Background: an optimization exercise with open tools, aiming at small area. Do not read the settings as production practice.
At most, simulation tests tie the RTL to the original design; equivalence was not proved.
Not every run is shown, and edits may drop behaviour that the tests do not exercise.
Function not checked in runs 9 to 14: the RTL went through the layout flow alone.
No activity file was given, so power comes from the tool's default toggle rates.

File: run.sh
#!/bin/bash
# synth_recipe.tcl (not shown) runs the flow's synth.tcl, then flattens the netlist and writes it again
# the make line also repeats each setting of config.mk as NAME=value (left out here)
make -C /OpenROAD-flow-scripts/flow DESIGN_CONFIG=/design/flow/config.mk WORK_HOME=/design/flow/orfs CLKGATE_MAP_FILE= SYNTH_SCRIPT=/design/flow/synth_recipe.tcl finish
File: config.mk
export PLATFORM = sky130hd
export DESIGN_NAME = cfg_test_top
export DESIGN_NICKNAME = cfg_test_top
export VERILOG_FILES = /design/flow/design.v
export SDC_FILE = /design/flow/constraint.sdc
export NUM_CORES = 4
export LEC_CHECK = 0
export CAP_MARGIN = 20
export CORE_MARGIN = 2
export CORE_UTILIZATION = 40
export SLEW_MARGIN = 20
File: constraint.sdc
create_clock -name core_clock -period 5.0 [get_ports {clk}]
set_input_delay 1.0000 -clock core_clock [delete_from_list [all_inputs] [get_ports {clk}]]
set_output_delay 1.0000 -clock core_clock [all_outputs]
set_load 0.01 [all_outputs]
File: design.v
module cfg_count_stat  #(
    parameter DATA_WIDTH = 1 
)(
    input                     clk,
    input                     rstn,
    input                     rd_count_mode,      
    input                     sample_mode,        
    input                     rd,
    input    [DATA_WIDTH-1:0] data_in,
    input                     data_in_vld,
    input                     wr,                 
    input    [31:0]           wr_data,
    output  reg [31:0]        data_out 
);
reg [31:0] data_tmp;
reg  data_in_r;
always @ (posedge clk)
begin
    if (!rstn)
        data_in_r <= 0;
    else
        data_in_r <= data_in;
end
always @ (posedge clk)
begin
    if (!rstn)
        data_out <= 0;
    else if(rd)begin
        if (sample_mode)
            if (data_in_vld)
                data_out <= data_tmp + data_in;
            else
                data_out <= data_tmp;
        else
            data_out <= data_tmp ;
    end
end
always @ (posedge clk)
begin
    if (!rstn)
        data_tmp <= 0;
    else if (wr)
        data_tmp <= wr_data;
    else if(data_in_vld)begin
        case ({rd,rd_count_mode,sample_mode})
        3'b000: data_tmp <= data_tmp + (data_in && !data_in_r);
        3'b001: data_tmp <= data_tmp + data_in;
        3'b010: data_tmp <= data_tmp + (data_in && !data_in_r);
        3'b011: data_tmp <= data_tmp + data_in;
        3'b100: data_tmp <= 0; 
        3'b101: data_tmp <= 0;
        3'b110: data_tmp <= data_tmp + (data_in && !data_in_r);
        3'b111: data_tmp <= data_tmp + data_in;
        endcase
    end
    else if (rd && !rd_count_mode) begin
        data_tmp <= 0;
    end
end
endmodule
module cfg#(
    parameter ADDR_WIDTH = 32,
    parameter DATA_WIDTH = 32
)(
    input                             clk          ,
    input                             rstn         ,
    input        [ADDR_WIDTH - 1 : 0] addr         ,
    input        [DATA_WIDTH - 1 : 0] wdata        ,
    output  reg  [DATA_WIDTH - 1 : 0] rdata        ,
    output  reg                       rdata_vld    ,
    input                             wr           ,
    input                             rd           ,
    output  reg  [DATA_WIDTH - 1 : 0] addr_0_2     ,
    output  reg  [DATA_WIDTH - 1 : 0] addr_0_3     ,
    output  reg  [DATA_WIDTH - 1 : 0] addr_0_4     ,
    output  reg  [DATA_WIDTH - 1 : 0] addr_1_0     ,
    output  reg  [DATA_WIDTH - 1 : 0] addr_1_1     ,
    output  reg  [DATA_WIDTH - 1 : 0] addr_1_2     ,
    output  reg  [DATA_WIDTH - 1 : 0] addr_1_3     ,
    output  reg  [DATA_WIDTH - 1 : 0] addr_1_4     ,
    input        [DATA_WIDTH - 1 : 0] addr_2_0     ,
    input        [DATA_WIDTH - 1 : 0] addr_2_1     ,
    input        [DATA_WIDTH - 1 : 0] addr_2_2     ,
    input        [DATA_WIDTH - 1 : 0] addr_2_3      
);
localparam  RD_COUNT_MODE_0   = 6'h0  ;   
localparam  SAMPLE_MODE_0   = 6'h1  ;   
localparam  ADDR_0_2   = 6'h2  ;   
localparam  ADDR_0_3   = 6'h3  ;   
localparam  ADDR_0_4   = 6'h4  ;   
localparam  ADDR_1_0   = 6'h10  ;   
localparam  ADDR_1_1   = 6'h11  ;   
localparam  ADDR_1_2   = 6'h12  ;   
localparam  ADDR_1_3   = 6'h13  ;   
localparam  ADDR_1_4   = 6'h14  ;   
localparam  ADDR_2_0   = 6'h20  ;   
localparam  ADDR_2_1   = 6'h21  ;   
localparam  ADDR_2_2   = 6'h22  ;   
localparam  ADDR_2_3   = 6'h23  ;   
reg rd_count_mode;
reg sample_mode;
reg rdata_vld_r ;
reg rd_r;
reg [31:0]  addr_r;
reg [DATA_WIDTH - 1 : 0] addr_2_3_cnt;      
always @ (posedge clk)
begin
    rd_r <= rd ;
    addr_r   <= addr ;
end
always @ (posedge clk)
begin
    rdata_vld_r <= rd ;
    rdata_vld   <= rdata_vld_r ;
end
always @ (posedge clk)
begin
    if (!rstn)begin
        rd_count_mode  <= 1'h0 ;
        sample_mode  <= 1'h0 ;
        addr_0_2  <= 32'h0 ;
        addr_0_3  <= 32'h0 ;
        addr_0_4  <= 32'h0 ;
        addr_1_0  <= 32'h0 ;
        addr_1_1  <= 32'h0 ;
        addr_1_2  <= 32'h0 ;
        addr_1_3  <= 32'h0 ;
        addr_1_4  <= 32'h0 ;
    end
    else if (wr) begin
        case (addr[5:0])
            RD_COUNT_MODE_0 :
                rd_count_mode <= wdata[0] ;
            SAMPLE_MODE_0 :
                sample_mode <= wdata[0] ;
            ADDR_0_2 :
                addr_0_2 <= wdata ;
            ADDR_0_3 :
                addr_0_3 <= wdata ;
            ADDR_0_4 :
                addr_0_4 <= wdata ;
            ADDR_1_0 :
                addr_1_0 <= wdata ;
            ADDR_1_1 :
                addr_1_1 <= wdata ;
            ADDR_1_2 :
                addr_1_2 <= wdata ;
            ADDR_1_3 :
                addr_1_3 <= wdata ;
            ADDR_1_4 :
                addr_1_4 <= wdata ;
        endcase
    end
end
always @ (posedge clk)
begin
    if (!rstn) begin
        rdata <= 32'b0;
    end
    else if (rd_r) begin
        case (addr_r[5:0])
            RD_COUNT_MODE_0:
                rdata <= {31'b0,rd_count_mode};
            SAMPLE_MODE_0:
                rdata <= {31'b0,sample_mode};
            ADDR_0_2:
                rdata <= addr_0_2;
            ADDR_0_3:
                rdata <= addr_0_3;
            ADDR_0_4:
                rdata <= addr_0_4;
            ADDR_1_0:
                rdata <= addr_1_0;
            ADDR_1_1:
                rdata <= addr_1_1;
            ADDR_1_2:
                rdata <= addr_1_2;
            ADDR_1_3:
                rdata <= addr_1_3;
            ADDR_1_4:
                rdata <= addr_1_4;
            ADDR_2_0:
                rdata <= addr_2_0;
            ADDR_2_1:
                rdata <= addr_2_1;
            ADDR_2_2:
                rdata <= addr_2_2;
            ADDR_2_3:
                rdata <= addr_2_3_cnt;
            default :
                rdata <= 32'hf0f0f0f0;
        endcase
    end
end
wire addr_2_3_rd;
assign addr_2_3_rd = (addr[5:0] == ADDR_2_3 ) ? rd : 1'b0;
cfg_count_stat  addr_2_3_stat(
    .clk(clk),
    .rstn(rstn),
    .rd_count_mode(rd_count_mode),
    .sample_mode(sample_mode),
    .rd(addr_2_3_rd),
    .data_in(addr_2_3[0]),
    .data_in_vld(1'b1),
    .wr(wr && (addr[5:0] == ADDR_2_3)),
    .wr_data(wdata),
    .data_out(addr_2_3_cnt) 
);
endmodule
module cfg_test#(
    parameter DATA_WIDTH = 32
)(
    input clk,
    input rstn,
    input        [DATA_WIDTH - 1 : 0] in_0_2     ,
    input        [DATA_WIDTH - 1 : 0] in_0_3     ,
    input        [DATA_WIDTH - 1 : 0] in_0_4     ,
    input        [DATA_WIDTH - 1 : 0] in_1_0     ,
    input        [DATA_WIDTH - 1 : 0] in_1_1     ,
    input        [DATA_WIDTH - 1 : 0] in_1_2     ,
    input        [DATA_WIDTH - 1 : 0] in_1_3     ,
    input        [DATA_WIDTH - 1 : 0] in_1_4     ,
    output       [DATA_WIDTH - 1 : 0] out_2_0     ,
    output       [DATA_WIDTH - 1 : 0] out_2_1     ,
    output       [DATA_WIDTH - 1 : 0] out_2_2     ,
    output       [DATA_WIDTH - 1 : 0] out_2_3      
);
reg [18:0] cnt;
reg [31:0] reg_0_2;
reg [31:0] reg_2_0;
assign out_2_1 = 1'b1;
assign out_2_2 = 1'b0;
assign out_2_0 = reg_2_0;
always @ (posedge clk)
begin
    if (!rstn)
        reg_0_2 <= 0;
    else
        reg_0_2 <= in_0_2;
end
always @ (posedge clk)
begin
    if (!rstn)
        reg_2_0 <= 0;
    else
        reg_2_0 <= reg_0_2 + 1;
end
always @ (posedge clk)
begin
    if (!rstn)
        cnt <= 0;
    else 
        cnt <= cnt +1;
end
assign out_2_3 = (cnt <100) ? 1'b0 :1'b1;
endmodule
module cfg_test_top(
    input clk ,
    input rstn ,
    input        [32 - 1 : 0] addr         ,
    input        [32 - 1 : 0] wdata        ,
    output       [32 - 1 : 0] rdata        ,
    output                    rdata_vld    ,
    input                     wr           ,
    input                     rd            
);
wire [31:0] in_0_2   ;
wire [31:0] in_0_3   ;
wire [31:0] in_0_4   ;
wire [31:0] in_1_0   ;
wire [31:0] in_1_1   ;
wire [31:0] in_1_2   ;
wire [31:0] in_1_3   ;
wire [31:0] in_1_4   ;
wire [31:0] out_2_0  ;
wire [31:0] out_2_1  ;
wire [31:0] out_2_2  ;
wire [31:0] out_2_3  ;
cfg_test cfg_test_u0(
    .clk        ( clk       ),
    .rstn       ( rstn      ),
    .in_0_2     ( in_0_2    ),
    .in_0_3     ( in_0_3    ),
    .in_0_4     ( in_0_4    ),
    .in_1_0     ( in_1_0    ),
    .in_1_1     ( in_1_1    ),
    .in_1_2     ( in_1_2    ),
    .in_1_3     ( in_1_3    ),
    .in_1_4     ( in_1_4    ),
    .out_2_0    ( out_2_0   ),
    .out_2_1    ( out_2_1   ),
    .out_2_2    ( out_2_2   ),
    .out_2_3    ( out_2_3   )  
);
cfg cfg_u0(
    .clk          (clk         ),
    .rstn         (rstn        ),
    .addr         (addr        ),
    .wdata        (wdata       ),
    .rdata        (rdata       ),
    .rdata_vld    (rdata_vld   ),
    .wr           (wr          ),
    .rd           (rd          ),
    .addr_0_2     (in_0_2     ),
    .addr_0_3     (in_0_3     ),
    .addr_0_4     (in_0_4     ),
    .addr_1_0     (in_1_0     ),
    .addr_1_1     (in_1_1     ),
    .addr_1_2     (in_1_2     ),
    .addr_1_3     (in_1_3     ),
    .addr_1_4     (in_1_4     ),
    .addr_2_0     (out_2_0    ),
    .addr_2_1     (out_2_1    ),
    .addr_2_2     (out_2_2    ),
    .addr_2_3     (out_2_3    ) 
);
endmodule
==> results.txt, run 1 <==
end point of the critical path=cfg_u0.addr_2_3_stat.data_tmp[22]; Wirelength per Cell=22.1 µm; via count=roughly 17000; clock share of power=0.483; H-tree Lvls=2; overall power=7.54 mW; cell internal pwr=slightly below 6 mW; Combinational Power=between 0.2 and 0.3 mW; CTS resizes=0; outcome=timing/DRC/antenna clean; first-pass GRT wire length=99300 µm; hold_buf cts=0; CTS Root Cell=clkbuf_16; Hold Path Sink=cfg_u0.addr_1_3[24]; Flop pwr share=0.479; Final Non-Filler Cells=slightly below 3000; layer with the highest usage=met2; worst endpoint data arrival time=about 4.0 ns; P_clk=approximately 3.6 mW; clock slew at reported path FFs=about 0.060 ns; endpoints failing setup=0; vias per cell=5.86; GRT overflow=0; Data buffer area share=0.0499; die width=approximately 220 µm
**Run 1: the routed nets**

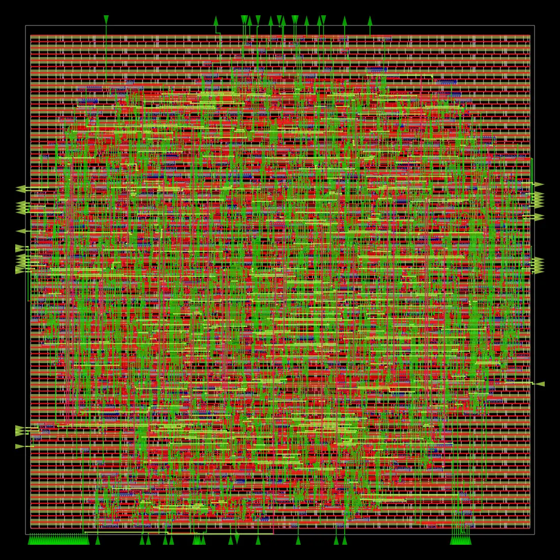
DR WL met2: 30200 µm
final WL: 65200 µm
met3 wire length: 4510 µm
wire length on met1: 28100 µm

**Run 1: cell placement**

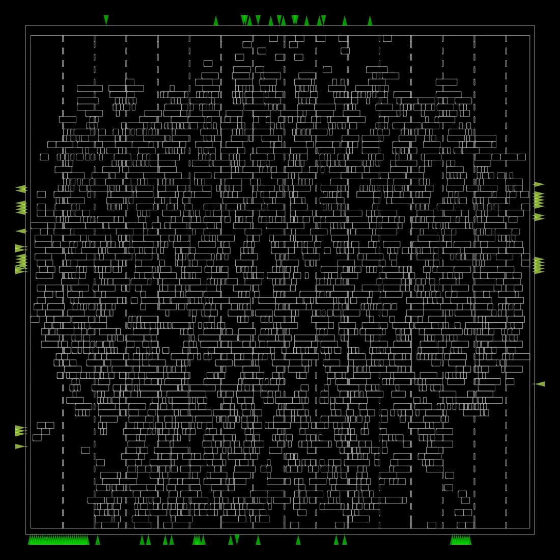
Fillers: 4517
FFs & Latches: 446
final design utilization: 0.462
Core Region: 46800 µm²

**Run 1: placement by cell class**

Scale bar: 50 µm. Fill, decap, tap and diode cells in gray.
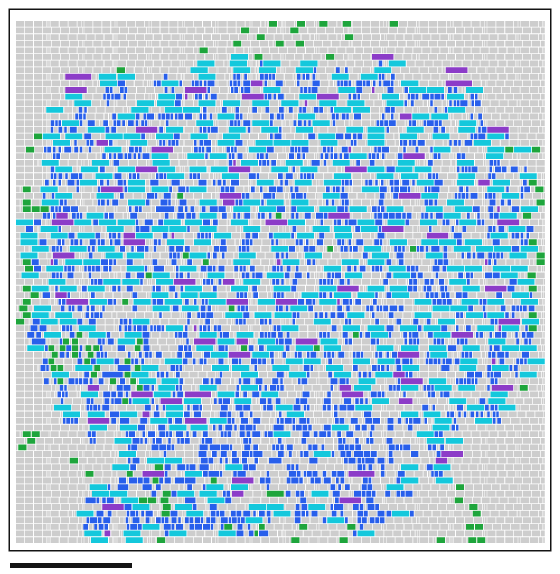
Green is other buffers and delay cells, cells 118, share of their area 5.2%. Blue is all other logic, cells 1688, share of their area 44%. Cyan is flip-flops, cells 446, share of their area 43%. Purple is clock drivers and dummy loads, cells 84, share of their area 7.7%.

==> run 1 -> run 2 <==
==> design.v (replaced) <==
module cfg_test_top(
    input             clk ,
    input             rstn ,
    input      [31:0] addr ,
    input      [31:0] wdata ,
    output reg [31:0] rdata ,
    output            rdata_vld ,
    input             wr ,
    input             rd
);
wire [5:0] a = addr[5:0];
reg        rd_count_mode;
reg        sample_mode;
reg [31:0] r02, r03, r04, r10, r11, r12, r13, r14;
wire [31:0] wd = wdata & {32{rstn}};
wire        ld = wr | ~rstn;
always @(posedge clk) begin
    if (ld && (!rstn || a == 6'h00)) rd_count_mode <= wd[0];
    if (ld && (!rstn || a == 6'h01)) sample_mode   <= wd[0];
    if (ld && (!rstn || a == 6'h02)) r02 <= wd;
    if (ld && (!rstn || a == 6'h03)) r03 <= wd;
    if (ld && (!rstn || a == 6'h04)) r04 <= wd;
    if (ld && (!rstn || a == 6'h10)) r10 <= wd;
    if (ld && (!rstn || a == 6'h11)) r11 <= wd;
    if (ld && (!rstn || a == 6'h12)) r12 <= wd;
    if (ld && (!rstn || a == 6'h13)) r13 <= wd;
    if (ld && (!rstn || a == 6'h14)) r14 <= wd;
end
reg [31:0] p1;
reg        rst_d;
always @(posedge clk) begin
    p1    <= r02;
    rst_d <= ~rstn;
end
reg  [18:0] up;
reg         s_prev;
wire        s = |up[18:7] | (up[6:5] == 2'b11 & |up[4:2]);    
always @(posedge clk) begin
    up     <= rstn ? up + 19'd1 : 19'd0;
    s_prev <= s;
end
wire e = s & ~s_prev;
reg  [31:0] acc;
wire        is23 = (a == 6'h23);
wire [31:0] acc_inc = acc + {31'd0, sample_mode ? s : e};
always @(posedge clk) begin
    if (!rstn || (wr && is23))
        acc <= wd;
    else if (rd && is23 && !rd_count_mode)
        acc <= 32'd0;
    else
        acc <= acc_inc;
end
reg  [31:0] x;
always @(posedge clk)
    x <= (a[0] ? acc : p1) + {31'd0, a[0] ? (sample_mode & s) : 1'b1};
reg  [5:0] ar;
reg        v1, v2;
always @(posedge clk) begin
    ar <= {a[5:1], a[0] | (rst_d & a[5] & ~a[1])};
    v1 <= rd;
    v2 <= v1;
end
assign rdata_vld = v2;
always @(posedge clk) begin
    case (ar)
        6'h00: rdata <= {31'd0, rd_count_mode};
        6'h01: rdata <= {31'd0, sample_mode};
        6'h02: rdata <= r02;
        6'h03: rdata <= r03;
        6'h04: rdata <= r04;
        6'h10: rdata <= r10;
        6'h11: rdata <= r11;
        6'h12: rdata <= r12;
        6'h13: rdata <= r13;
        6'h14: rdata <= r14;
        6'h20: rdata <= x;
        6'h21: rdata <= 32'h1;
        6'h22: rdata <= 32'h0;
        6'h23: rdata <= x;
        default: rdata <= 32'hF0F0F0F0;
    endcase
end
endmodule
--- a/config.mk
+++ b/config.mk
@@ -8,4 +8,7 @@
 export CAP_MARGIN = 20
 export CORE_MARGIN = 2
 export CORE_UTILIZATION = 40
+export CTS_BUF_LIST = sky130_fd_sc_hd__clkbuf_4
+export CTS_CLUSTER_DIAMETER = 50
+export CTS_CLUSTER_SIZE = 8
 export SLEW_MARGIN = 20
==> run 2 against run 1 <==
Worst hold slack worse by 0.11 ns; final cell count shrank 37%; critical path depth rose by 1; worst setup slack gained 0.49 ns; clock-buffer cell count rose by 31; non-clock buffer count shrank 22; fmax rose by 17%; first-iteration DRC count shrank 50%; core utilization grew 0.20 points; critical endpoint is now x[28]; largest power group is now sequential cells.
==> results.txt, run 2 <==
outcome=timing/DRC/antenna clean; FFs & Latches=about 420; layer with the highest usage=met2; DR WL met2=just under 20000 µm; Flop pwr share=0.613; Wirelength per Cell=roughly 22 µm; GRT overflow=0; end point of the critical path=x[28]; Setup WS pre-CTS=~1.3 ns; Data buffer area share=0.0507; CTS resizes=0; worst endpoint data arrival time=3.65 ns; P_clk=2.12 mW; clock share of power=0.326; overall power=6.49 mW; Fillers=3548; Final Non-Filler Cells=around 1800; cell internal pwr=about 5 mW; Combinational Power=about 0.4 mW; wire length on met1=approximately 18000 µm; CTS Root Cell=clkbuf_4; Adder-Cell Fraction of Synth Area=0.00394; Hold Path Sink=v2; via count=10096; final WL=just over 40000 µm; met3 wire length=about 2200 µm; H-tree Lvls=2; endpoints failing setup=0
**Run 2: placement by cell class**

Scale bar: 50 µm. Fill, decap, tap and diode cells in gray.
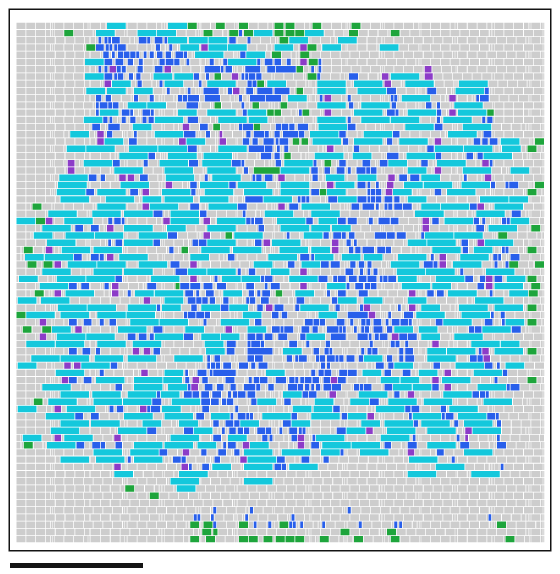
Blue is all other logic, cells 701, share of their area 27%. Green is other buffers and delay cells, cells 96, share of their area 5.3%. Purple is clock drivers and dummy loads, cells 110, share of their area 4.7%. Cyan is flip-flops, cells 415, share of their area 63%.

**Run 2: cell placement**

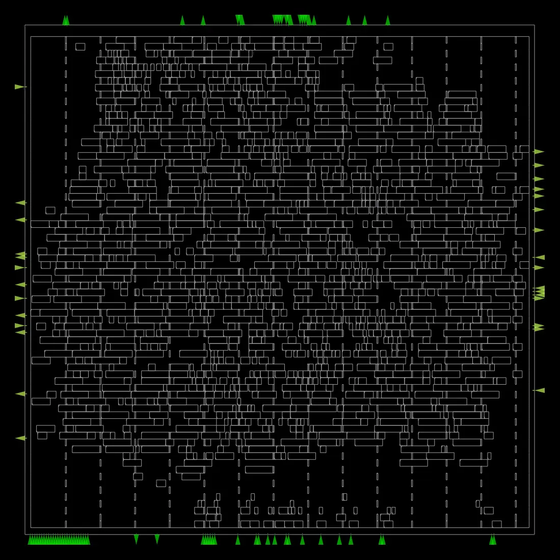
final design utilization: 0.464
# rows: 72
Taps Inserted: 518
Core Region: 38900 µm²

**Run 2: metal layers overlaid**

Scale bar: 50 µm.
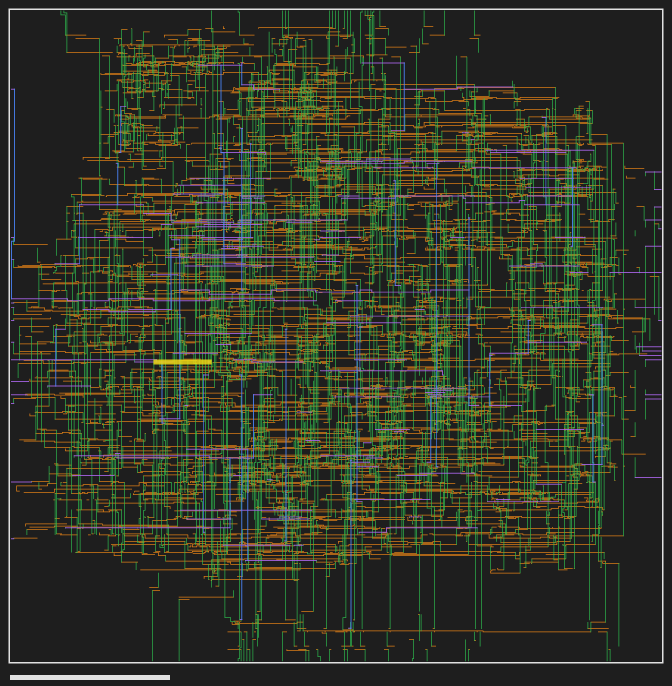
Green is met2, wire length 19700 µm. Yellow is met5, wire length 16.6 µm. Purple is met3, wire length 2220 µm. Orange is met1, wire length 18200 µm. Blue is met4, wire length 1150 µm.

**Run 2: metal 1**

Scale bar: 50 µm.
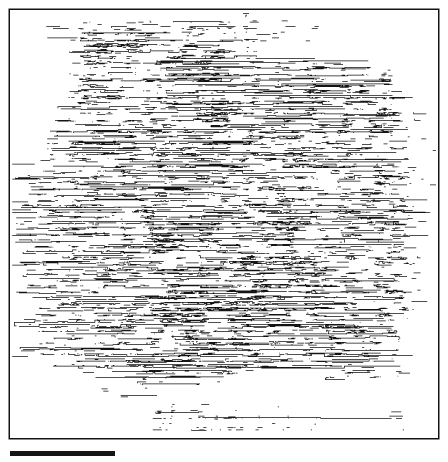
1260 nets have wire on it. The wires run mostly horizontal. The longest straight run is 81.4 µm.

==> run 2 -> run 3 <==
--- a/config.mk
+++ b/config.mk
@@ -8,7 +8,7 @@
 export CAP_MARGIN = 20
 export CORE_MARGIN = 2
 export CORE_UTILIZATION = 40
-export CTS_BUF_LIST = sky130_fd_sc_hd__clkbuf_4
-export CTS_CLUSTER_DIAMETER = 50
-export CTS_CLUSTER_SIZE = 8
+export CTS_BUF_LIST = sky130_fd_sc_hd__clkbuf_8
+export CTS_CLUSTER_DIAMETER = 60
+export CTS_CLUSTER_SIZE = 14
 export SLEW_MARGIN = 20
==> run 3 against run 2 <==
Still clean on timing, DRC and antenna; fmax shrank 5.5%; register-to-register slack about the same; wire length is 0.87% lower; first-iteration DRC count decreased by 6.6%; total power down 3.0%; synthesized cell count unchanged; sequential cell count stayed put; clock skew shrank 0.021 ns; non-clock buffer count unchanged; area after synthesis stayed put; critical endpoint unchanged; largest power group unchanged.
==> results.txt, run 3 <==
largest family of logic cells by synthesized area=simple AND/OR/NAND/NOR gates; worst endpoint data arrival time=3.63 ns; share of cells above drive strength 1=0.0884; cell internal pwr=between 4 and 5 mW; CTS resizes=0; final design utilization=0.461; hold_buf cts=0; Synth top area share=0.488; Sw Share=0.234; R2R cell count=11; Wirelength per Cell=~23 µm; Setup WS pre-CTS=1.28 ns; start of the worst register-to-register path=up[7]; P_clk=about 1.9 mW; Final Non-Filler Cells=1797; Hold Path Sink=v2; critical path class=in -> reg; clock slew at reported path FFs=0.08 ns; # rows=around 70; first-pass GRT wire length=about 62000 µm; most frequent cells in the layout=258 x edfxtp_1, 157 x dfxtp_1, 81 x nand2_1; Data buffer area share=0.0511; clock buffer depth=3; wire length on met1=about 18000 µm; Fillers=between 3000 and 4000; final worst slack=~1.9 ns; H-tree Lvls=2; count of cell types in the netlist=67; Worst path max stage delay=about 0.7 ns; die width=between 200 and 250 µm; GRT overflow=0; outcome=timing/DRC/antenna clean; via count=a little under 10000; Adder-Cell Fraction of Synth Area=0.00394; Critical Path Source=addr[0]; Taps Inserted=518; Core Region=38900 µm²; Syn Nets=~1300; end point of the critical path=x[28]; clock share of power=0.305; final WL=41000 µm; Post-Synth Simple-Gate Area=0.112; Slew Limit Headroom=0.342; endpoints failing setup=0; critical path peak fanout=just under 70; DR WL met2=between 15000 and 20000 µm; layer with the highest usage=met2; vias per cell=5.47; remaining antenna violation count=0; overall power=around 6.3 mW; Synth-to-Final Area Change=13.0%; CP required=5.49 ns; number of global-route vias before repair=roughly 10000; met3 wire length=2080 µm; Combinational Power=around 0.4 mW; final setup skew=about 0.018 ns; RePlAce Congestion=0.826; Synth Warn #=1; Flop pwr share=0.632; CTS Root Cell=clkbuf_8
**Run 3: placement by cell class**

Scale bar: 50 µm. Fill, decap, tap and diode cells in gray.
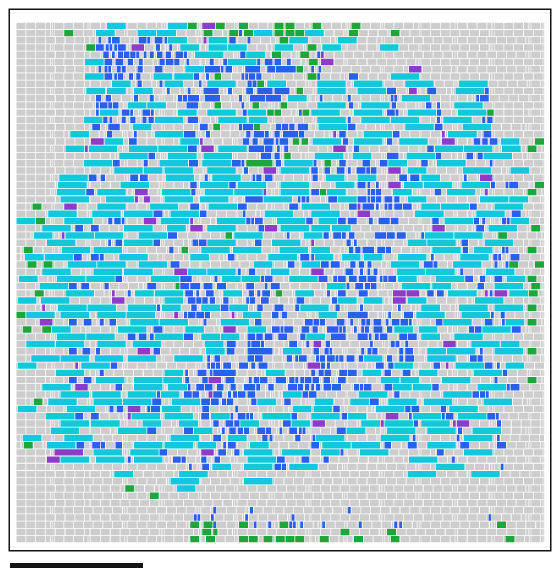
Green is other buffers and delay cells, cells 96, share of their area 5.3%. Purple is clock drivers and dummy loads, cells 67, share of their area 4.0%. Blue is all other logic, cells 701, share of their area 28%. Cyan is flip-flops, cells 415, share of their area 63%.

**Run 3: cell placement**

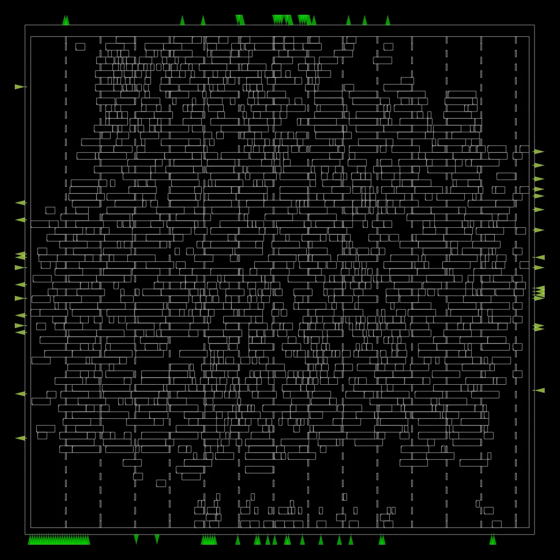
Seq/total area: 0.608
FFs & Latches: 415

**Run 3: nets reached from selected ports**

Scale bar: 50 µm.
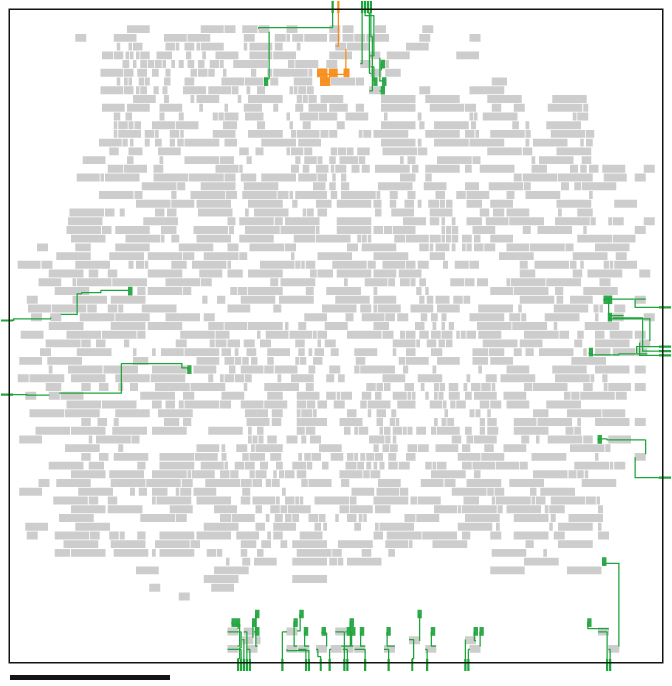
Green is `wdata`, bits 32, direction input, edge 20 bottom, 5 top, 5 right, 2 left, end cells 32, wire 690 µm. Orange is `wr`, bits 1, direction input, edge top, end cells 4, wire 33.1 µm.

**Run 3: metal layers overlaid**

Scale bar: 50 µm.
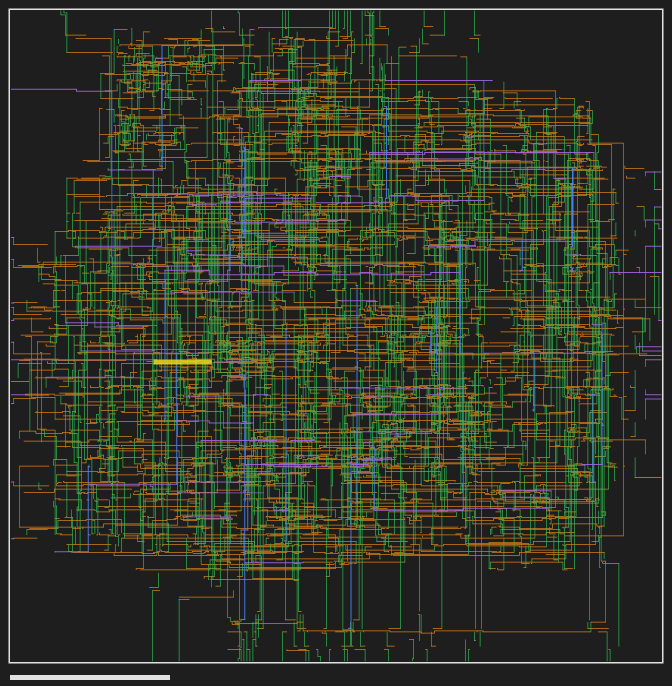
Orange is met1, wire length 18100 µm. Yellow is met5, wire length 16.6 µm. Blue is met4, wire length 1040 µm. Green is met2, wire length 19700 µm. Purple is met3, wire length 2080 µm.

==> run 3 -> run 4 <==
--- a/config.mk
+++ b/config.mk
@@ -9,6 +9,6 @@
 export CORE_MARGIN = 2
 export CORE_UTILIZATION = 40
 export CTS_BUF_LIST = sky130_fd_sc_hd__clkbuf_8
-export CTS_CLUSTER_DIAMETER = 60
-export CTS_CLUSTER_SIZE = 14
+export CTS_CLUSTER_DIAMETER = 40
+export CTS_CLUSTER_SIZE = 18
 export SLEW_MARGIN = 20
==> run 4 against run 3 <==
Clock power increased by 33%; global-route usage about the same; clock skew increased by 0.0080 ns; non-clock buffer count unchanged; critical path type unchanged; fmax increased by 0.95%; final cell count increased by 1.2%; die area unchanged; worst hold slack got worse by 0.0018 ns; sequential cell count unchanged; wire length about the same; core utilization increased by 1.0 points; combinational power about the same; highest routed layer unchanged.
==> results.txt, run 4 <==
outcome=timing/DRC/antenna clean; Data buffer area share=0.0500; Sw Share=0.242; P_clk=2.56 mW; clock buffer depth=3; Core Region=38900 µm²; number of global-route vias before repair=approximately 10000; R2R cell count=11; Synth-to-Final Area Change=15.5%; Worst path max stage delay=approximately 0.69 ns; worst endpoint data arrival time=~3.6 ns; final worst slack=about 1.9 ns; largest family of logic cells by synthesized area=simple AND/OR/NAND/NOR gates; remaining antenna violation count=0; clock slew at reported path FFs=~0.08 ns; die width=around 200 µm; CP required=roughly 5.5 ns; cell internal pwr=approximately 5.3 mW; final setup skew=between 0.02 and 0.03 ns; overall power=approximately 6.9 mW; layer with the highest usage=met2; Critical Path Source=addr[0]; end point of the critical path=x[31]; Synth top area share=0.488; hold_buf cts=0; critical path peak fanout=approximately 70; CTS resizes=0; CTS Root Cell=clkbuf_8; wire length on met1=~18000 µm; Syn Nets=between 1000 and 1500; Fillers=roughly 3500; FFs & Latches=just over 400; # rows=between 70 and 80; Hold Path Sink=v2; Slew Limit Headroom=0.358; critical path class=in -> reg; Adder-Cell Fraction of Synth Area=0.00394; Final Non-Filler Cells=1819
**Run 4: nets reached from selected ports**

Scale bar: 50 µm.
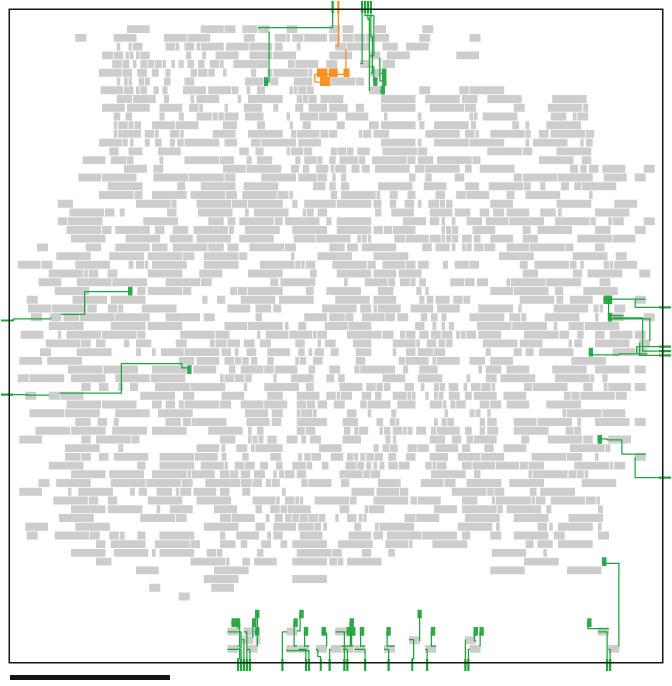
Orange is `wr`, bits 1, direction input, edge top, end cells 4, wire 34.4 µm. Green is `wdata`, bits 32, direction input, edge 20 bottom, 5 top, 5 right, 2 left, end cells 32, wire 689 µm.

**Run 4: metal layers overlaid**

Scale bar: 50 µm.
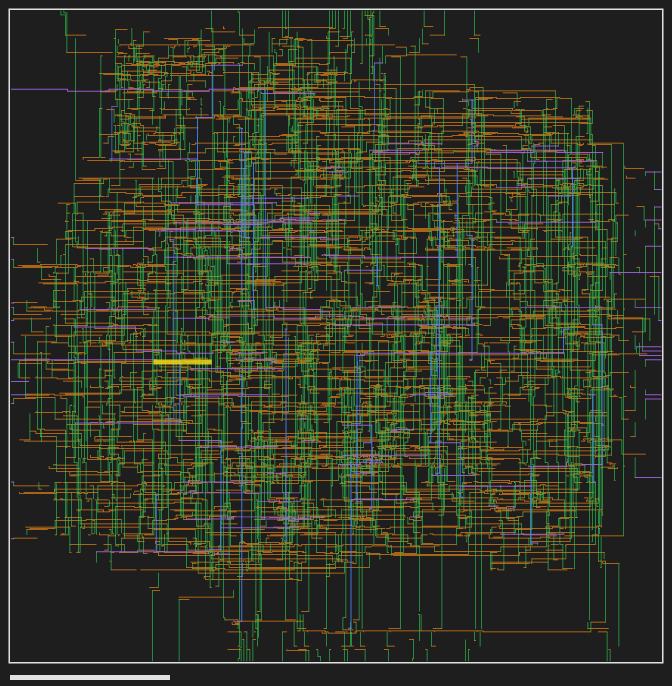
Green is met2, wire length 19800 µm. Purple is met3, wire length 1920 µm. Orange is met1, wire length 18100 µm. Yellow is met5, wire length 16.6 µm. Blue is met4, wire length 1070 µm.

**Run 4: cell placement**

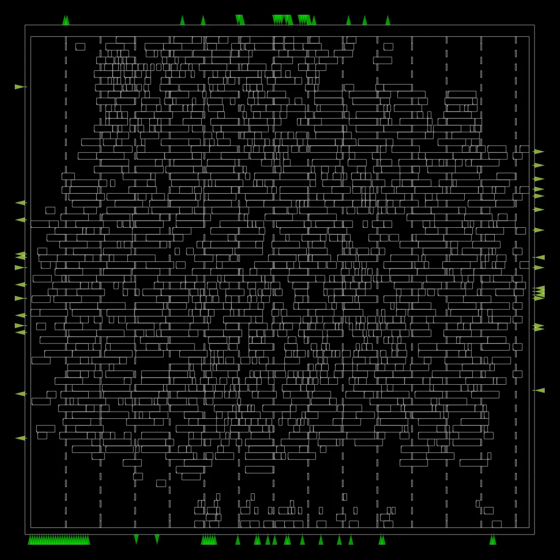
Seq/total area: 0.594
final design utilization: 0.471

**Run 4: the routed nets**

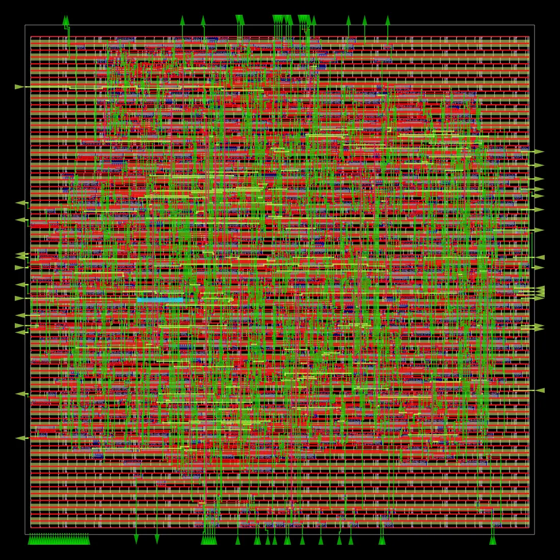
Wirelength per Cell: 22.5 µm
via count: 9949
gr usage total: 0.199
met3 wire length: 1920 µm

==> run 4 -> run 5 <==
--- a/config.mk
+++ b/config.mk
@@ -7,7 +7,7 @@
 export LEC_CHECK = 0
 export CAP_MARGIN = 20
 export CORE_MARGIN = 2
-export CORE_UTILIZATION = 40
+export CORE_UTILIZATION = 65
 export CTS_BUF_LIST = sky130_fd_sc_hd__clkbuf_8
 export CTS_CLUSTER_DIAMETER = 40
 export CTS_CLUSTER_SIZE = 18
==> run 5 against run 4 <==
Largest power group unchanged; final area fell by 1.9%; clock power fell by 6%; critical endpoint is now x[25]; die area fell by 38%.
==> results.txt, run 5 <==
Data buffer area share=0.0506; number of global-route vias before repair=between 9000 and 10000; critical path peak fanout=5; remaining antenna violation count=0; layer with the highest usage=met2; start of the worst register-to-register path=up[15]; end point of the critical path=x[25]; largest family of logic cells by synthesized area=simple AND/OR/NAND/NOR gates; Worst path max stage delay=0.53 ns; clock buffer depth=3; Post-Synth Simple-Gate Area=0.112; Critical Path Source=up[15]; P_clk=2.40 mW; clock share of power=0.355; Combinational Power=0.385 mW; die width=~160 µm; RePlAce Congestion=0.967; final worst slack=1.89 ns; FFs & Latches=~420; outcome=timing/DRC/antenna clean; count of cell types in the netlist=67; first-pass GRT wire length=between 50000 and 60000 µm; CP required=approximately 5.5 ns; Setup WS pre-CTS=about 1.4 ns; Taps Inserted=324; H-tree Lvls=2; Synth-to-Final Area Change=13.3%; critical path class=reg -> reg; Hold Path Sink=v2; cell internal pwr=5.12 mW; Sw Share=0.243; # rows=57; endpoints failing setup=0; Adder-Cell Fraction of Synth Area=0.00394; DR WL met2=17300 µm; Seq/total area=0.606; Fillers=around 1600; most frequent cells in the layout=258 x edfxtp_1, 157 x dfxtp_1, 81 x nand2_1; share of cells above drive strength 1=0.114
**Run 5: nets reached from selected ports**

Scale bar: 50 µm.
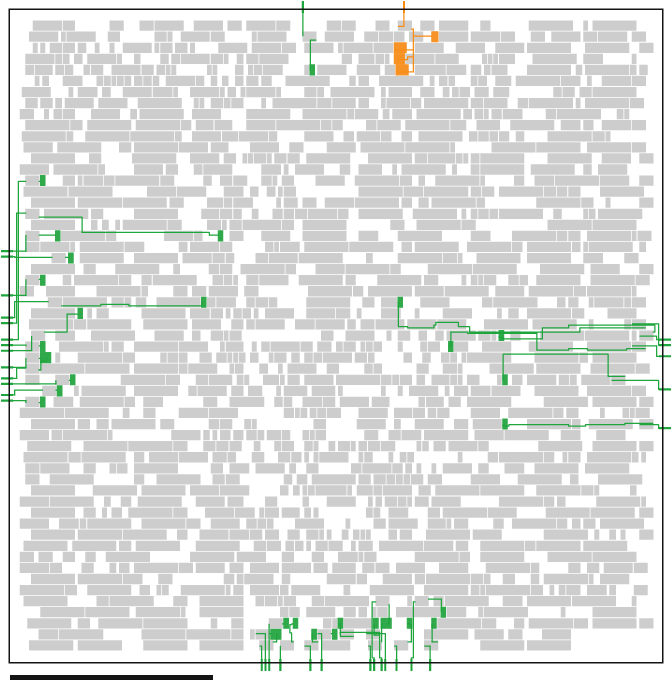
Orange is `wr`, bits 1, direction input, edge top, end cells 4, wire 34.9 µm. Green is `wdata`, bits 32, direction input, edge 13 left, 13 bottom, 5 right, 1 top, end cells 32, wire 748 µm.

**Run 5: the routed nets**

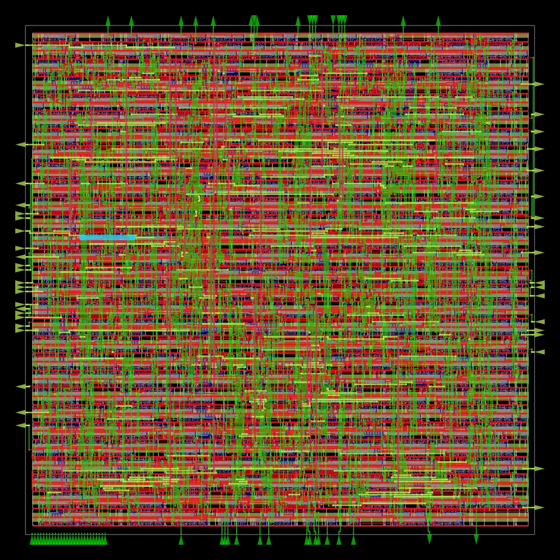
gr usage total: 0.288
met3 wire length: 2440 µm
via count: 9942

**Run 5: cell placement**

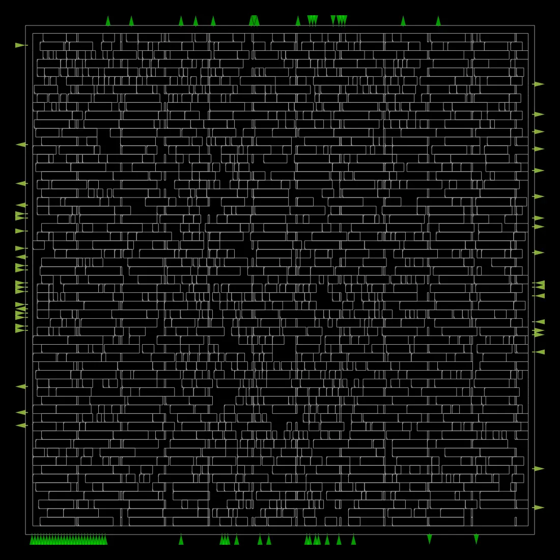
Core Region: 24200 µm²
Final Non-Filler Cells: 1618

**Run 5: placement by cell class**

Scale bar: 50 µm. Fill, decap, tap and diode cells in gray.
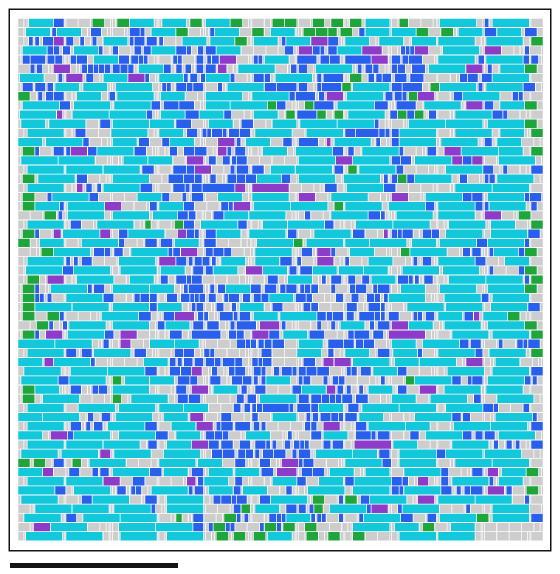
Green is other buffers and delay cells, cells 98, share of their area 5.2%. Cyan is flip-flops, cells 415, share of their area 62%. Blue is all other logic, cells 701, share of their area 27%. Purple is clock drivers and dummy loads, cells 80, share of their area 5.7%.

==> run 5 -> run 6 <==
--- a/config.mk
+++ b/config.mk
@@ -7,8 +7,5 @@
 export LEC_CHECK = 0
 export CAP_MARGIN = 20
 export CORE_MARGIN = 2
-export CORE_UTILIZATION = 65
-export CTS_BUF_LIST = sky130_fd_sc_hd__clkbuf_8
-export CTS_CLUSTER_DIAMETER = 40
-export CTS_CLUSTER_SIZE = 18
+export CORE_UTILIZATION = 40
 export SLEW_MARGIN = 20
==> run 6 against run 5 <==
Still clean on timing, DRC and antenna; global-route usage down 8.7 points; wire length rose by 13%; clock power grew 33%; via count up 0.36%; first-iteration DRC count is 8.4% lower; area after synthesis unchanged; combinational power increased by 3%; critical path depth fell by 3; final area is 3.7% higher; fmax decreased by 2.4%; clock skew fell by 0.017 ns; largest cell class unchanged; highest routed layer unchanged.
==> results.txt, run 6 <==
outcome=timing/DRC/antenna clean; Worst path max stage delay=a little under 0.7 ns; Post-Synth Simple-Gate Area=0.112; Max Freq=314 MHz; CTS Root Cell=clkbuf_16; overall power=7.56 mW; Seq/total area=0.584; Flop pwr share=0.527; Hold Path Sink=v2; FFs & Latches=415; clock slew at reported path FFs=about 0.060 ns; cell internal pwr=around 6 mW; vias per cell=around 5.5; clock buffer depth=3; Fillers=about 3400; via count=approximately 10000; CP required=5.47 ns; hold_buf cts=0; Slew Limit Headroom=0.338; first-pass GRT wire length=between 60000 and 70000 µm; final setup skew=~0.013 ns; slowest CP cell=buf_4; Sw Share=0.215; RePlAce Congestion=around 0.83; critical path class=in -> reg; remaining antenna violation count=0; Taps Inserted=a little over 500; final design utilization=0.479; Setup WS pre-CTS=1.28 ns; Synth Warn #=1; end point of the critical path=x[28]; Synth-to-Final Area Change=17.5%; most frequent cells in the layout=258 x edfxtp_1, 157 x dfxtp_1, 81 x nand2_1; gr usage total=0.201; # rows=72; wire length on met1=about 18000 µm; Combinational Power=a little under 0.4 mW; Data buffer area share=0.0491; largest family of logic cells by synthesized area=simple AND/OR/NAND/NOR gates; count of cell types in the netlist=67; final WL=approximately 41000 µm; worst endpoint data arrival time=between 3 and 4 ns; Synth top area share=0.488; met3 wire length=between 2000 and 2500 µm; Adder-Cell Fraction of Synth Area=0.00394; Syn Nets=roughly 1300; worst r2r dst=x[28]; die width=203 µm; start of the worst register-to-register path=up[7]; endpoints failing setup=0; Critical Path Source=addr[0]; layer with the highest usage=met2; R2R cell count=12; number of global-route vias before repair=about 10000; P_clk=~3.2 mW; CTS resizes=0; Wirelength per Cell=22.8 µm; DR WL met2=roughly 20000 µm
**Run 6: nets reached from selected ports**

Scale bar: 50 µm.
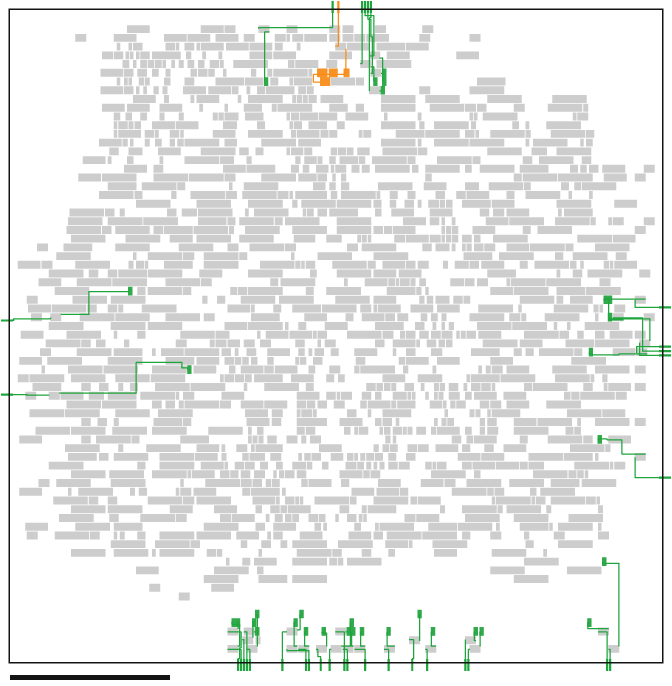
Green is `wdata`, bits 32, direction input, edge 20 bottom, 5 top, 5 right, 2 left, end cells 32, wire 690 µm. Orange is `wr`, bits 1, direction input, edge top, end cells 4, wire 35.3 µm.

**Run 6: metal layers overlaid**

Scale bar: 50 µm.
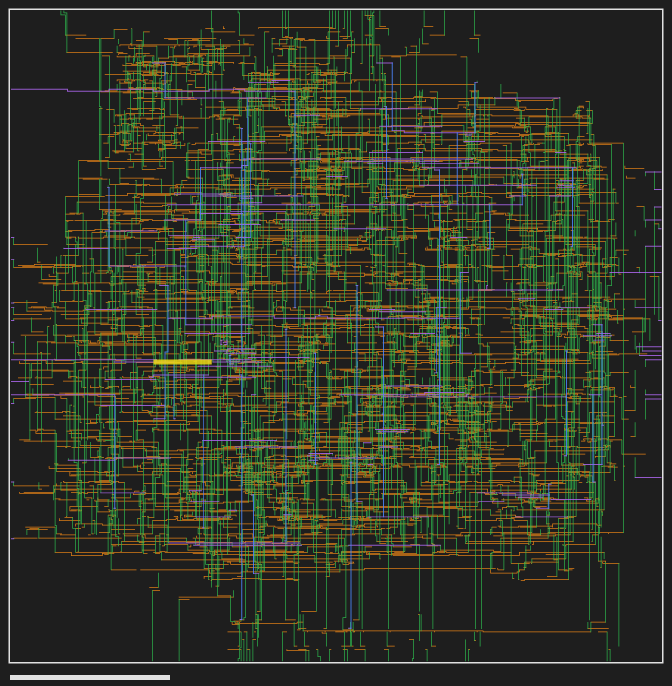
Yellow is met5, wire length 16.6 µm. Purple is met3, wire length 2100 µm. Blue is met4, wire length 1210 µm. Green is met2, wire length 20000 µm. Orange is met1, wire length 18000 µm.

**Run 6: cell placement**

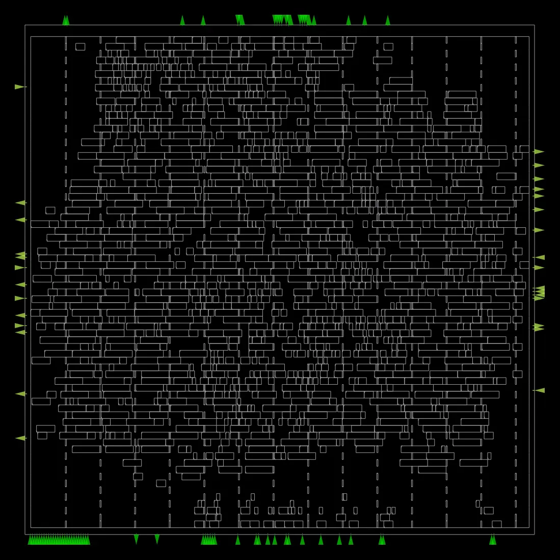
Core Region: 38900 µm²
Final Non-Filler Cells: 1808

**Run 6: metal 1**

Scale bar: 50 µm.
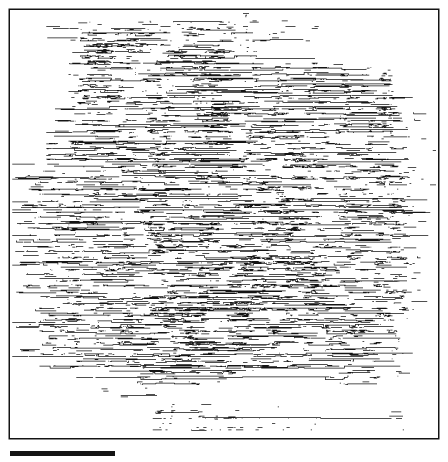
1248 nets have wire on it. The wires run mostly horizontal. The layer holds 44% of the routed length. The longest straight run is 57.5 µm. The layer carries 18000 µm of wire.

==> run 6 -> run 7 <==
==> flow/run.sh (new file) <==
#!/bin/bash
set -euo pipefail
work=$(pwd)
rm -rf "$work/scripts"
mkdir -p "$work/scripts"
cp -r "$FLOW_HOME/scripts/." "$work/scripts/"
cp "$work/flow/abc.script" "$work/scripts/abc_speed.script"
export SCRIPTS_DIR="$work/scripts"
export BUFFER_PORTS_ARGS="-buffer_cell sky130_fd_sc_hd__buf_1"
bash standard.sh > "$work/orfs_make.log" 2>&1
==> flow/abc.script (new file) <==
&get -n
&st
&syn2
&dch
&nf -a -R 1000
&put
==> standard.sh (new file) <==
#!/bin/bash
# synth_recipe.tcl (not shown) runs the flow's synth.tcl, then flattens the netlist and writes it again
# the make line also repeats each setting of config.mk as NAME=value (left out here)
make -C /OpenROAD-flow-scripts/flow DESIGN_CONFIG=/design/flow/config.mk WORK_HOME=/design/flow/orfs CLKGATE_MAP_FILE= SYNTH_SCRIPT=/design/flow/synth_recipe.tcl "${@:-finish}"
--- a/config.mk
+++ b/config.mk
@@ -7,5 +7,9 @@
 export LEC_CHECK = 0
 export CAP_MARGIN = 20
 export CORE_MARGIN = 2
-export CORE_UTILIZATION = 40
+export CORE_UTILIZATION = 65
+export CTS_BUF_LIST = sky130_fd_sc_hd__clkbuf_8
+export CTS_CLUSTER_DIAMETER = 60
+export CTS_CLUSTER_SIZE = 14
+export GPL_TIMING_DRIVEN = 0
 export SLEW_MARGIN = 20
removed: run.sh
==> run 7 against run 6 <==
Still clean on timing, DRC and antenna; sequential power up 1%; wire length down 12%; core utilization up 27 points; register-to-register slack worse by 1.1 ns; sequential cell count unchanged; die area down 42%; critical path type unchanged; critical endpoint is now x[31]; highest routed layer is now met4.
==> results.txt, run 7 <==
layer with the highest usage=met2; final worst slack=about 0.34 ns; Max Freq=215 MHz; endpoints failing setup=0; final WL=between 30000 and 40000 µm; Hold Path Sink=v2; Syn Nets=around 1100; worst r2r dst=x[31]; Setup WS pre-CTS=-0.332 ns; Data buffer area share=0.0584; final setup skew=0.0270 ns; Combinational Power=about 0.40 mW; clock buffer depth=3; RePlAce Congestion=between 0.8 and 0.9; DR WL met2=~18000 µm; most frequent cells in the layout=258 x edfxtp_1, 157 x dfxtp_1, 113 x nand2_1; hold_buf cts=0; CTS Root Cell=clkbuf_8; Sw Share=0.228; Wirelength per Cell=around 24 µm; worst endpoint data arrival time=between 5 and 6 ns; clock share of power=0.290; CTS resizes=0; outcome=timing/DRC/antenna clean; H-tree Lvls=2; Adder-Cell Fraction of Synth Area=0.00424; first-pass GRT wire length=between 50000 and 60000 µm; Synth top area share=0.525; share of cells above drive strength 1=0.0820; # rows=55; end point of the critical path=x[31]; Worst path max stage delay=about 0.40 ns; R2R cell count=15; number of global-route vias before repair=about 9300; die width=between 150 and 200 µm; overall power=approximately 6.2 mW; Synth-to-Final Area Change=14.6%; cell internal pwr=a little under 5 mW; final design utilization=0.752; start of the worst register-to-register path=p1[8]; vias per cell=6.29; critical path class=in -> reg
**Run 7: cell placement**

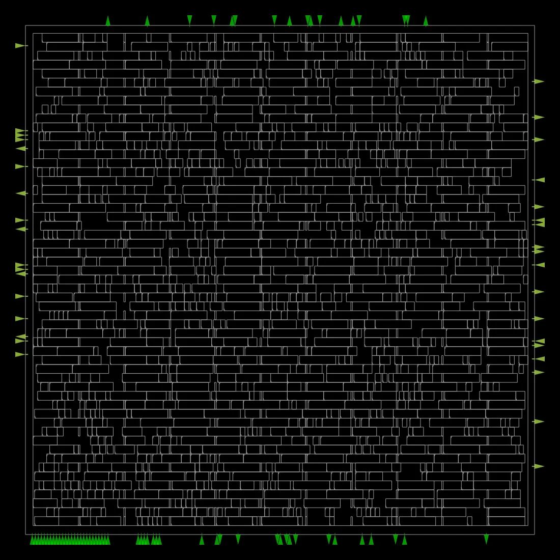
Final Non-Filler Cells: 1505
Seq/total area: 0.644
Taps Inserted: 285
Fillers: 1449
Core Region: 22500 µm²

**Run 7: metal layers overlaid**

Scale bar: 50 µm.
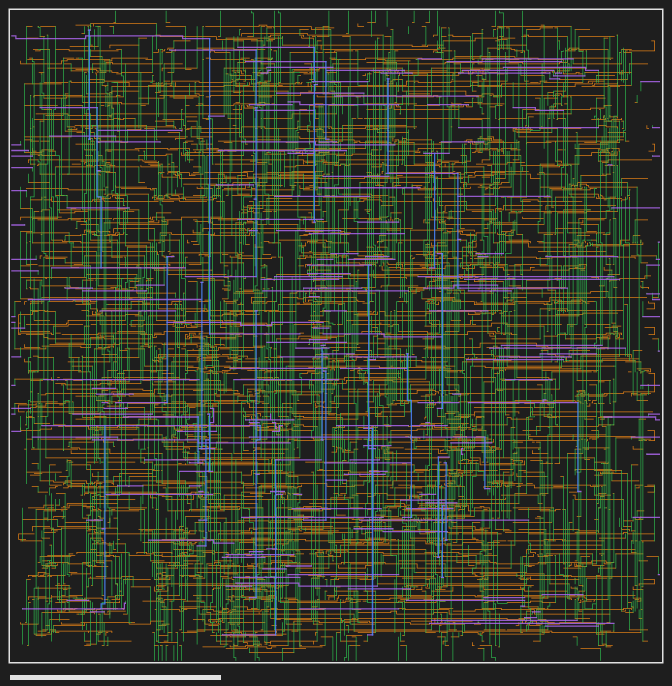
Orange is met1, wire length 14800 µm. Green is met2, wire length 17600 µm. Blue is met4, wire length 924 µm. Purple is met3, wire length 2820 µm.

**Run 7: nets reached from selected ports**

Scale bar: 50 µm.
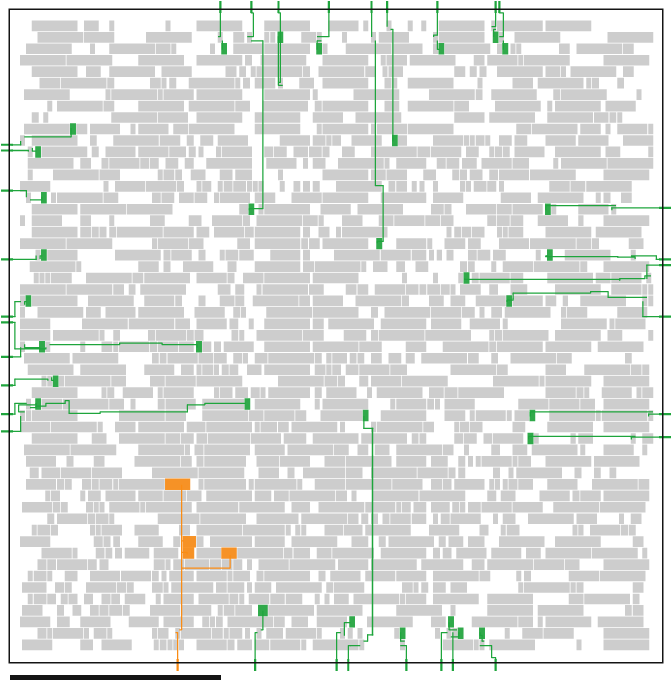
Orange is `wr`, bits 1, direction input, edge bottom, end cells 4, wire 58.6 µm. Green is `wdata`, bits 32, direction input, edge 10 left, 9 top, 7 bottom, 6 right, end cells 32, wire 760 µm.

**Run 7: metal 1**

Scale bar: 50 µm.
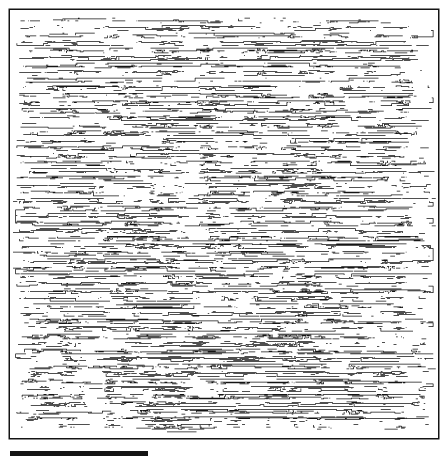
The longest straight run is 38.2 µm. The wires run mostly horizontal. The layer holds 41% of the routed length. The layer carries 14800 µm of wire.

==> run 7 -> run 8 <==
--- a/config.mk
+++ b/config.mk
@@ -5,11 +5,11 @@
 export SDC_FILE = /design/flow/constraint.sdc
 export NUM_CORES = 4
 export LEC_CHECK = 0
-export CAP_MARGIN = 20
+export CAP_MARGIN = 5
 export CORE_MARGIN = 2
 export CORE_UTILIZATION = 65
 export CTS_BUF_LIST = sky130_fd_sc_hd__clkbuf_8
 export CTS_CLUSTER_DIAMETER = 60
 export CTS_CLUSTER_SIZE = 14
 export GPL_TIMING_DRIVEN = 0
-export SLEW_MARGIN = 20
+export SLEW_MARGIN = 5
==> run 8 against run 7 <==
Still clean; worst hold slack worse by 0.017 ns; core utilization shrank 1.2 points; die area unchanged; total power decreased by 1.0%; wire length shrank 0.61%; final area down 1.5%; combinational power down 5.6%; largest cell class unchanged; highest routed layer unchanged.
==> results.txt, run 8 <==
Core Region=about 23000 µm²; gr usage total=0.302; Setup WS pre-CTS=-0.183 ns; Synth-to-Final Area Change=12.8%; met3 wire length=2860 µm; RePlAce Congestion=a little over 0.8; Worst path max stage delay=about 0.40 ns; P_clk=about 1.8 mW; H-tree Lvls=2; Combinational Power=between 0.3 and 0.4 mW; outcome=timing/DRC/antenna clean; CP required=~5.4 ns; Synth Warn #=1; Syn Nets=roughly 1100; overall power=6.16 mW; Critical Path Source=addr[0]; R2R cell count=15; final worst slack=0.347 ns; layer with the highest usage=met2; critical path peak fanout=28; wire length on met1=roughly 15000 µm; DR WL met2=approximately 17000 µm; clock share of power=0.287; Hold Path Sink=v2; slowest CP cell=or3b_1; final setup skew=approximately 0.026 ns; Post-Synth Simple-Gate Area=0.0918; GRT overflow=0; most frequent cells in the layout=258 x edfxtp_1, 157 x dfxtp_1, 114 x nand2_1; worst r2r dst=x[31]; start of the worst register-to-register path=p1[8]; die width=around 150 µm; CTS resizes=0; share of cells above drive strength 1=0.0725; cell internal pwr=around 4.7 mW; CTS Root Cell=clkbuf_8
**Run 8: placement by cell class**

Scale bar: 50 µm. Fill, decap, tap and diode cells in gray.
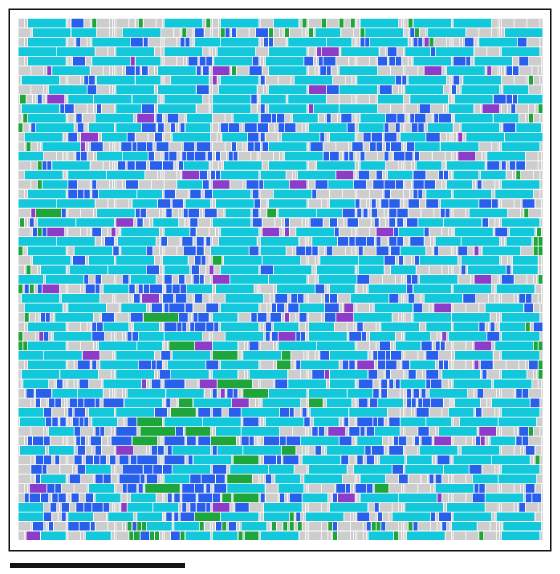
Green is other buffers and delay cells, cells 101, share of their area 4.6%. Purple is clock drivers and dummy loads, cells 63, share of their area 3.8%. Cyan is flip-flops, cells 415, share of their area 67%. Blue is all other logic, cells 634, share of their area 25%.

**Run 8: nets reached from selected ports**

Scale bar: 50 µm.
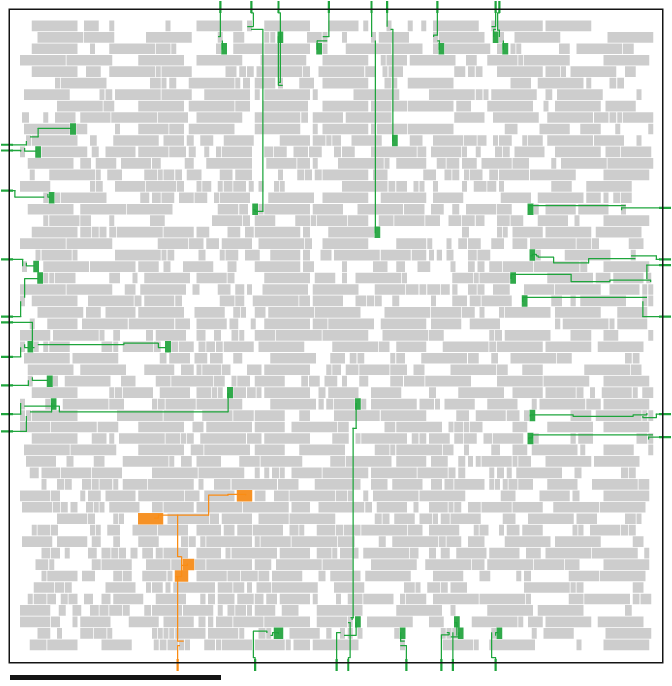
Orange is `wr`, bits 1, direction input, edge bottom, end cells 4, wire 66.8 µm. Green is `wdata`, bits 32, direction input, edge 10 left, 9 top, 7 bottom, 6 right, end cells 32, wire 741 µm.

**Run 8: cell placement**

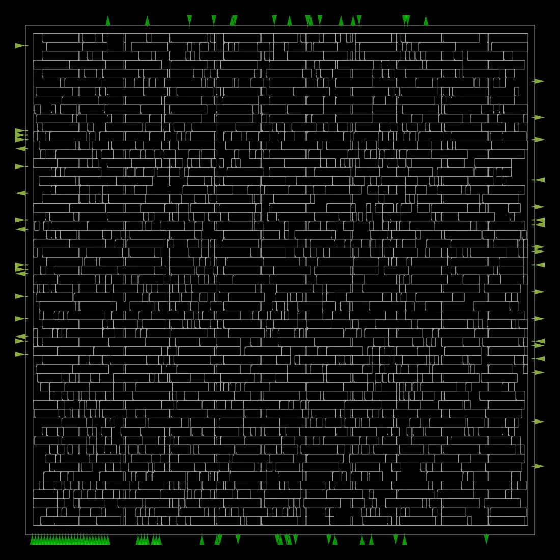
Fillers: 1533
Seq/total area: 0.654
# rows: 55
final design utilization: 0.740

**Run 8: metal 1**

Scale bar: 50 µm.
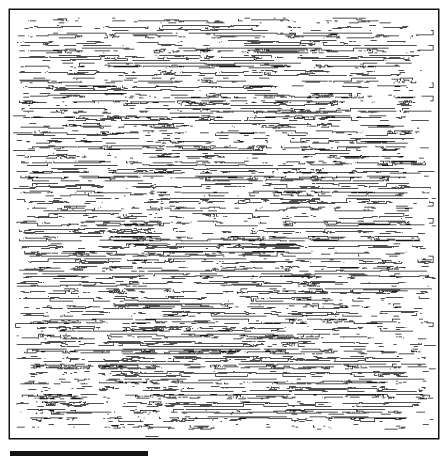
The layer carries 14700 µm of wire. The layer holds 41% of the routed length. 1164 nets have wire on it. The longest straight run is 49.7 µm.

==> run 8 -> run 9 <==
--- a/design.v
+++ b/design.v
@@ -26,12 +26,9 @@
     if (ld && (!rstn || a == 6'h13)) r13 <= wd;
     if (ld && (!rstn || a == 6'h14)) r14 <= wd;
 end
-reg [31:0] p1;
 reg        rst_d;
-always @(posedge clk) begin
-    p1    <= r02;
+always @(posedge clk)
     rst_d <= ~rstn;
-end
 reg  [18:0] up;
 reg         s_prev;
 wire        s = |up[18:7] | (up[6:5] == 2'b11 & |up[4:2]);    
@@ -51,10 +48,11 @@
     else
         acc <= acc_inc;
 end
+reg  [5:0] ar;
 reg  [31:0] x;
+wire [31:0] p1 = (ar == 6'h02) ? x : r02;
 always @(posedge clk)
-    x <= (a[0] ? acc : p1) + {31'd0, a[0] ? (sample_mode & s) : 1'b1};
-reg  [5:0] ar;
+    x <= (a[0] ? acc : (a[5] ? p1 : r02)) + {31'd0, a[0] ? (sample_mode & s) : a[5]};
 reg        v1, v2;
 always @(posedge clk) begin
     ar <= {a[5:1], a[0] | (rst_d & a[5] & ~a[1])};
==> config.mk (replaced) <==
export PLATFORM = sky130hd
export DESIGN_NAME = cfg_test_top
export DESIGN_NICKNAME = cfg_test_top
export VERILOG_FILES = /design/flow/design.v
export SDC_FILE = /design/flow/constraint.sdc
export NUM_CORES = 4
export LEC_CHECK = 0
export CAP_MARGIN = 20
export CORE_MARGIN = 2
export CORE_UTILIZATION = 40
export CTS_BUF_LIST = sky130_fd_sc_hd__clkbuf_8
export CTS_CLUSTER_DIAMETER = 60
export CTS_CLUSTER_SIZE = 14
export SLEW_MARGIN = 20
==> run 9 against run 8 <==
Critical endpoint unchanged; still clean on timing, DRC and antenna; wire length up 4.4%; fmax up 11%; register-to-register slack worse by 0.07 ns; combinational power about the same; largest power group unchanged; via count up 1.2%; final area down 1.4%; sequential cell count down 32; sequential share of layout area down 3.0 points.
==> results.txt, run 9 <==
outcome=timing/DRC/antenna clean; worst endpoint data arrival time=between 4 and 5 ns; RePlAce Congestion=~0.83; share of cells above drive strength 1=0.0815; Synth top area share=0.539; final setup skew=about 0.021 ns; Post-Synth Simple-Gate Area=0.127; Adder-Cell Fraction of Synth Area=0.00435; FFs & Latches=between 300 and 400; CTS resizes=0; final worst slack=0.825 ns; number of global-route vias before repair=approximately 9300; Synth Warn #=1; Flop pwr share=0.617; Combinational Power=~0.37 mW; gr usage total=0.198; count of cell types in the netlist=34; final design utilization=0.463; critical path class=in -> reg; Worst path max stage delay=0.36 ns; slowest CP cell=nor4_4; via count=between 9000 and 10000; layer with the highest usage=met2; P_clk=1.95 mW; met3 wire length=around 2600 µm; Slew Limit Headroom=0.261; remaining antenna violation count=0; worst r2r dst=x[31]; H-tree Lvls=2; overall power=just over 6 mW; # rows=roughly 70; sequential share of the synthesized area=0.713; start of the worst register-to-register path=ar[2]; Data buffer area share=0.0358; die width=between 150 and 200 µm; most frequent cells in the layout=258 x edfxtp_1, 150 x nand2_1, 125 x dfxtp_1; Critical Path Source=addr[5]; vias per cell=~5.6; clock buffer depth=3; final WL=between 30000 and 40000 µm; Cells after DPL=about 1600; Setup WS pre-CTS=between 0.2 and 0.3 ns; end point of the critical path=x[31]; CP required=~5.5 ns; first-pass GRT wire length=approximately 57000 µm; CTS Root Cell=clkbuf_8; ys async rst share=0; Final Non-Filler Cells=about 1700; Sw Share=0.233; clock share of power=0.322; Syn Nets=around 1200; critical path peak fanout=32; clock slew at reported path FFs=0.09 ns; DRC violations left=0; Core Region=35500 µm²; endpoints failing setup=0; hold_buf cts=0; R2R cell count=19; Seq/total area=0.624; Wirelength per Cell=roughly 22 µm
**Run 9: nets reached from selected ports**

Scale bar: 50 µm.
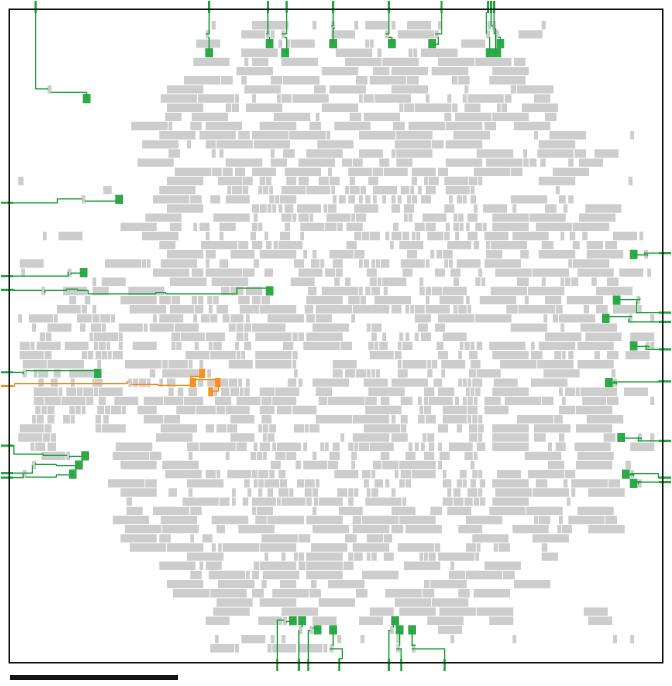
Green is `wdata`, bits 32, direction input, edge 10 top, 8 right, 7 left, 7 bottom, end cells 32, wire 568 µm. Orange is `wr`, bits 1, direction input, edge left, end cells 4, wire 73.4 µm.

**Run 9: the routed nets**

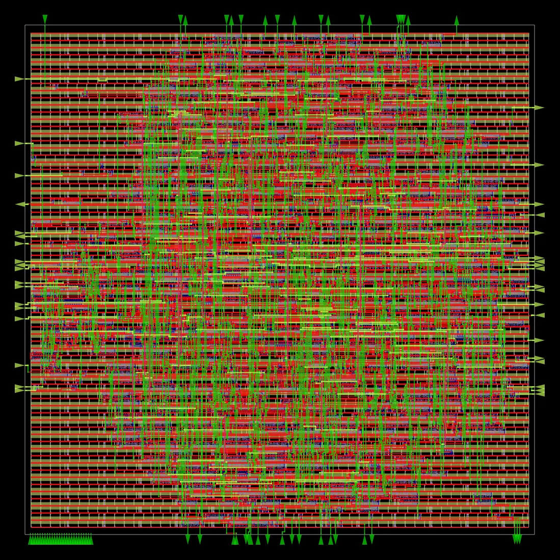
DR WL met2: 17300 µm
wire length on met1: 16900 µm

**Run 9: placement by cell class**

Scale bar: 50 µm. Fill, decap, tap and diode cells in gray.
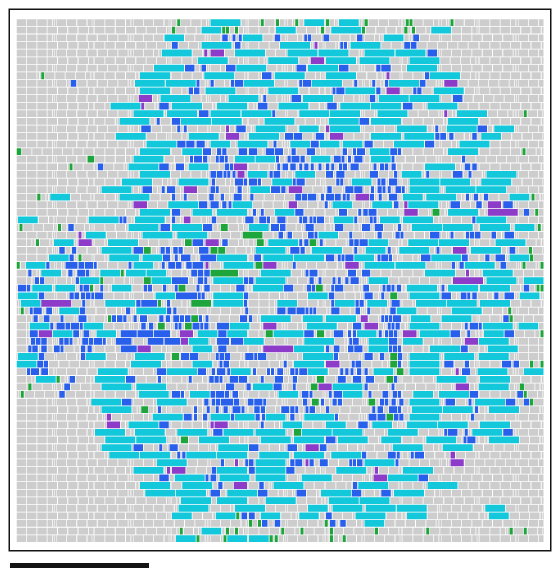
Green is other buffers and delay cells, cells 109, share of their area 3.7%. Cyan is flip-flops, cells 383, share of their area 65%. Purple is clock drivers and dummy loads, cells 64, share of their area 4.6%. Blue is all other logic, cells 696, share of their area 27%.

**Run 9: metal layers overlaid**

Scale bar: 50 µm.
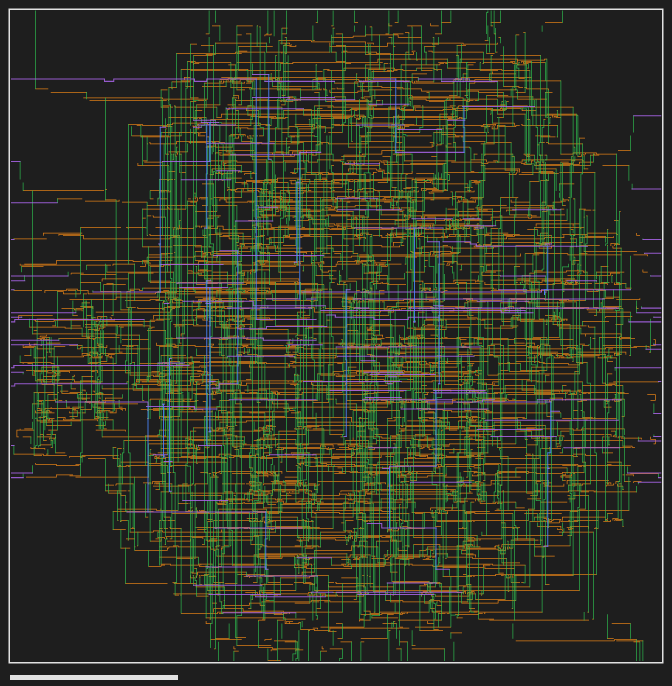
Purple is met3, wire length 2560 µm. Blue is met4, wire length 749 µm. Green is met2, wire length 17300 µm. Orange is met1, wire length 16900 µm.

==> run 9 -> run 10 <==
--- a/config.mk
+++ b/config.mk
@@ -5,10 +5,10 @@
 export SDC_FILE = /design/flow/constraint.sdc
 export NUM_CORES = 4
 export LEC_CHECK = 0
-export CAP_MARGIN = 20
+export CAP_MARGIN = 0
 export CORE_MARGIN = 2
 export CORE_UTILIZATION = 40
 export CTS_BUF_LIST = sky130_fd_sc_hd__clkbuf_8
 export CTS_CLUSTER_DIAMETER = 60
 export CTS_CLUSTER_SIZE = 14
-export SLEW_MARGIN = 20
+export SLEW_MARGIN = 0
==> run 10 against run 9 <==
Still clean on timing, DRC and antenna; core utilization is 0.092 points lower; area after synthesis did not move; total power about the same; register-to-register slack about the same; wire length about the same; global-route usage unchanged; worst hold slack about the same; fmax decreased by 0.27%; clock-buffer cell count unchanged; largest cell class unchanged.
==> results.txt, run 10 <==
R2R cell count=19; remaining antenna violation count=0; final worst slack=~0.81 ns; Fillers=3176; die width=just under 200 µm; critical path peak fanout=32; most frequent CP cell=nand2_1; Slew Limit Headroom=0.168; outcome=timing/DRC/antenna clean; Synth Warn #=1; end point of the critical path=x[31]; Wirelength per Cell=21.9 µm; Seq/total area=0.625; Core Region=approximately 35000 µm²; Adder-Cell Fraction of Synth Area=0.00435; Data buffer area share=0.0342; Taps Inserted=roughly 460; Post-Synth Simple-Gate Area=0.127; hold_buf cts=0; via count=9555; CTS Root Cell=clkbuf_8; number of global-route vias before repair=about 9300; slowest CP cell=nor4_4; Synth-to-Final Area Change=14.1%; gr usage total=0.198; Hold Path Sink=v2; Worst path max stage delay=0.36 ns; final setup skew=0.0228 ns; Final HPWL DP=approximately 23000 µm; clock slew at reported path FFs=roughly 0.090 ns; Area-dominant class=registers; wire length on met1=roughly 17000 µm; count of cell types in the netlist=34; start of the worst register-to-register path=ar[2]; Flop pwr share=0.617; Combinational Power=between 0.3 and 0.4 mW; met3 wire length=2440 µm; most frequent cells in the layout=258 x edfxtp_1, 150 x nand2_1, 125 x dfxtp_1; clock buffer depth=3; Final Non-Filler Cells=between 1500 and 2000; critical path class=in -> reg; final hold viol count=0; clock share of power=0.322; sequential share of the synthesized area=0.713; GRT overflow=0; worst endpoint data arrival time=4.69 ns; ys async rst share=0; endpoints failing setup=0; Critical Path Source=addr[5]; RePlAce Congestion=0.825; Max Freq=239 MHz; Synth Area in Compound Gates=0.115; layer with the highest usage=met2; Cells after DPL=around 1600; overall power=around 6.1 mW; Synth top area share=0.539; final WL=37500 µm; Sw Share=0.233
**Run 10: metal 1**

Scale bar: 50 µm.
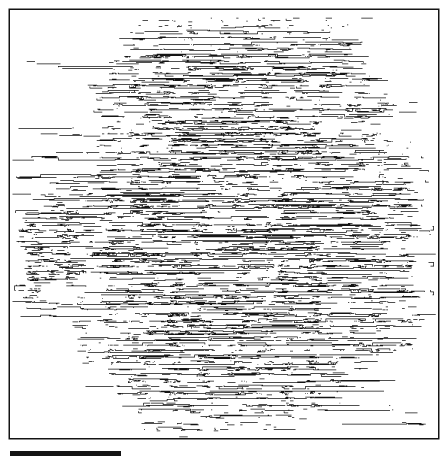
1193 nets have wire on it. The layer carries 17100 µm of wire. The longest straight run is 84.6 µm.

**Run 10: metal layers overlaid**

Scale bar: 50 µm.
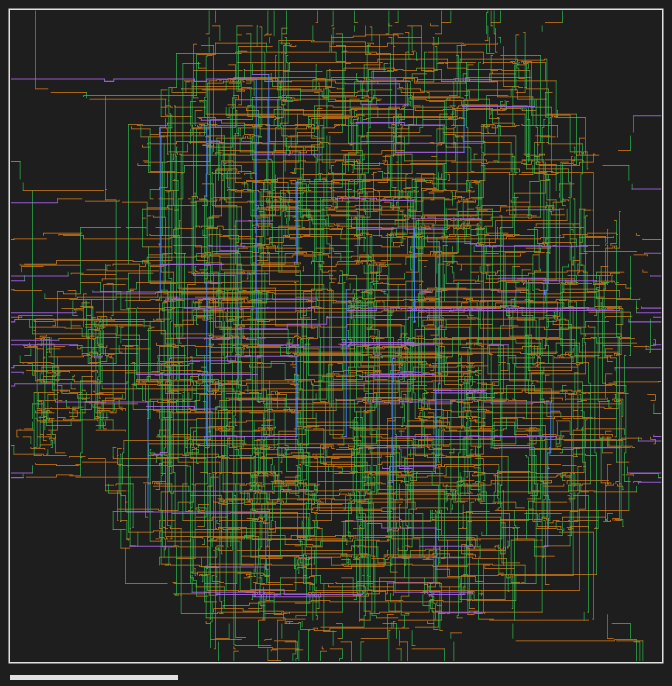
Blue is met4, wire length 727 µm. Green is met2, wire length 17200 µm. Purple is met3, wire length 2440 µm. Orange is met1, wire length 17100 µm.

**Run 10: cell placement**

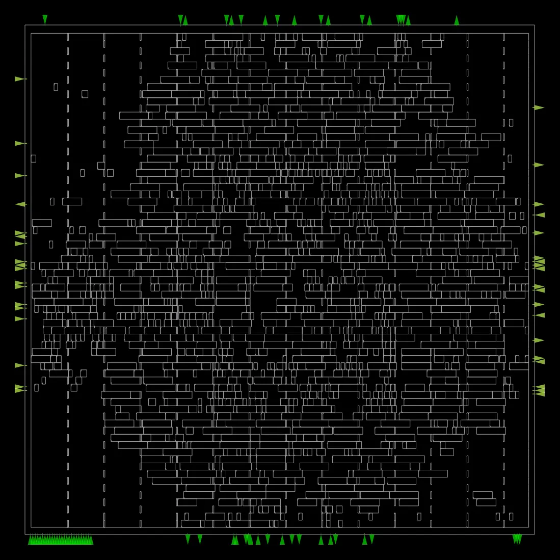
final design utilization: 0.462
# rows: 69
FFs & Latches: 383

**Run 10: nets reached from selected ports**

Scale bar: 50 µm.
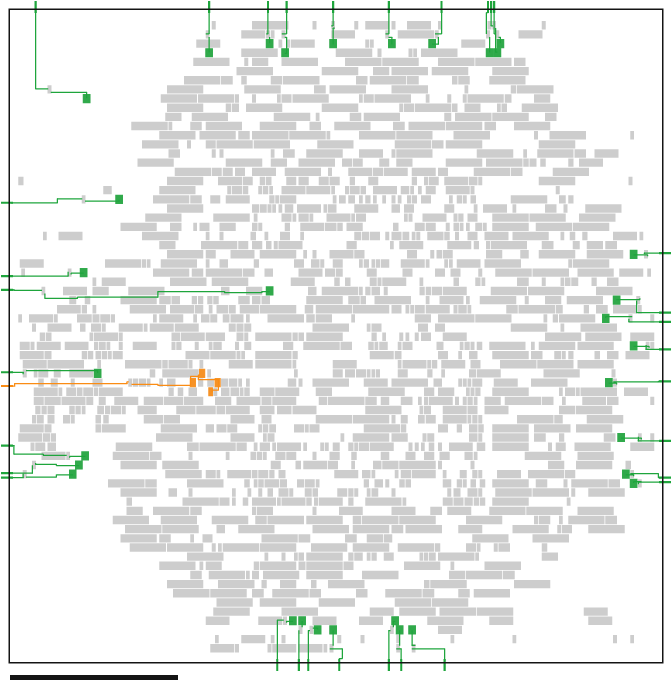
Green is `wdata`, bits 32, direction input, edge 10 top, 8 right, 7 left, 7 bottom, end cells 32, wire 567 µm. Orange is `wr`, bits 1, direction input, edge left, end cells 4, wire 72.1 µm.

==> run 10 -> run 11 <==
--- a/config.mk
+++ b/config.mk
@@ -5,10 +5,10 @@
 export SDC_FILE = /design/flow/constraint.sdc
 export NUM_CORES = 4
 export LEC_CHECK = 0
-export CAP_MARGIN = 0
+export CAP_MARGIN = 5
 export CORE_MARGIN = 2
 export CORE_UTILIZATION = 40
 export CTS_BUF_LIST = sky130_fd_sc_hd__clkbuf_8
 export CTS_CLUSTER_DIAMETER = 60
 export CTS_CLUSTER_SIZE = 14
-export SLEW_MARGIN = 0
+export SLEW_MARGIN = 5
==> run 11 against run 10 <==
Synthesized cell count did not move; register-to-register slack about the same; worst setup slack stayed put; clock-buffer cell count unchanged; area after synthesis is the same; fmax unchanged; total power is the same; sequential share of layout area unchanged; critical endpoint unchanged; largest power group unchanged.
==> results.txt, run 11 <==
outcome=timing/DRC/antenna clean; Area-dominant class=registers; Combinational Power=around 0.37 mW; largest family of logic cells by synthesized area=simple AND/OR/NAND/NOR gates; Final Non-Filler Cells=1713; Seq/total area=0.625; worst endpoint data arrival time=roughly 4.7 ns; gr usage total=0.198; most frequent cells in the layout=258 x edfxtp_1, 150 x nand2_1, 125 x dfxtp_1; R2R cell count=19; count of cell types in the netlist=34; Fillers=between 3000 and 4000; ys async rst share=0; Post-Synth Simple-Gate Area=0.127; remaining antenna violation count=0; wire length on met1=around 17000 µm; Flop pwr share=0.617; vias per cell=5.58; end point of the critical path=x[31]; slowest CP cell=nor4_4; Worst path max stage delay=approximately 0.36 ns; Data buffer area share=0.0342; Taps Inserted=approximately 460; Synth Area in Compound Gates=0.115; P_clk=roughly 2.0 mW; die width=194 µm; Syn Nets=1152; Cells after DPL=about 1600; RePlAce Congestion=0.825; Synth-to-Final Area Change=14.1%; Synth top area share=0.539; share of cells above drive strength 1=0.0807; DRC violations left=0; CTS Root Cell=clkbuf_8; worst r2r dst=x[31]; number of global-route vias before repair=approximately 9300; endpoints failing setup=0; final setup skew=approximately 0.023 ns; clock share of power=0.322; final worst slack=0.814 ns; Sw Share=0.233; layer with the highest usage=met2; Synth Warn #=1; final hold viol count=0; start of the worst register-to-register path=ar[2]; Hold Path Sink=v2; Critical Path Source=addr[5]; Setup WS pre-CTS=around 0.27 ns; most frequent CP cell=nand2_1; hold_buf cts=0
**Run 11: placement by cell class**

Scale bar: 50 µm. Fill, decap, tap and diode cells in gray.
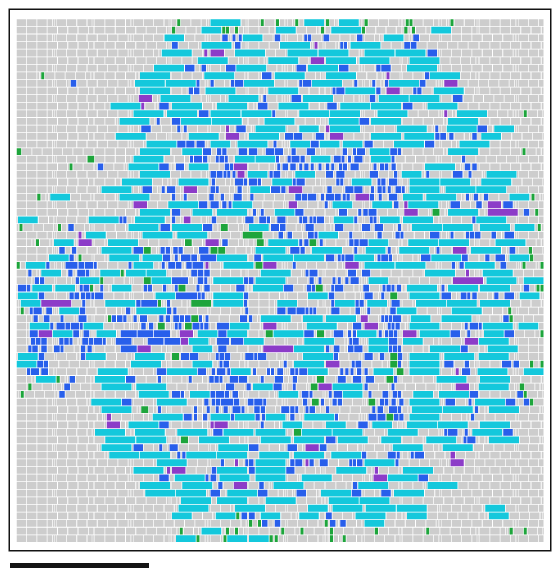
Cyan is flip-flops, cells 383, share of their area 65%. Purple is clock drivers and dummy loads, cells 64, share of their area 4.6%. Blue is all other logic, cells 696, share of their area 27%. Green is other buffers and delay cells, cells 108, share of their area 3.5%.

**Run 11: the routed nets**

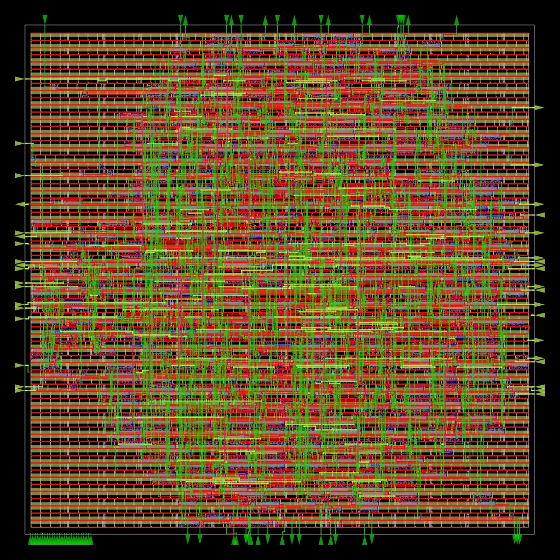
final WL: 37500 µm
Top Metal Used: met4
Wirelength per Cell: 21.9 µm
DR WL met2: 17200 µm
via count: 9555

==> run 11 -> run 12 <==
==> config.mk (replaced) <==
export PLATFORM = sky130hd
export DESIGN_NAME = cfg_test_top
export DESIGN_NICKNAME = cfg_test_top
export VERILOG_FILES = /design/flow/design.v
export SDC_FILE = /design/flow/constraint.sdc
export NUM_CORES = 4
export LEC_CHECK = 0
export CAP_MARGIN = 20
export CORE_MARGIN = 2
export CORE_UTILIZATION = 65
export CTS_BUF_LIST = sky130_fd_sc_hd__clkbuf_8
export CTS_CLUSTER_DIAMETER = 100
export CTS_CLUSTER_SIZE = 17
export SLEW_MARGIN = 20
==> run 12 against run 11 <==
Total power fell by 8.4%; worst setup slack lost 0.17 ns; still clean; final cell count is 11% lower; core utilization rose by 27 points; critical path depth down 1; clock skew is 0.0095 ns lower; sequential cell count is the same.
==> results.txt, run 12 <==
layer with the highest usage=met2; final WL=roughly 35000 µm; R2R cell count=18; Area-dominant class=registers; worst r2r dst=x[31]; P_clk=1.45 mW; Critical Path Source=addr[5]; Cells after DPL=around 1500; Flop pwr share=0.674; CTS Root Cell=clkbuf_8; Slew Limit Headroom=0.355; gr usage total=0.297; Data buffer area share=0.0342; Synth Warn #=1; H-tree Lvls=1; DRC violations left=0; ys async rst share=0; critical path class=in -> reg; largest family of logic cells by synthesized area=simple AND/OR/NAND/NOR gates; Wirelength per Cell=roughly 23 µm; sequential share of the synthesized area=0.713; via count=9639; met3 wire length=3210 µm; Max Freq=around 230 MHz; first-pass GRT wire length=between 50000 and 60000 µm; Synth top area share=0.539; CP required=about 5.5 ns; overall power=5.56 mW; Synth-to-Final Area Change=10.5%; final worst slack=approximately 0.64 ns; Fillers=around 1500; Worst path max stage delay=between 0.5 and 0.6 ns; outcome=timing/DRC/antenna clean; DR WL met2=15800 µm; start of the worst register-to-register path=ar[2]; die width=153 µm; Seq/total area=0.645; Combinational Power=0.367 mW; final setup skew=about 0.013 ns; slowest CP cell=nor4_4; end point of the critical path=x[31]; Syn Nets=roughly 1200
**Run 12: metal layers overlaid**

Scale bar: 50 µm.
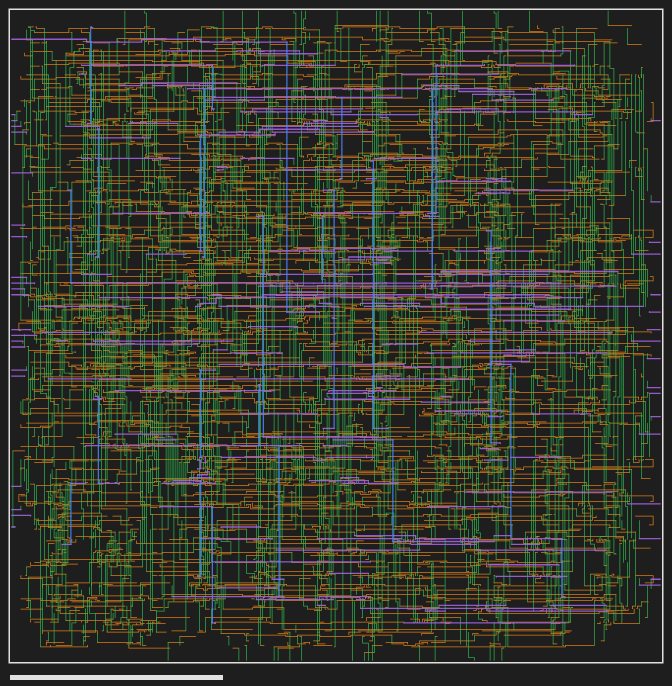
Purple is met3, wire length 3210 µm. Orange is met1, wire length 15300 µm. Green is met2, wire length 15800 µm. Blue is met4, wire length 781 µm.

**Run 12: cell placement**

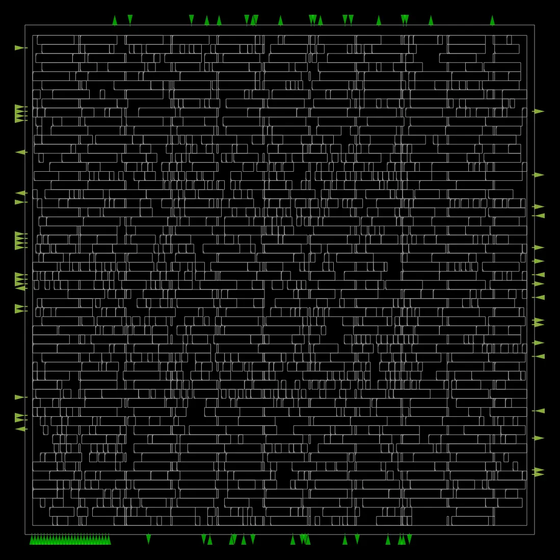
# rows: 54
final design utilization: 0.730

**Run 12: nets reached from selected ports**

Scale bar: 50 µm.
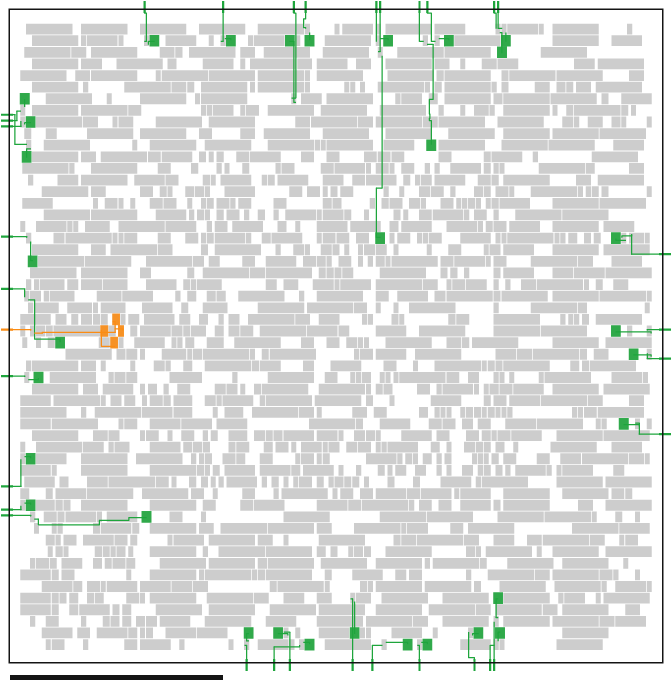
Orange is `wr`, bits 1, direction input, edge left, end cells 4, wire 35.7 µm. Green is `wdata`, bits 32, direction input, edge 10 top, 9 left, 9 bottom, 4 right, end cells 32, wire 448 µm.

**Run 12: placement by cell class**

Scale bar: 50 µm. Fill, decap, tap and diode cells in gray.
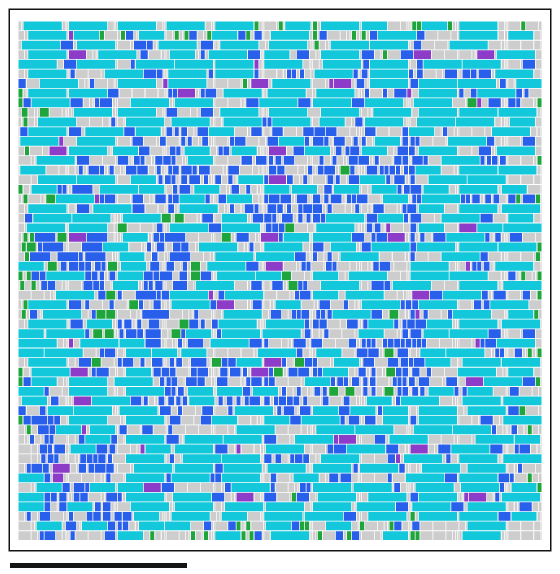
Cyan is flip-flops, cells 383, share of their area 66%. Blue is all other logic, cells 696, share of their area 28%. Purple is clock drivers and dummy loads, cells 48, share of their area 2.9%. Green is other buffers and delay cells, cells 109, share of their area 3.5%.

==> run 12 -> run 13 <==
--- a/config.mk
+++ b/config.mk
@@ -5,10 +5,10 @@
 export SDC_FILE = /design/flow/constraint.sdc
 export NUM_CORES = 4
 export LEC_CHECK = 0
-export CAP_MARGIN = 20
+export CAP_MARGIN = 0
 export CORE_MARGIN = 2
-export CORE_UTILIZATION = 65
+export CORE_UTILIZATION = 85
 export CTS_BUF_LIST = sky130_fd_sc_hd__clkbuf_8
 export CTS_CLUSTER_DIAMETER = 100
 export CTS_CLUSTER_SIZE = 17
-export SLEW_MARGIN = 20
+export SLEW_MARGIN = 0
==> run 13 against run 12 <==
Now fails the layout checks on negative setup slack; global-route usage rose by 25 points; worst setup slack got worse by 0.76 ns; final cell count fell by 4.1%; clock-buffer cell count did not move; critical path depth did not move; non-clock buffer count fell by 6; core utilization rose by 22 points.
==> results.txt, run 13 <==
final worst slack=-0.123 ns; clock slew at reported path FFs=~0.11 ns; clock buffer depth=3; endpoints failing setup=2; # rows=47; start of the worst register-to-register path=ar[2]; Cells after DPL=~1400; Adder-Cell Fraction of Synth Area=0.00435; RePlAce Congestion=roughly 0.93; share of cells above drive strength 1=0.0634; outcome=failed layout checks; Max Freq=between 150 and 200 MHz; via count=around 12000; SO Faults=negative setup slack; Core Region=around 17000 µm²; Setup WS pre-CTS=roughly 0.065 ns; P_clk=about 1.5 mW; end point of the critical path=x[31]; first-pass GRT wire length=~71000 µm; wire length on met1=about 13000 µm; Worst path max stage delay=approximately 0.64 ns; CTS Root Cell=clkbuf_8; Final Non-Filler Cells=about 1500; Combinational Power=roughly 0.43 mW; number of global-route vias before repair=11955
**Run 13: metal 1**

Scale bar: 50 µm.
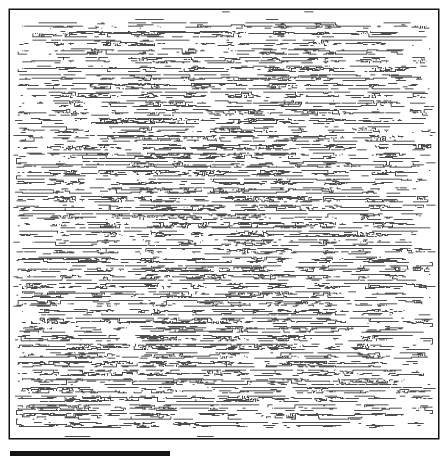
The layer holds 28% of the routed length. The longest straight run is 31.5 µm. 1207 nets have wire on it.

**Run 13: nets reached from selected ports**

Scale bar: 50 µm.
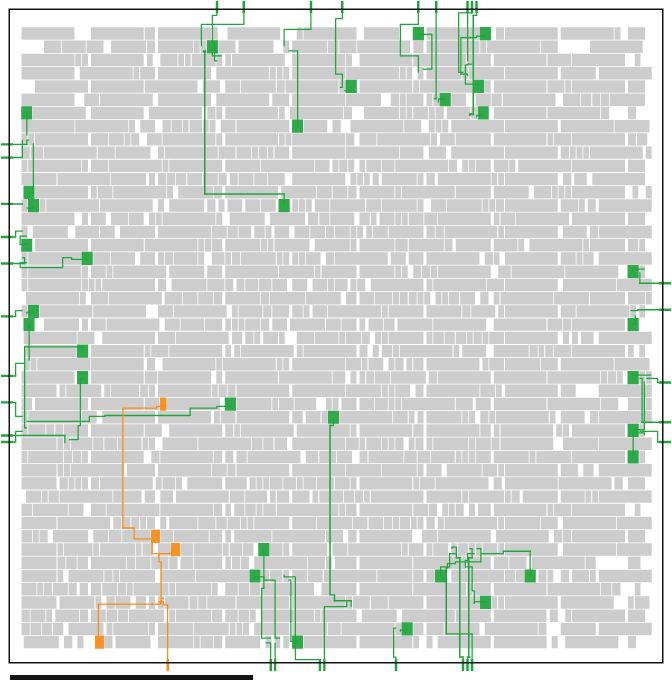
Green is `wdata`, bits 32, direction input, edge 10 left, 9 top, 8 bottom, 5 right, end cells 32, wire 794 µm. Orange is `wr`, bits 1, direction input, edge bottom, end cells 4, wire 97.0 µm.

**Run 13: metal layers overlaid**

Scale bar: 50 µm.
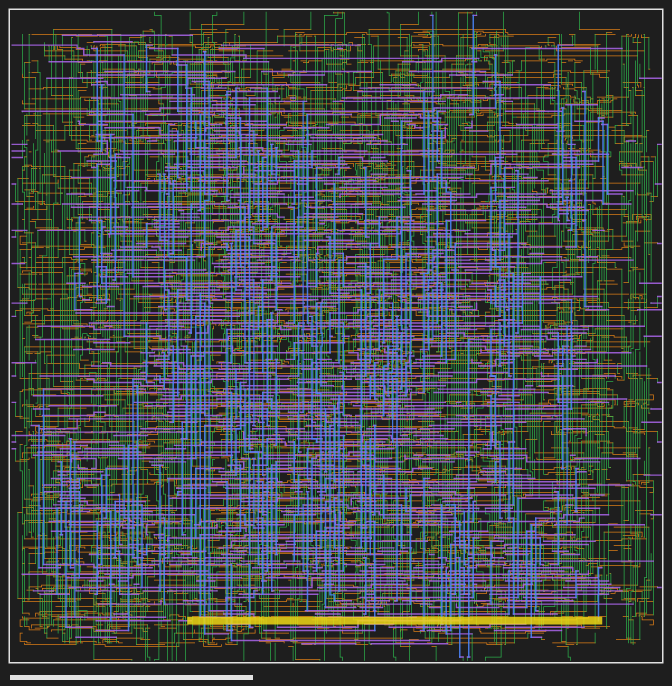
Purple is met3, wire length 9450 µm. Orange is met1, wire length 13400 µm. Green is met2, wire length 20.7 mm. Yellow is met5, wire length 83.7 µm. Blue is met4, wire length 4740 µm.

**Run 13: the routed nets**

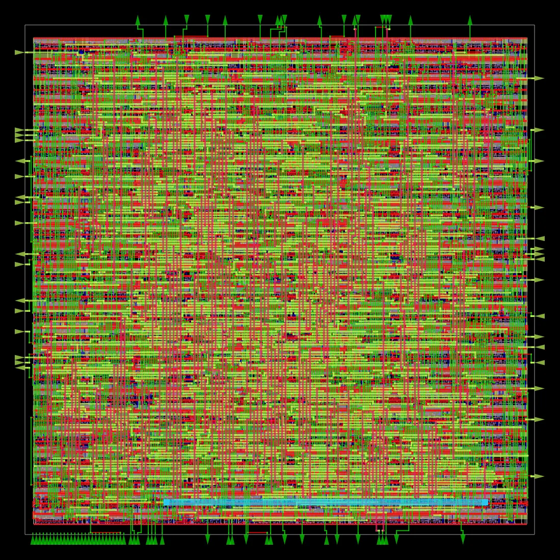
met3 wire length: 9450 µm
Top Metal Used: met5

==> run 13 -> run 14 <==
--- a/config.mk
+++ b/config.mk
@@ -7,8 +7,8 @@
 export LEC_CHECK = 0
 export CAP_MARGIN = 0
 export CORE_MARGIN = 2
-export CORE_UTILIZATION = 85
+export CORE_UTILIZATION = 75
 export CTS_BUF_LIST = sky130_fd_sc_hd__clkbuf_8
 export CTS_CLUSTER_DIAMETER = 100
-export CTS_CLUSTER_SIZE = 17
+export CTS_CLUSTER_SIZE = 18
 export SLEW_MARGIN = 0
==> run 14 against run 13 <==
The run now finishes clean; clock skew rose by 0.0063 ns; die area increased by 13%; first-iteration DRC count shrank 57%; highest routed layer is now met4; wire length shrank 27%; sequential cell count did not move; core utilization shrank 11 points; critical endpoint unchanged; global-route usage fell by 19 points; clock-buffer cell count down 2; area after synthesis is the same.
==> results.txt, run 14 <==
outcome=timing/DRC/antenna clean; P_clk=~1.4 mW; DRC violations left=0; number of global-route vias before repair=between 9000 and 10000; Data buffer area share=0.0344; clock slew at reported path FFs=around 0.11 ns; Cells after DPL=between 1000 and 1500; Post-Synth Simple-Gate Area=0.127; R2R cell count=19; count of cell types in the netlist=34; Combinational Power=approximately 0.37 mW; Worst path max stage delay=0.37 ns; gr usage total=0.353; hold_buf cts=0; via count=approximately 10000; Syn Nets=1152; DR WL met2=16000 µm; Flop pwr share=0.679; Area-dominant class=registers; sequential share of the synthesized area=0.713; slowest CP cell=nor3_1; Adder-Cell Fraction of Synth Area=0.00435; endpoints failing setup=0; H-tree Lvls=1; cell internal pwr=4.24 mW; Setup WS pre-CTS=0.115 ns; CTS resizes=0; CTS Root Cell=clkbuf_8; CP required=5.51 ns; Seq/total area=0.649; clock buffer depth=3; Critical Path Source=addr[5]; ys async rst share=0; most frequent CP cell=nand2_1; Hold Path Sink=v2; overall power=5.54 mW; final worst slack=roughly 0.58 ns; Final Non-Filler Cells=approximately 1500; vias per cell=slightly below 7; Sw Share=0.233; Synth Warn #=1; die width=between 100 and 150 µm; Max Freq=between 200 and 250 MHz; Fillers=997; final setup skew=approximately 0.032 ns; GRT overflow=0; largest family of logic cells by synthesized area=simple AND/OR/NAND/NOR gates; FFs & Latches=around 380; Synth Area in Compound Gates=0.115; RePlAce Congestion=0.942; critical path peak fanout=9; Final HPWL DP=21700 µm; Taps Inserted=234; worst r2r dst=x[31]; most frequent cells in the layout=258 x edfxtp_1, 150 x nand2_1, 125 x dfxtp_1; remaining antenna violation count=0
**Run 14: placement by cell class**

Scale bar: 50 µm. Fill, decap, tap and diode cells in gray.
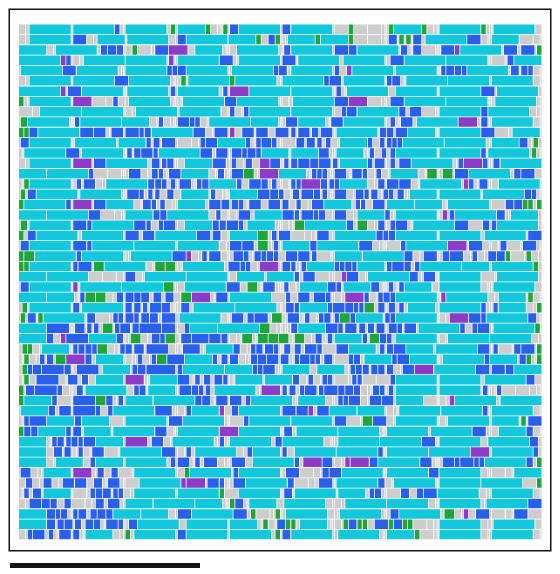
Purple is clock drivers and dummy loads, cells 46, share of their area 2.8%. Blue is all other logic, cells 696, share of their area 28%. Cyan is flip-flops, cells 383, share of their area 66%. Green is other buffers and delay cells, cells 109, share of their area 3.5%.

**Run 14: metal layers overlaid**

Scale bar: 50 µm.
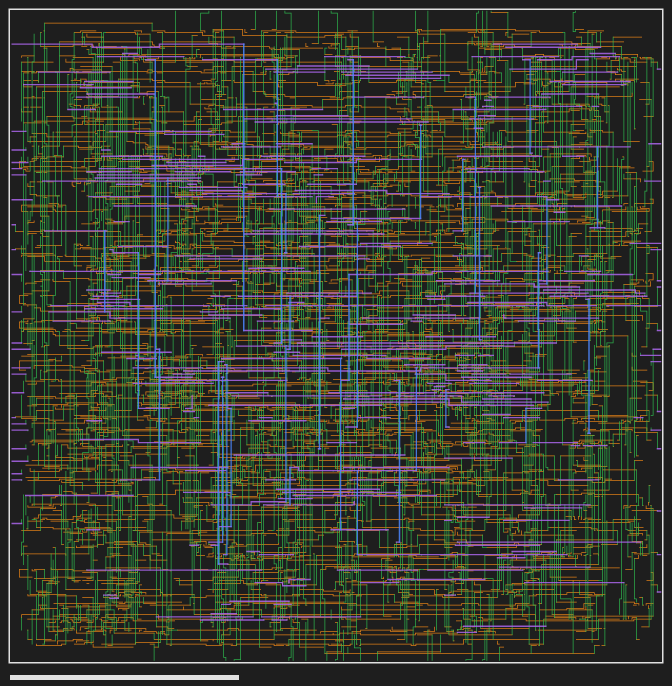
Purple is met3, wire length 4260 µm. Orange is met1, wire length 13900 µm. Green is met2, wire length 16000 µm. Blue is met4, wire length 1020 µm.

**Run 14: the routed nets**

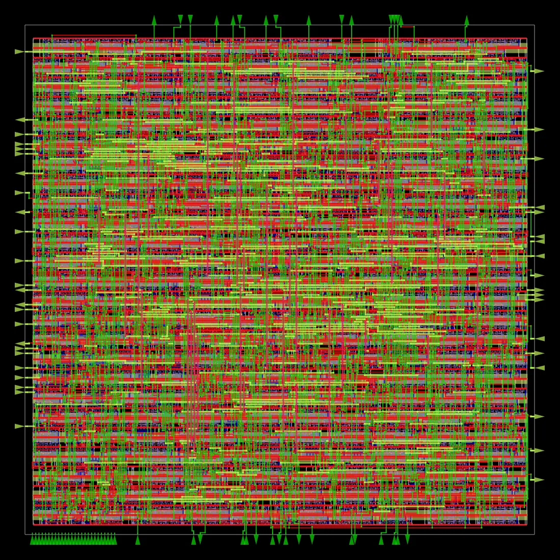
met3 wire length: 4260 µm
Top Metal Used: met4

**Run 14: metal 1**

Scale bar: 50 µm.
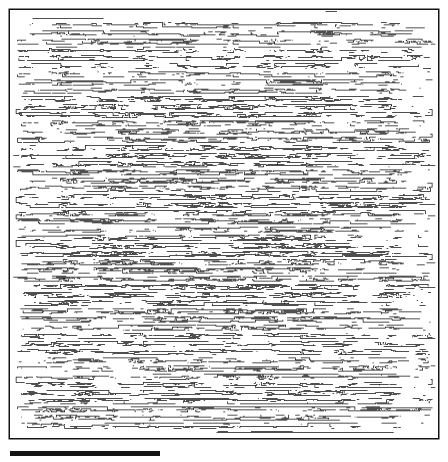
The layer carries 13900 µm of wire. 1194 nets have wire on it.

==> run 14 -> run 15 <==
--- a/design.v
+++ b/design.v
@@ -26,9 +26,12 @@
     if (ld && (!rstn || a == 6'h13)) r13 <= wd;
     if (ld && (!rstn || a == 6'h14)) r14 <= wd;
 end
+reg [31:0] p1;
 reg        rst_d;
-always @(posedge clk)
+always @(posedge clk) begin
+    p1    <= r02;
     rst_d <= ~rstn;
+end
 reg  [18:0] up;
 reg         s_prev;
 wire        s = |up[18:7] | (up[6:5] == 2'b11 & |up[4:2]);    
@@ -48,11 +51,10 @@
     else
         acc <= acc_inc;
 end
+reg  [31:0] x;
+always @(posedge clk)
+    x <= (a[0] ? acc : p1) + {31'd0, a[0] ? (sample_mode & s) : 1'b1};
 reg  [5:0] ar;
-reg  [31:0] x;
-wire [31:0] p1 = (ar == 6'h02) ? x : r02;
-always @(posedge clk)
-    x <= (a[0] ? acc : (a[5] ? p1 : r02)) + {31'd0, a[0] ? (sample_mode & s) : a[5]};
 reg        v1, v2;
 always @(posedge clk) begin
     ar <= {a[5:1], a[0] | (rst_d & a[5] & ~a[1])};
==> config.mk (replaced) <==
export PLATFORM = sky130hd
export DESIGN_NAME = cfg_test_top
export DESIGN_NICKNAME = cfg_test_top
export VERILOG_FILES = /design/flow/design.v
export SDC_FILE = /design/flow/constraint.sdc
export NUM_CORES = 4
export LEC_CHECK = 0
export CAP_MARGIN = 20
export CORE_MARGIN = 2
export CORE_UTILIZATION = 40
export CTS_BUF_LIST = sky130_fd_sc_hd__clkbuf_8
export CTS_CLUSTER_DIAMETER = 60
export CTS_CLUSTER_SIZE = 14
export SLEW_MARGIN = 20
==> run 15 against run 14 <==
Still clean on timing, DRC and antenna; global-route usage is 16 points lower; via count down 7.1%; worst hold slack worse by 0.020 ns; synthesized cell count down 2.8%; critical path depth down 3; sequential cell count grew 32; clock-buffer cell count is 13 higher; sequential power grew 6.9%.
==> results.txt, run 15 <==
outcome=timing/DRC/antenna clean; end point of the critical path=x[31]; Synth top area share=0.525; Area-dominant class=registers; Hold Path Sink=v2; overall power=between 6 and 7 mW; Post-Synth Simple-Gate Area=0.0918; Final HPWL DP=~22000 µm; worst endpoint data arrival time=approximately 4.6 ns; most frequent cells in the layout=258 x edfxtp_1, 157 x dfxtp_1, 114 x nand2_1; start of the worst register-to-register path=p1[8]; Synth Area in Compound Gates=0.104; Data buffer area share=0.0302; Taps Inserted=468; RePlAce Congestion=a little under 0.8; GRT overflow=0; Flop pwr share=0.646; Combinational Power=0.357 mW; wire length on met1=16400 µm; cell internal pwr=4.75 mW; slowest CP cell=or3b_1; final worst slack=between 0.9 and 1 ns; largest family of logic cells by synthesized area=compound AO/OA/AOI/OAI gates; CTS resizes=0; share of cells above drive strength 1=0.0757; CTS Root Cell=clkbuf_8; Worst path max stage delay=about 0.4 ns; Syn Nets=roughly 1100; number of global-route vias before repair=just over 9000; ys async rst share=0; sequential share of the synthesized area=0.738; final design utilization=0.456; Setup WS pre-CTS=approximately 0.38 ns; Seq/total area=0.654; Cells after DPL=~1600; DRC violations left=0; clock share of power=0.297; vias per cell=about 5.5; Critical Path Source=addr[0]; clock slew at reported path FFs=0.09 ns
**Run 15: metal layers overlaid**

Scale bar: 50 µm.
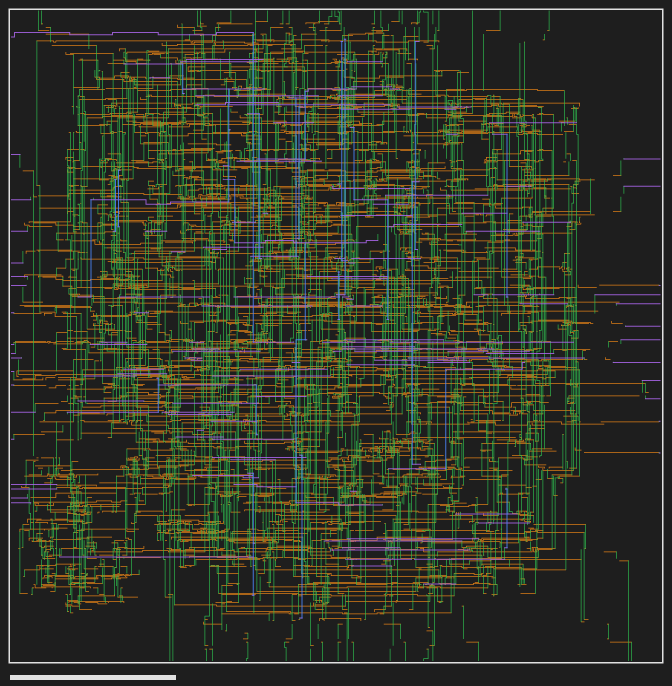
Orange is met1, wire length 16400 µm. Blue is met4, wire length 1020 µm. Purple is met3, wire length 2420 µm. Green is met2, wire length 18100 µm.

**Run 15: the routed nets**

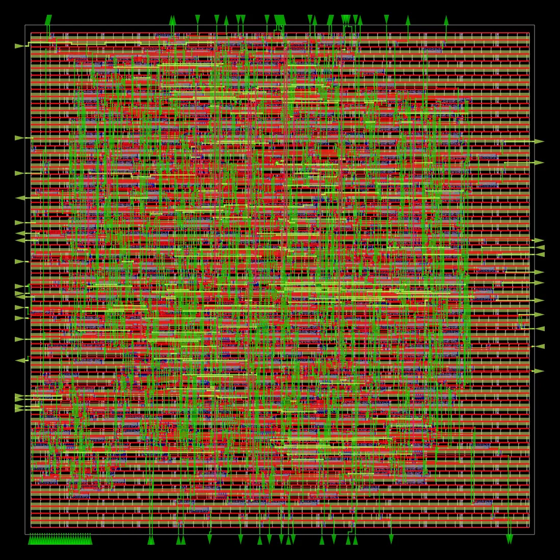
DR WL met2: 18100 µm
gr usage total: 0.197
Wirelength per Cell: 22.5 µm
final WL: 37900 µm

**Run 15: nets reached from selected ports**

Scale bar: 50 µm.
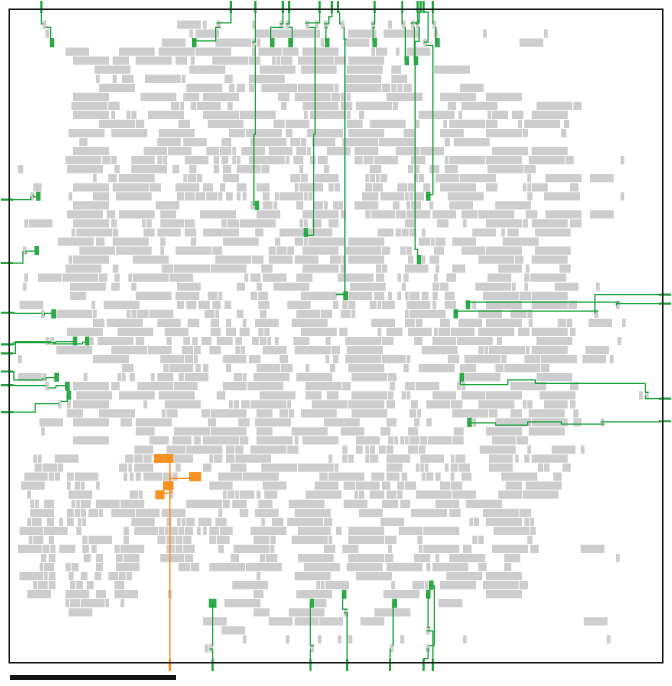
Green is `wdata`, bits 32, direction input, edge 14 top, 8 left, 6 bottom, 4 right, end cells 32, wire 987 µm. Orange is `wr`, bits 1, direction input, edge bottom, end cells 4, wire 77.1 µm.

**Run 15: placement by cell class**

Scale bar: 50 µm. Fill, decap, tap and diode cells in gray.
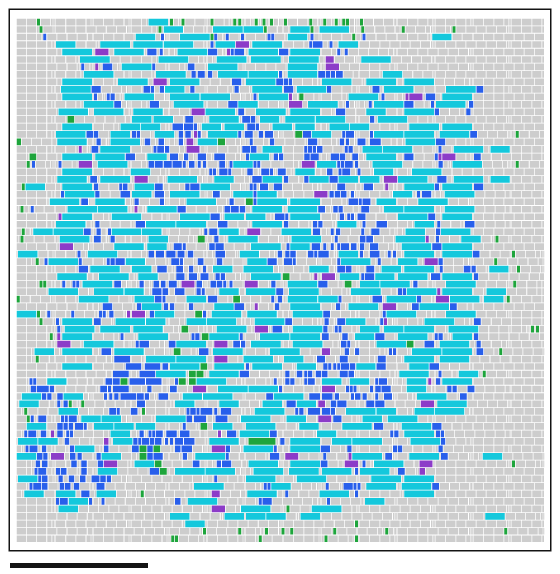
Purple is clock drivers and dummy loads, cells 66, share of their area 4.1%. Cyan is flip-flops, cells 415, share of their area 68%. Blue is all other logic, cells 634, share of their area 25%. Green is other buffers and delay cells, cells 101, share of their area 3.1%.

==> run 15 -> run 16 <==
--- a/design.v
+++ b/design.v
@@ -12,26 +12,37 @@
 reg        rd_count_mode;
 reg        sample_mode;
 reg [31:0] r02, r03, r04, r10, r11, r12, r13, r14;
-wire [31:0] wd = wdata & {32{rstn}};
-wire        ld = wr | ~rstn;
 always @(posedge clk) begin
-    if (ld && (!rstn || a == 6'h00)) rd_count_mode <= wd[0];
-    if (ld && (!rstn || a == 6'h01)) sample_mode   <= wd[0];
-    if (ld && (!rstn || a == 6'h02)) r02 <= wd;
-    if (ld && (!rstn || a == 6'h03)) r03 <= wd;
-    if (ld && (!rstn || a == 6'h04)) r04 <= wd;
-    if (ld && (!rstn || a == 6'h10)) r10 <= wd;
-    if (ld && (!rstn || a == 6'h11)) r11 <= wd;
-    if (ld && (!rstn || a == 6'h12)) r12 <= wd;
-    if (ld && (!rstn || a == 6'h13)) r13 <= wd;
-    if (ld && (!rstn || a == 6'h14)) r14 <= wd;
+    if (!rstn) begin
+        rd_count_mode <= 1'b0;
+        sample_mode   <= 1'b0;
+        r02 <= 32'd0;
+        r03 <= 32'd0;
+        r04 <= 32'd0;
+        r10 <= 32'd0;
+        r11 <= 32'd0;
+        r12 <= 32'd0;
+        r13 <= 32'd0;
+        r14 <= 32'd0;
+    end else if (wr) begin
+        case (a)
+            6'h00: rd_count_mode <= wdata[0];
+            6'h01: sample_mode   <= wdata[0];
+            6'h02: r02 <= wdata;
+            6'h03: r03 <= wdata;
+            6'h04: r04 <= wdata;
+            6'h10: r10 <= wdata;
+            6'h11: r11 <= wdata;
+            6'h12: r12 <= wdata;
+            6'h13: r13 <= wdata;
+            6'h14: r14 <= wdata;
+            default: ;
+        endcase
+    end
 end
-reg [31:0] p1;
 reg        rst_d;
-always @(posedge clk) begin
-    p1    <= r02;
+always @(posedge clk)
     rst_d <= ~rstn;
-end
 reg  [18:0] up;
 reg         s_prev;
 wire        s = |up[18:7] | (up[6:5] == 2'b11 & |up[4:2]);    
@@ -44,17 +55,20 @@
 wire        is23 = (a == 6'h23);
 wire [31:0] acc_inc = acc + {31'd0, sample_mode ? s : e};
 always @(posedge clk) begin
-    if (!rstn || (wr && is23))
-        acc <= wd;
+    if (!rstn)
+        acc <= 32'd0;
+    else if (wr && is23)
+        acc <= wdata;
     else if (rd && is23 && !rd_count_mode)
         acc <= 32'd0;
     else
         acc <= acc_inc;
 end
+reg  [5:0] ar;
 reg  [31:0] x;
+wire [31:0] p1 = (ar == 6'h02) ? x : r02;
 always @(posedge clk)
-    x <= (a[0] ? acc : p1) + {31'd0, a[0] ? (sample_mode & s) : 1'b1};
-reg  [5:0] ar;
+    x <= (a[0] ? acc : (a[5] ? p1 : r02)) + {31'd0, a[0] ? (sample_mode & s) : a[5]};
 reg        v1, v2;
 always @(posedge clk) begin
     ar <= {a[5:1], a[0] | (rst_d & a[5] & ~a[1])};
==> flow/abc.script (replaced) <==
&get -n
&st
&syn4
&dch
&nf -a -R 1000
&put
--- a/config.mk
+++ b/config.mk
@@ -7,8 +7,8 @@
 export LEC_CHECK = 0
 export CAP_MARGIN = 20
 export CORE_MARGIN = 2
-export CORE_UTILIZATION = 40
+export CORE_UTILIZATION = 70
 export CTS_BUF_LIST = sky130_fd_sc_hd__clkbuf_8
-export CTS_CLUSTER_DIAMETER = 60
-export CTS_CLUSTER_SIZE = 14
+export CTS_CLUSTER_DIAMETER = 100
+export CTS_CLUSTER_SIZE = 17
 export SLEW_MARGIN = 20
==> run 16 against run 15 <==
Still clean; wire length is 7.8% higher; area after synthesis is 6.7% lower; sequential share of layout area is 16 points lower; clock skew is 0.012 ns higher; sequential power is 23% lower; total power is 24% lower; die area is 46% lower.
==> results.txt, run 16 <==
outcome=timing/DRC/antenna clean; Taps Inserted=between 200 and 300; most frequent cells in the layout=383 x dfxtp_1, 267 x a22o_1, 148 x nand2_1; Synth Area in Compound Gates=0.306; end point of the critical path=x[30]; die width=between 100 and 150 µm; critical path peak fanout=4; Final HPWL DP=between 20000 and 30000 µm; P_clk=roughly 1.4 mW; RePlAce Congestion=approximately 0.94; vias per cell=between 7 and 8; endpoints failing setup=0; CP required=approximately 5.5 ns; overall power=between 4 and 5 mW; share of cells above drive strength 1=0.0732; H-tree Lvls=1; largest family of logic cells by synthesized area=compound AO/OA/AOI/OAI gates; CTS Root Cell=clkbuf_8; count of cell types in the netlist=38; GRT overflow=0; Synth-to-Final Area Change=11.6%; CTS resizes=0; clock buffer depth=3; Synth Warn #=1; start of the worst register-to-register path=ar[3]; final worst slack=~0.4 ns; slowest CP cell=or3b_1; worst endpoint data arrival time=just over 5 ns; hold_buf cts=0; Slew Limit Headroom=0.192; ys async rst share=0; R2R cell count=23; first-pass GRT wire length=63000 µm; final WL=40900 µm; DRC violations left=0; Data buffer area share=0.0457; Cells after DPL=1656
**Run 16: placement by cell class**

Scale bar: 50 µm. Fill, decap, tap and diode cells in gray.
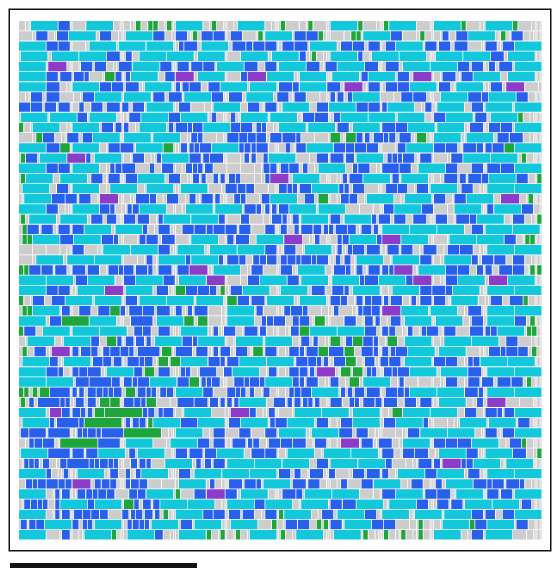
Blue is all other logic, cells 892, share of their area 42%. Green is other buffers and delay cells, cells 118, share of their area 4.7%. Purple is clock drivers and dummy loads, cells 28, share of their area 2.5%. Cyan is flip-flops, cells 383, share of their area 51%.

**Run 16: the routed nets**

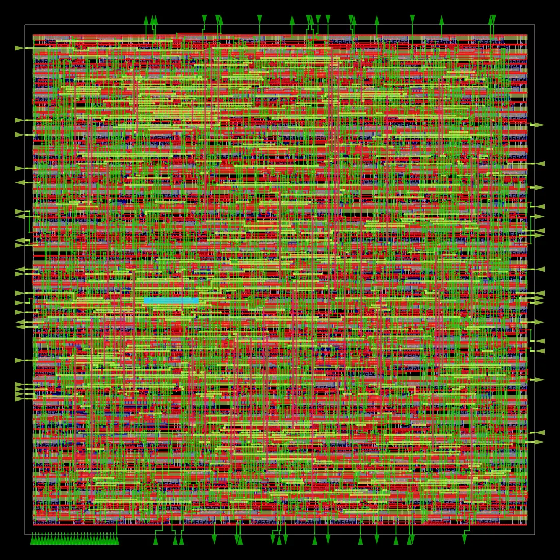
met3 wire length: 4810 µm
DR WL met2: 18100 µm
Wirelength per Cell: 24.3 µm
gr usage total: 0.388
via count: 12190

**Run 16: metal layers overlaid**

Scale bar: 50 µm.
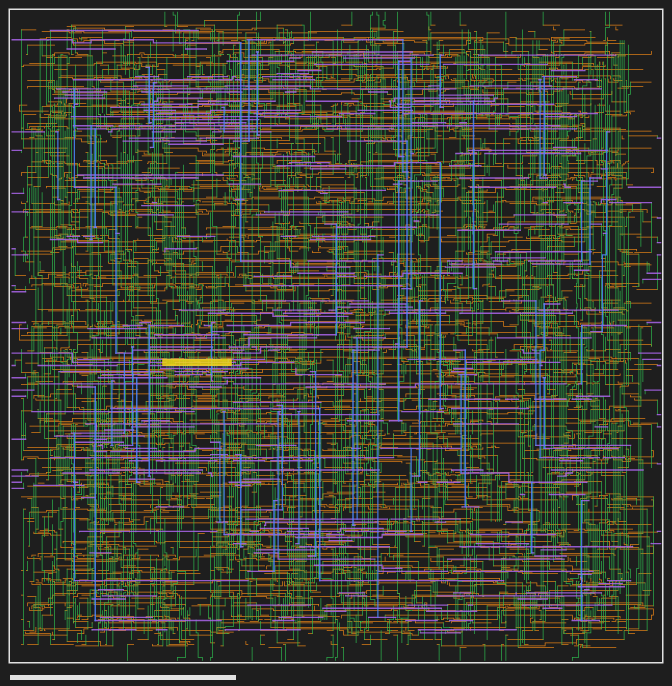
Blue is met4, wire length 1560 µm. Yellow is met5, wire length 13.8 µm. Green is met2, wire length 18100 µm. Orange is met1, wire length 16400 µm. Purple is met3, wire length 4810 µm.

**Run 16: metal 1**

Scale bar: 50 µm.
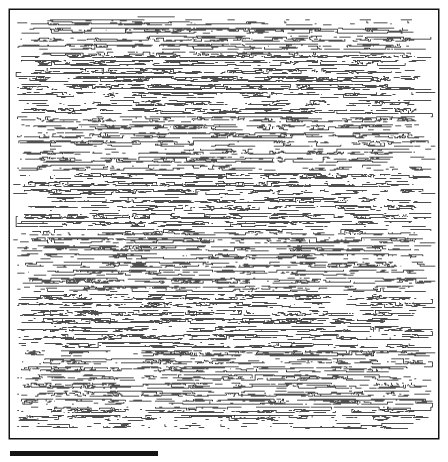
1407 nets have wire on it. The layer carries 16400 µm of wire. The longest straight run is 39.6 µm. The wires run mostly horizontal.


==> gallery <==
Metal layers overlaid.
Scale bar: 50 µm.
picture 1
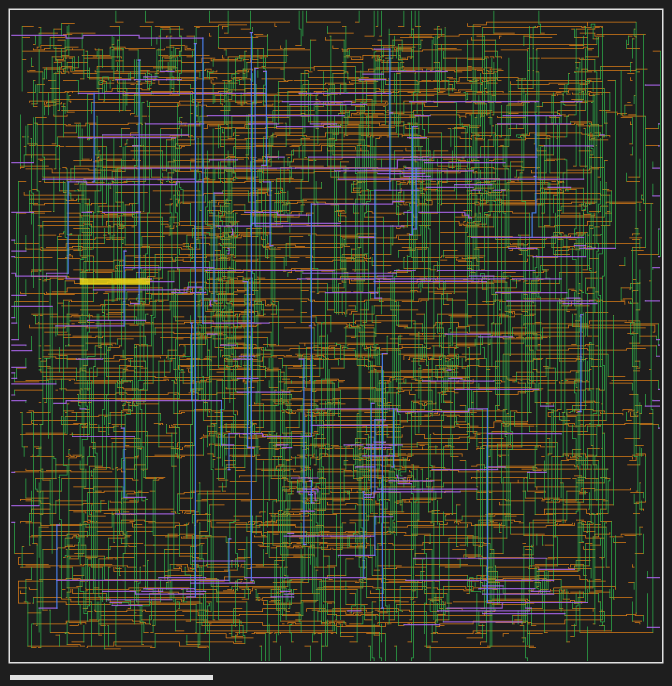
picture 2
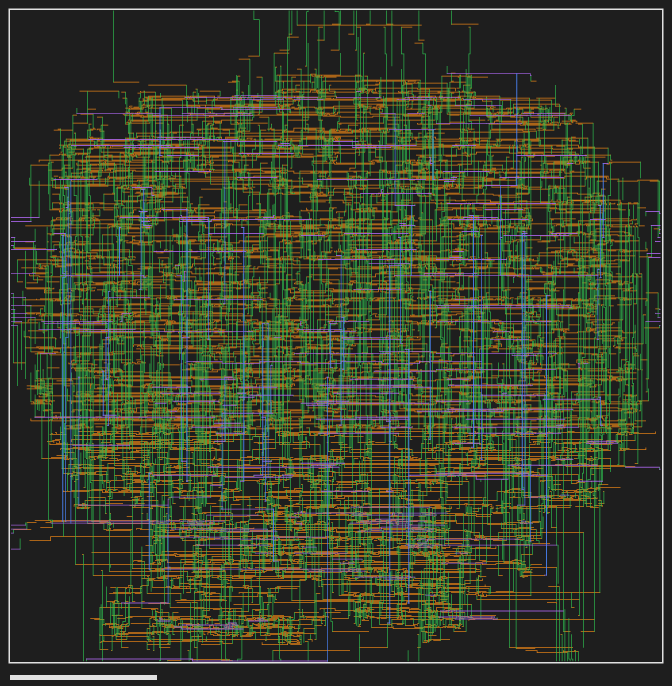
picture 3
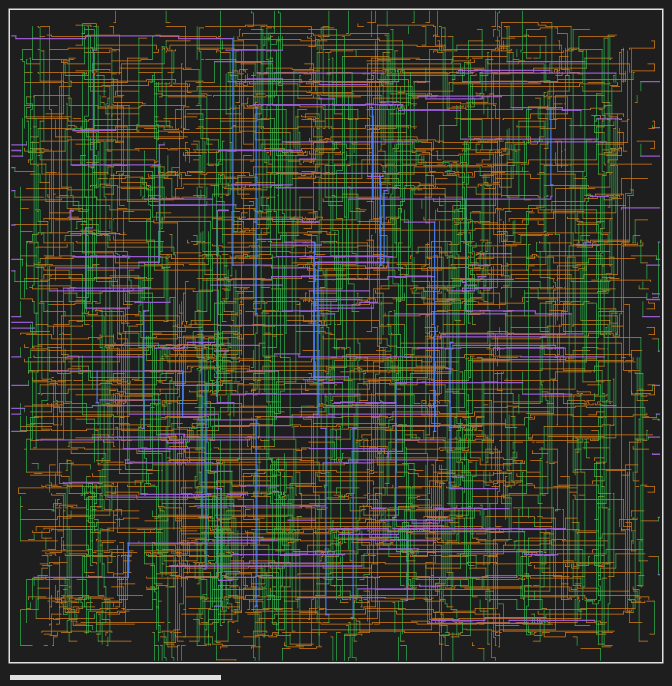
For run 1, see picture 2.
For run 8, see picture 3.
For run 5, see picture 1.
- most wire: picture 2


==> screenshots <==
The routed nets.
Plate I
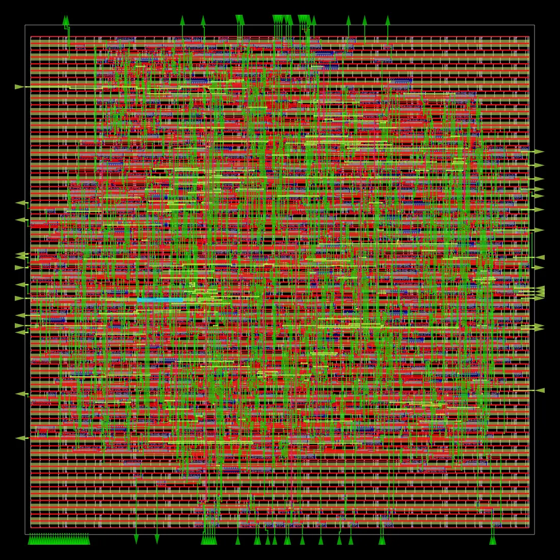
Plate II
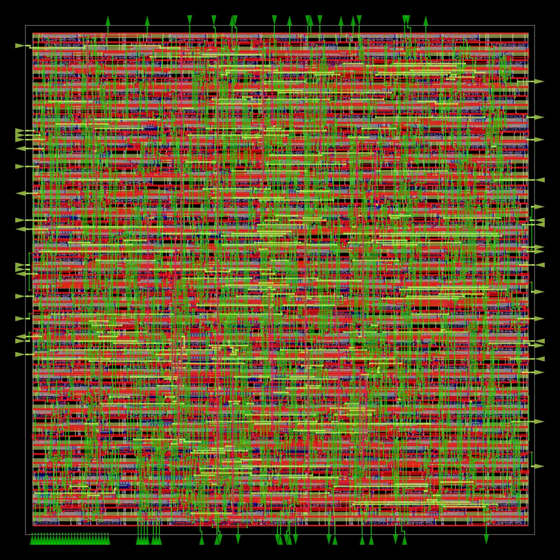
Plate III
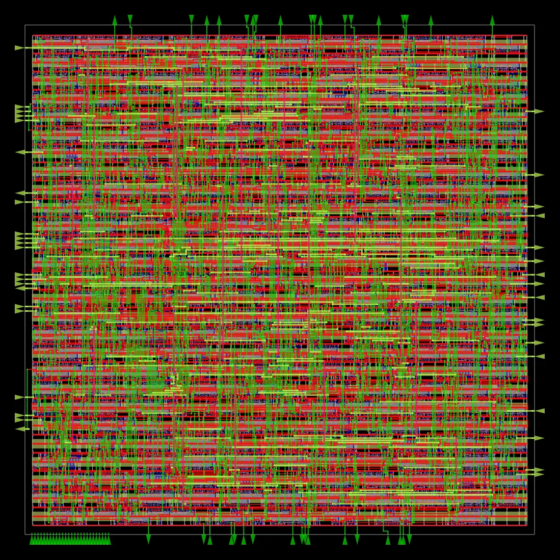
Plate I is run 6.
Plate III is run 12.
Plate II is run 7.
The one with the lowest track usage is Plate I.

==> afterwards: timing with drivers on the ports <==
Ports are ideal in the flow. The routed layouts listed here were re-timed in OpenROAD. Step 1: set_driving_cell puts a clkbuf_16 on clk and a buf_2 on each other input, an assumption about the parent block. Step 2 moves the port delays by t, midway between the first and last clock arrival at a register: inputs arrive t later, outputs are due t later. That takes back most of the time a late clock gives input paths. Slacks: no drivers / after step 1 / after step 2; pairs: no drivers / after step 1.
run	t, ns	setup WS [ns]	clock arrival spread, ns	worst slew at a driven data input, ns
run 1	0.624	1.542 / 1.552 / 0.928	0.020 / 0.020	0.06
run 2	0.794	2.035 / 1.997 / 1.203	0.043 / 0.043	0.07
run 3	0.608	1.861 / 1.832 / 1.224	0.026 / 0.026	0.07
run 4	0.637	1.891 / 1.864 / 1.227	0.031 / 0.031	0.07
run 5	0.616	1.891 / 1.890 / 1.300	0.029 / 0.030	0.05
run 6	0.587	1.814 / 1.786 / 1.200	0.013 / 0.013	0.07
run 7	0.583	0.341 / 0.362 / -0.221	0.027 / 0.027	0.03
run 8	0.587	0.347 / 0.365 / -0.223	0.027 / 0.027	0.04
run 9	0.605	0.825 / 0.815 / 0.211	0.022 / 0.023	0.07
run 10	0.605	0.814 / 0.803 / 0.198	0.024 / 0.023	0.06
run 11	0.605	0.814 / 0.803 / 0.198	0.024 / 0.023	0.06
run 12	0.625	0.641 / 0.662 / 0.037	0.014 / 0.014	0.04
run 13	0.651	-0.123 / -0.123 / -0.550	0.026 / 0.025	0.05
run 14	0.615	0.579 / 0.601 / -0.014	0.032 / 0.033	0.04
run 15	0.616	0.925 / 0.926 / 0.310	0.036 / 0.036	0.06
run 16	0.635	0.395 / 0.395 / 0.086	0.046 / 0.046	0.08
With both steps, setup timing fails in run 7, run 8 and run 14, where it was met with ideal ports. The setup slack of run 2, which loses most, moves by -0.038 ns with the drivers and by -0.832 ns with both steps.
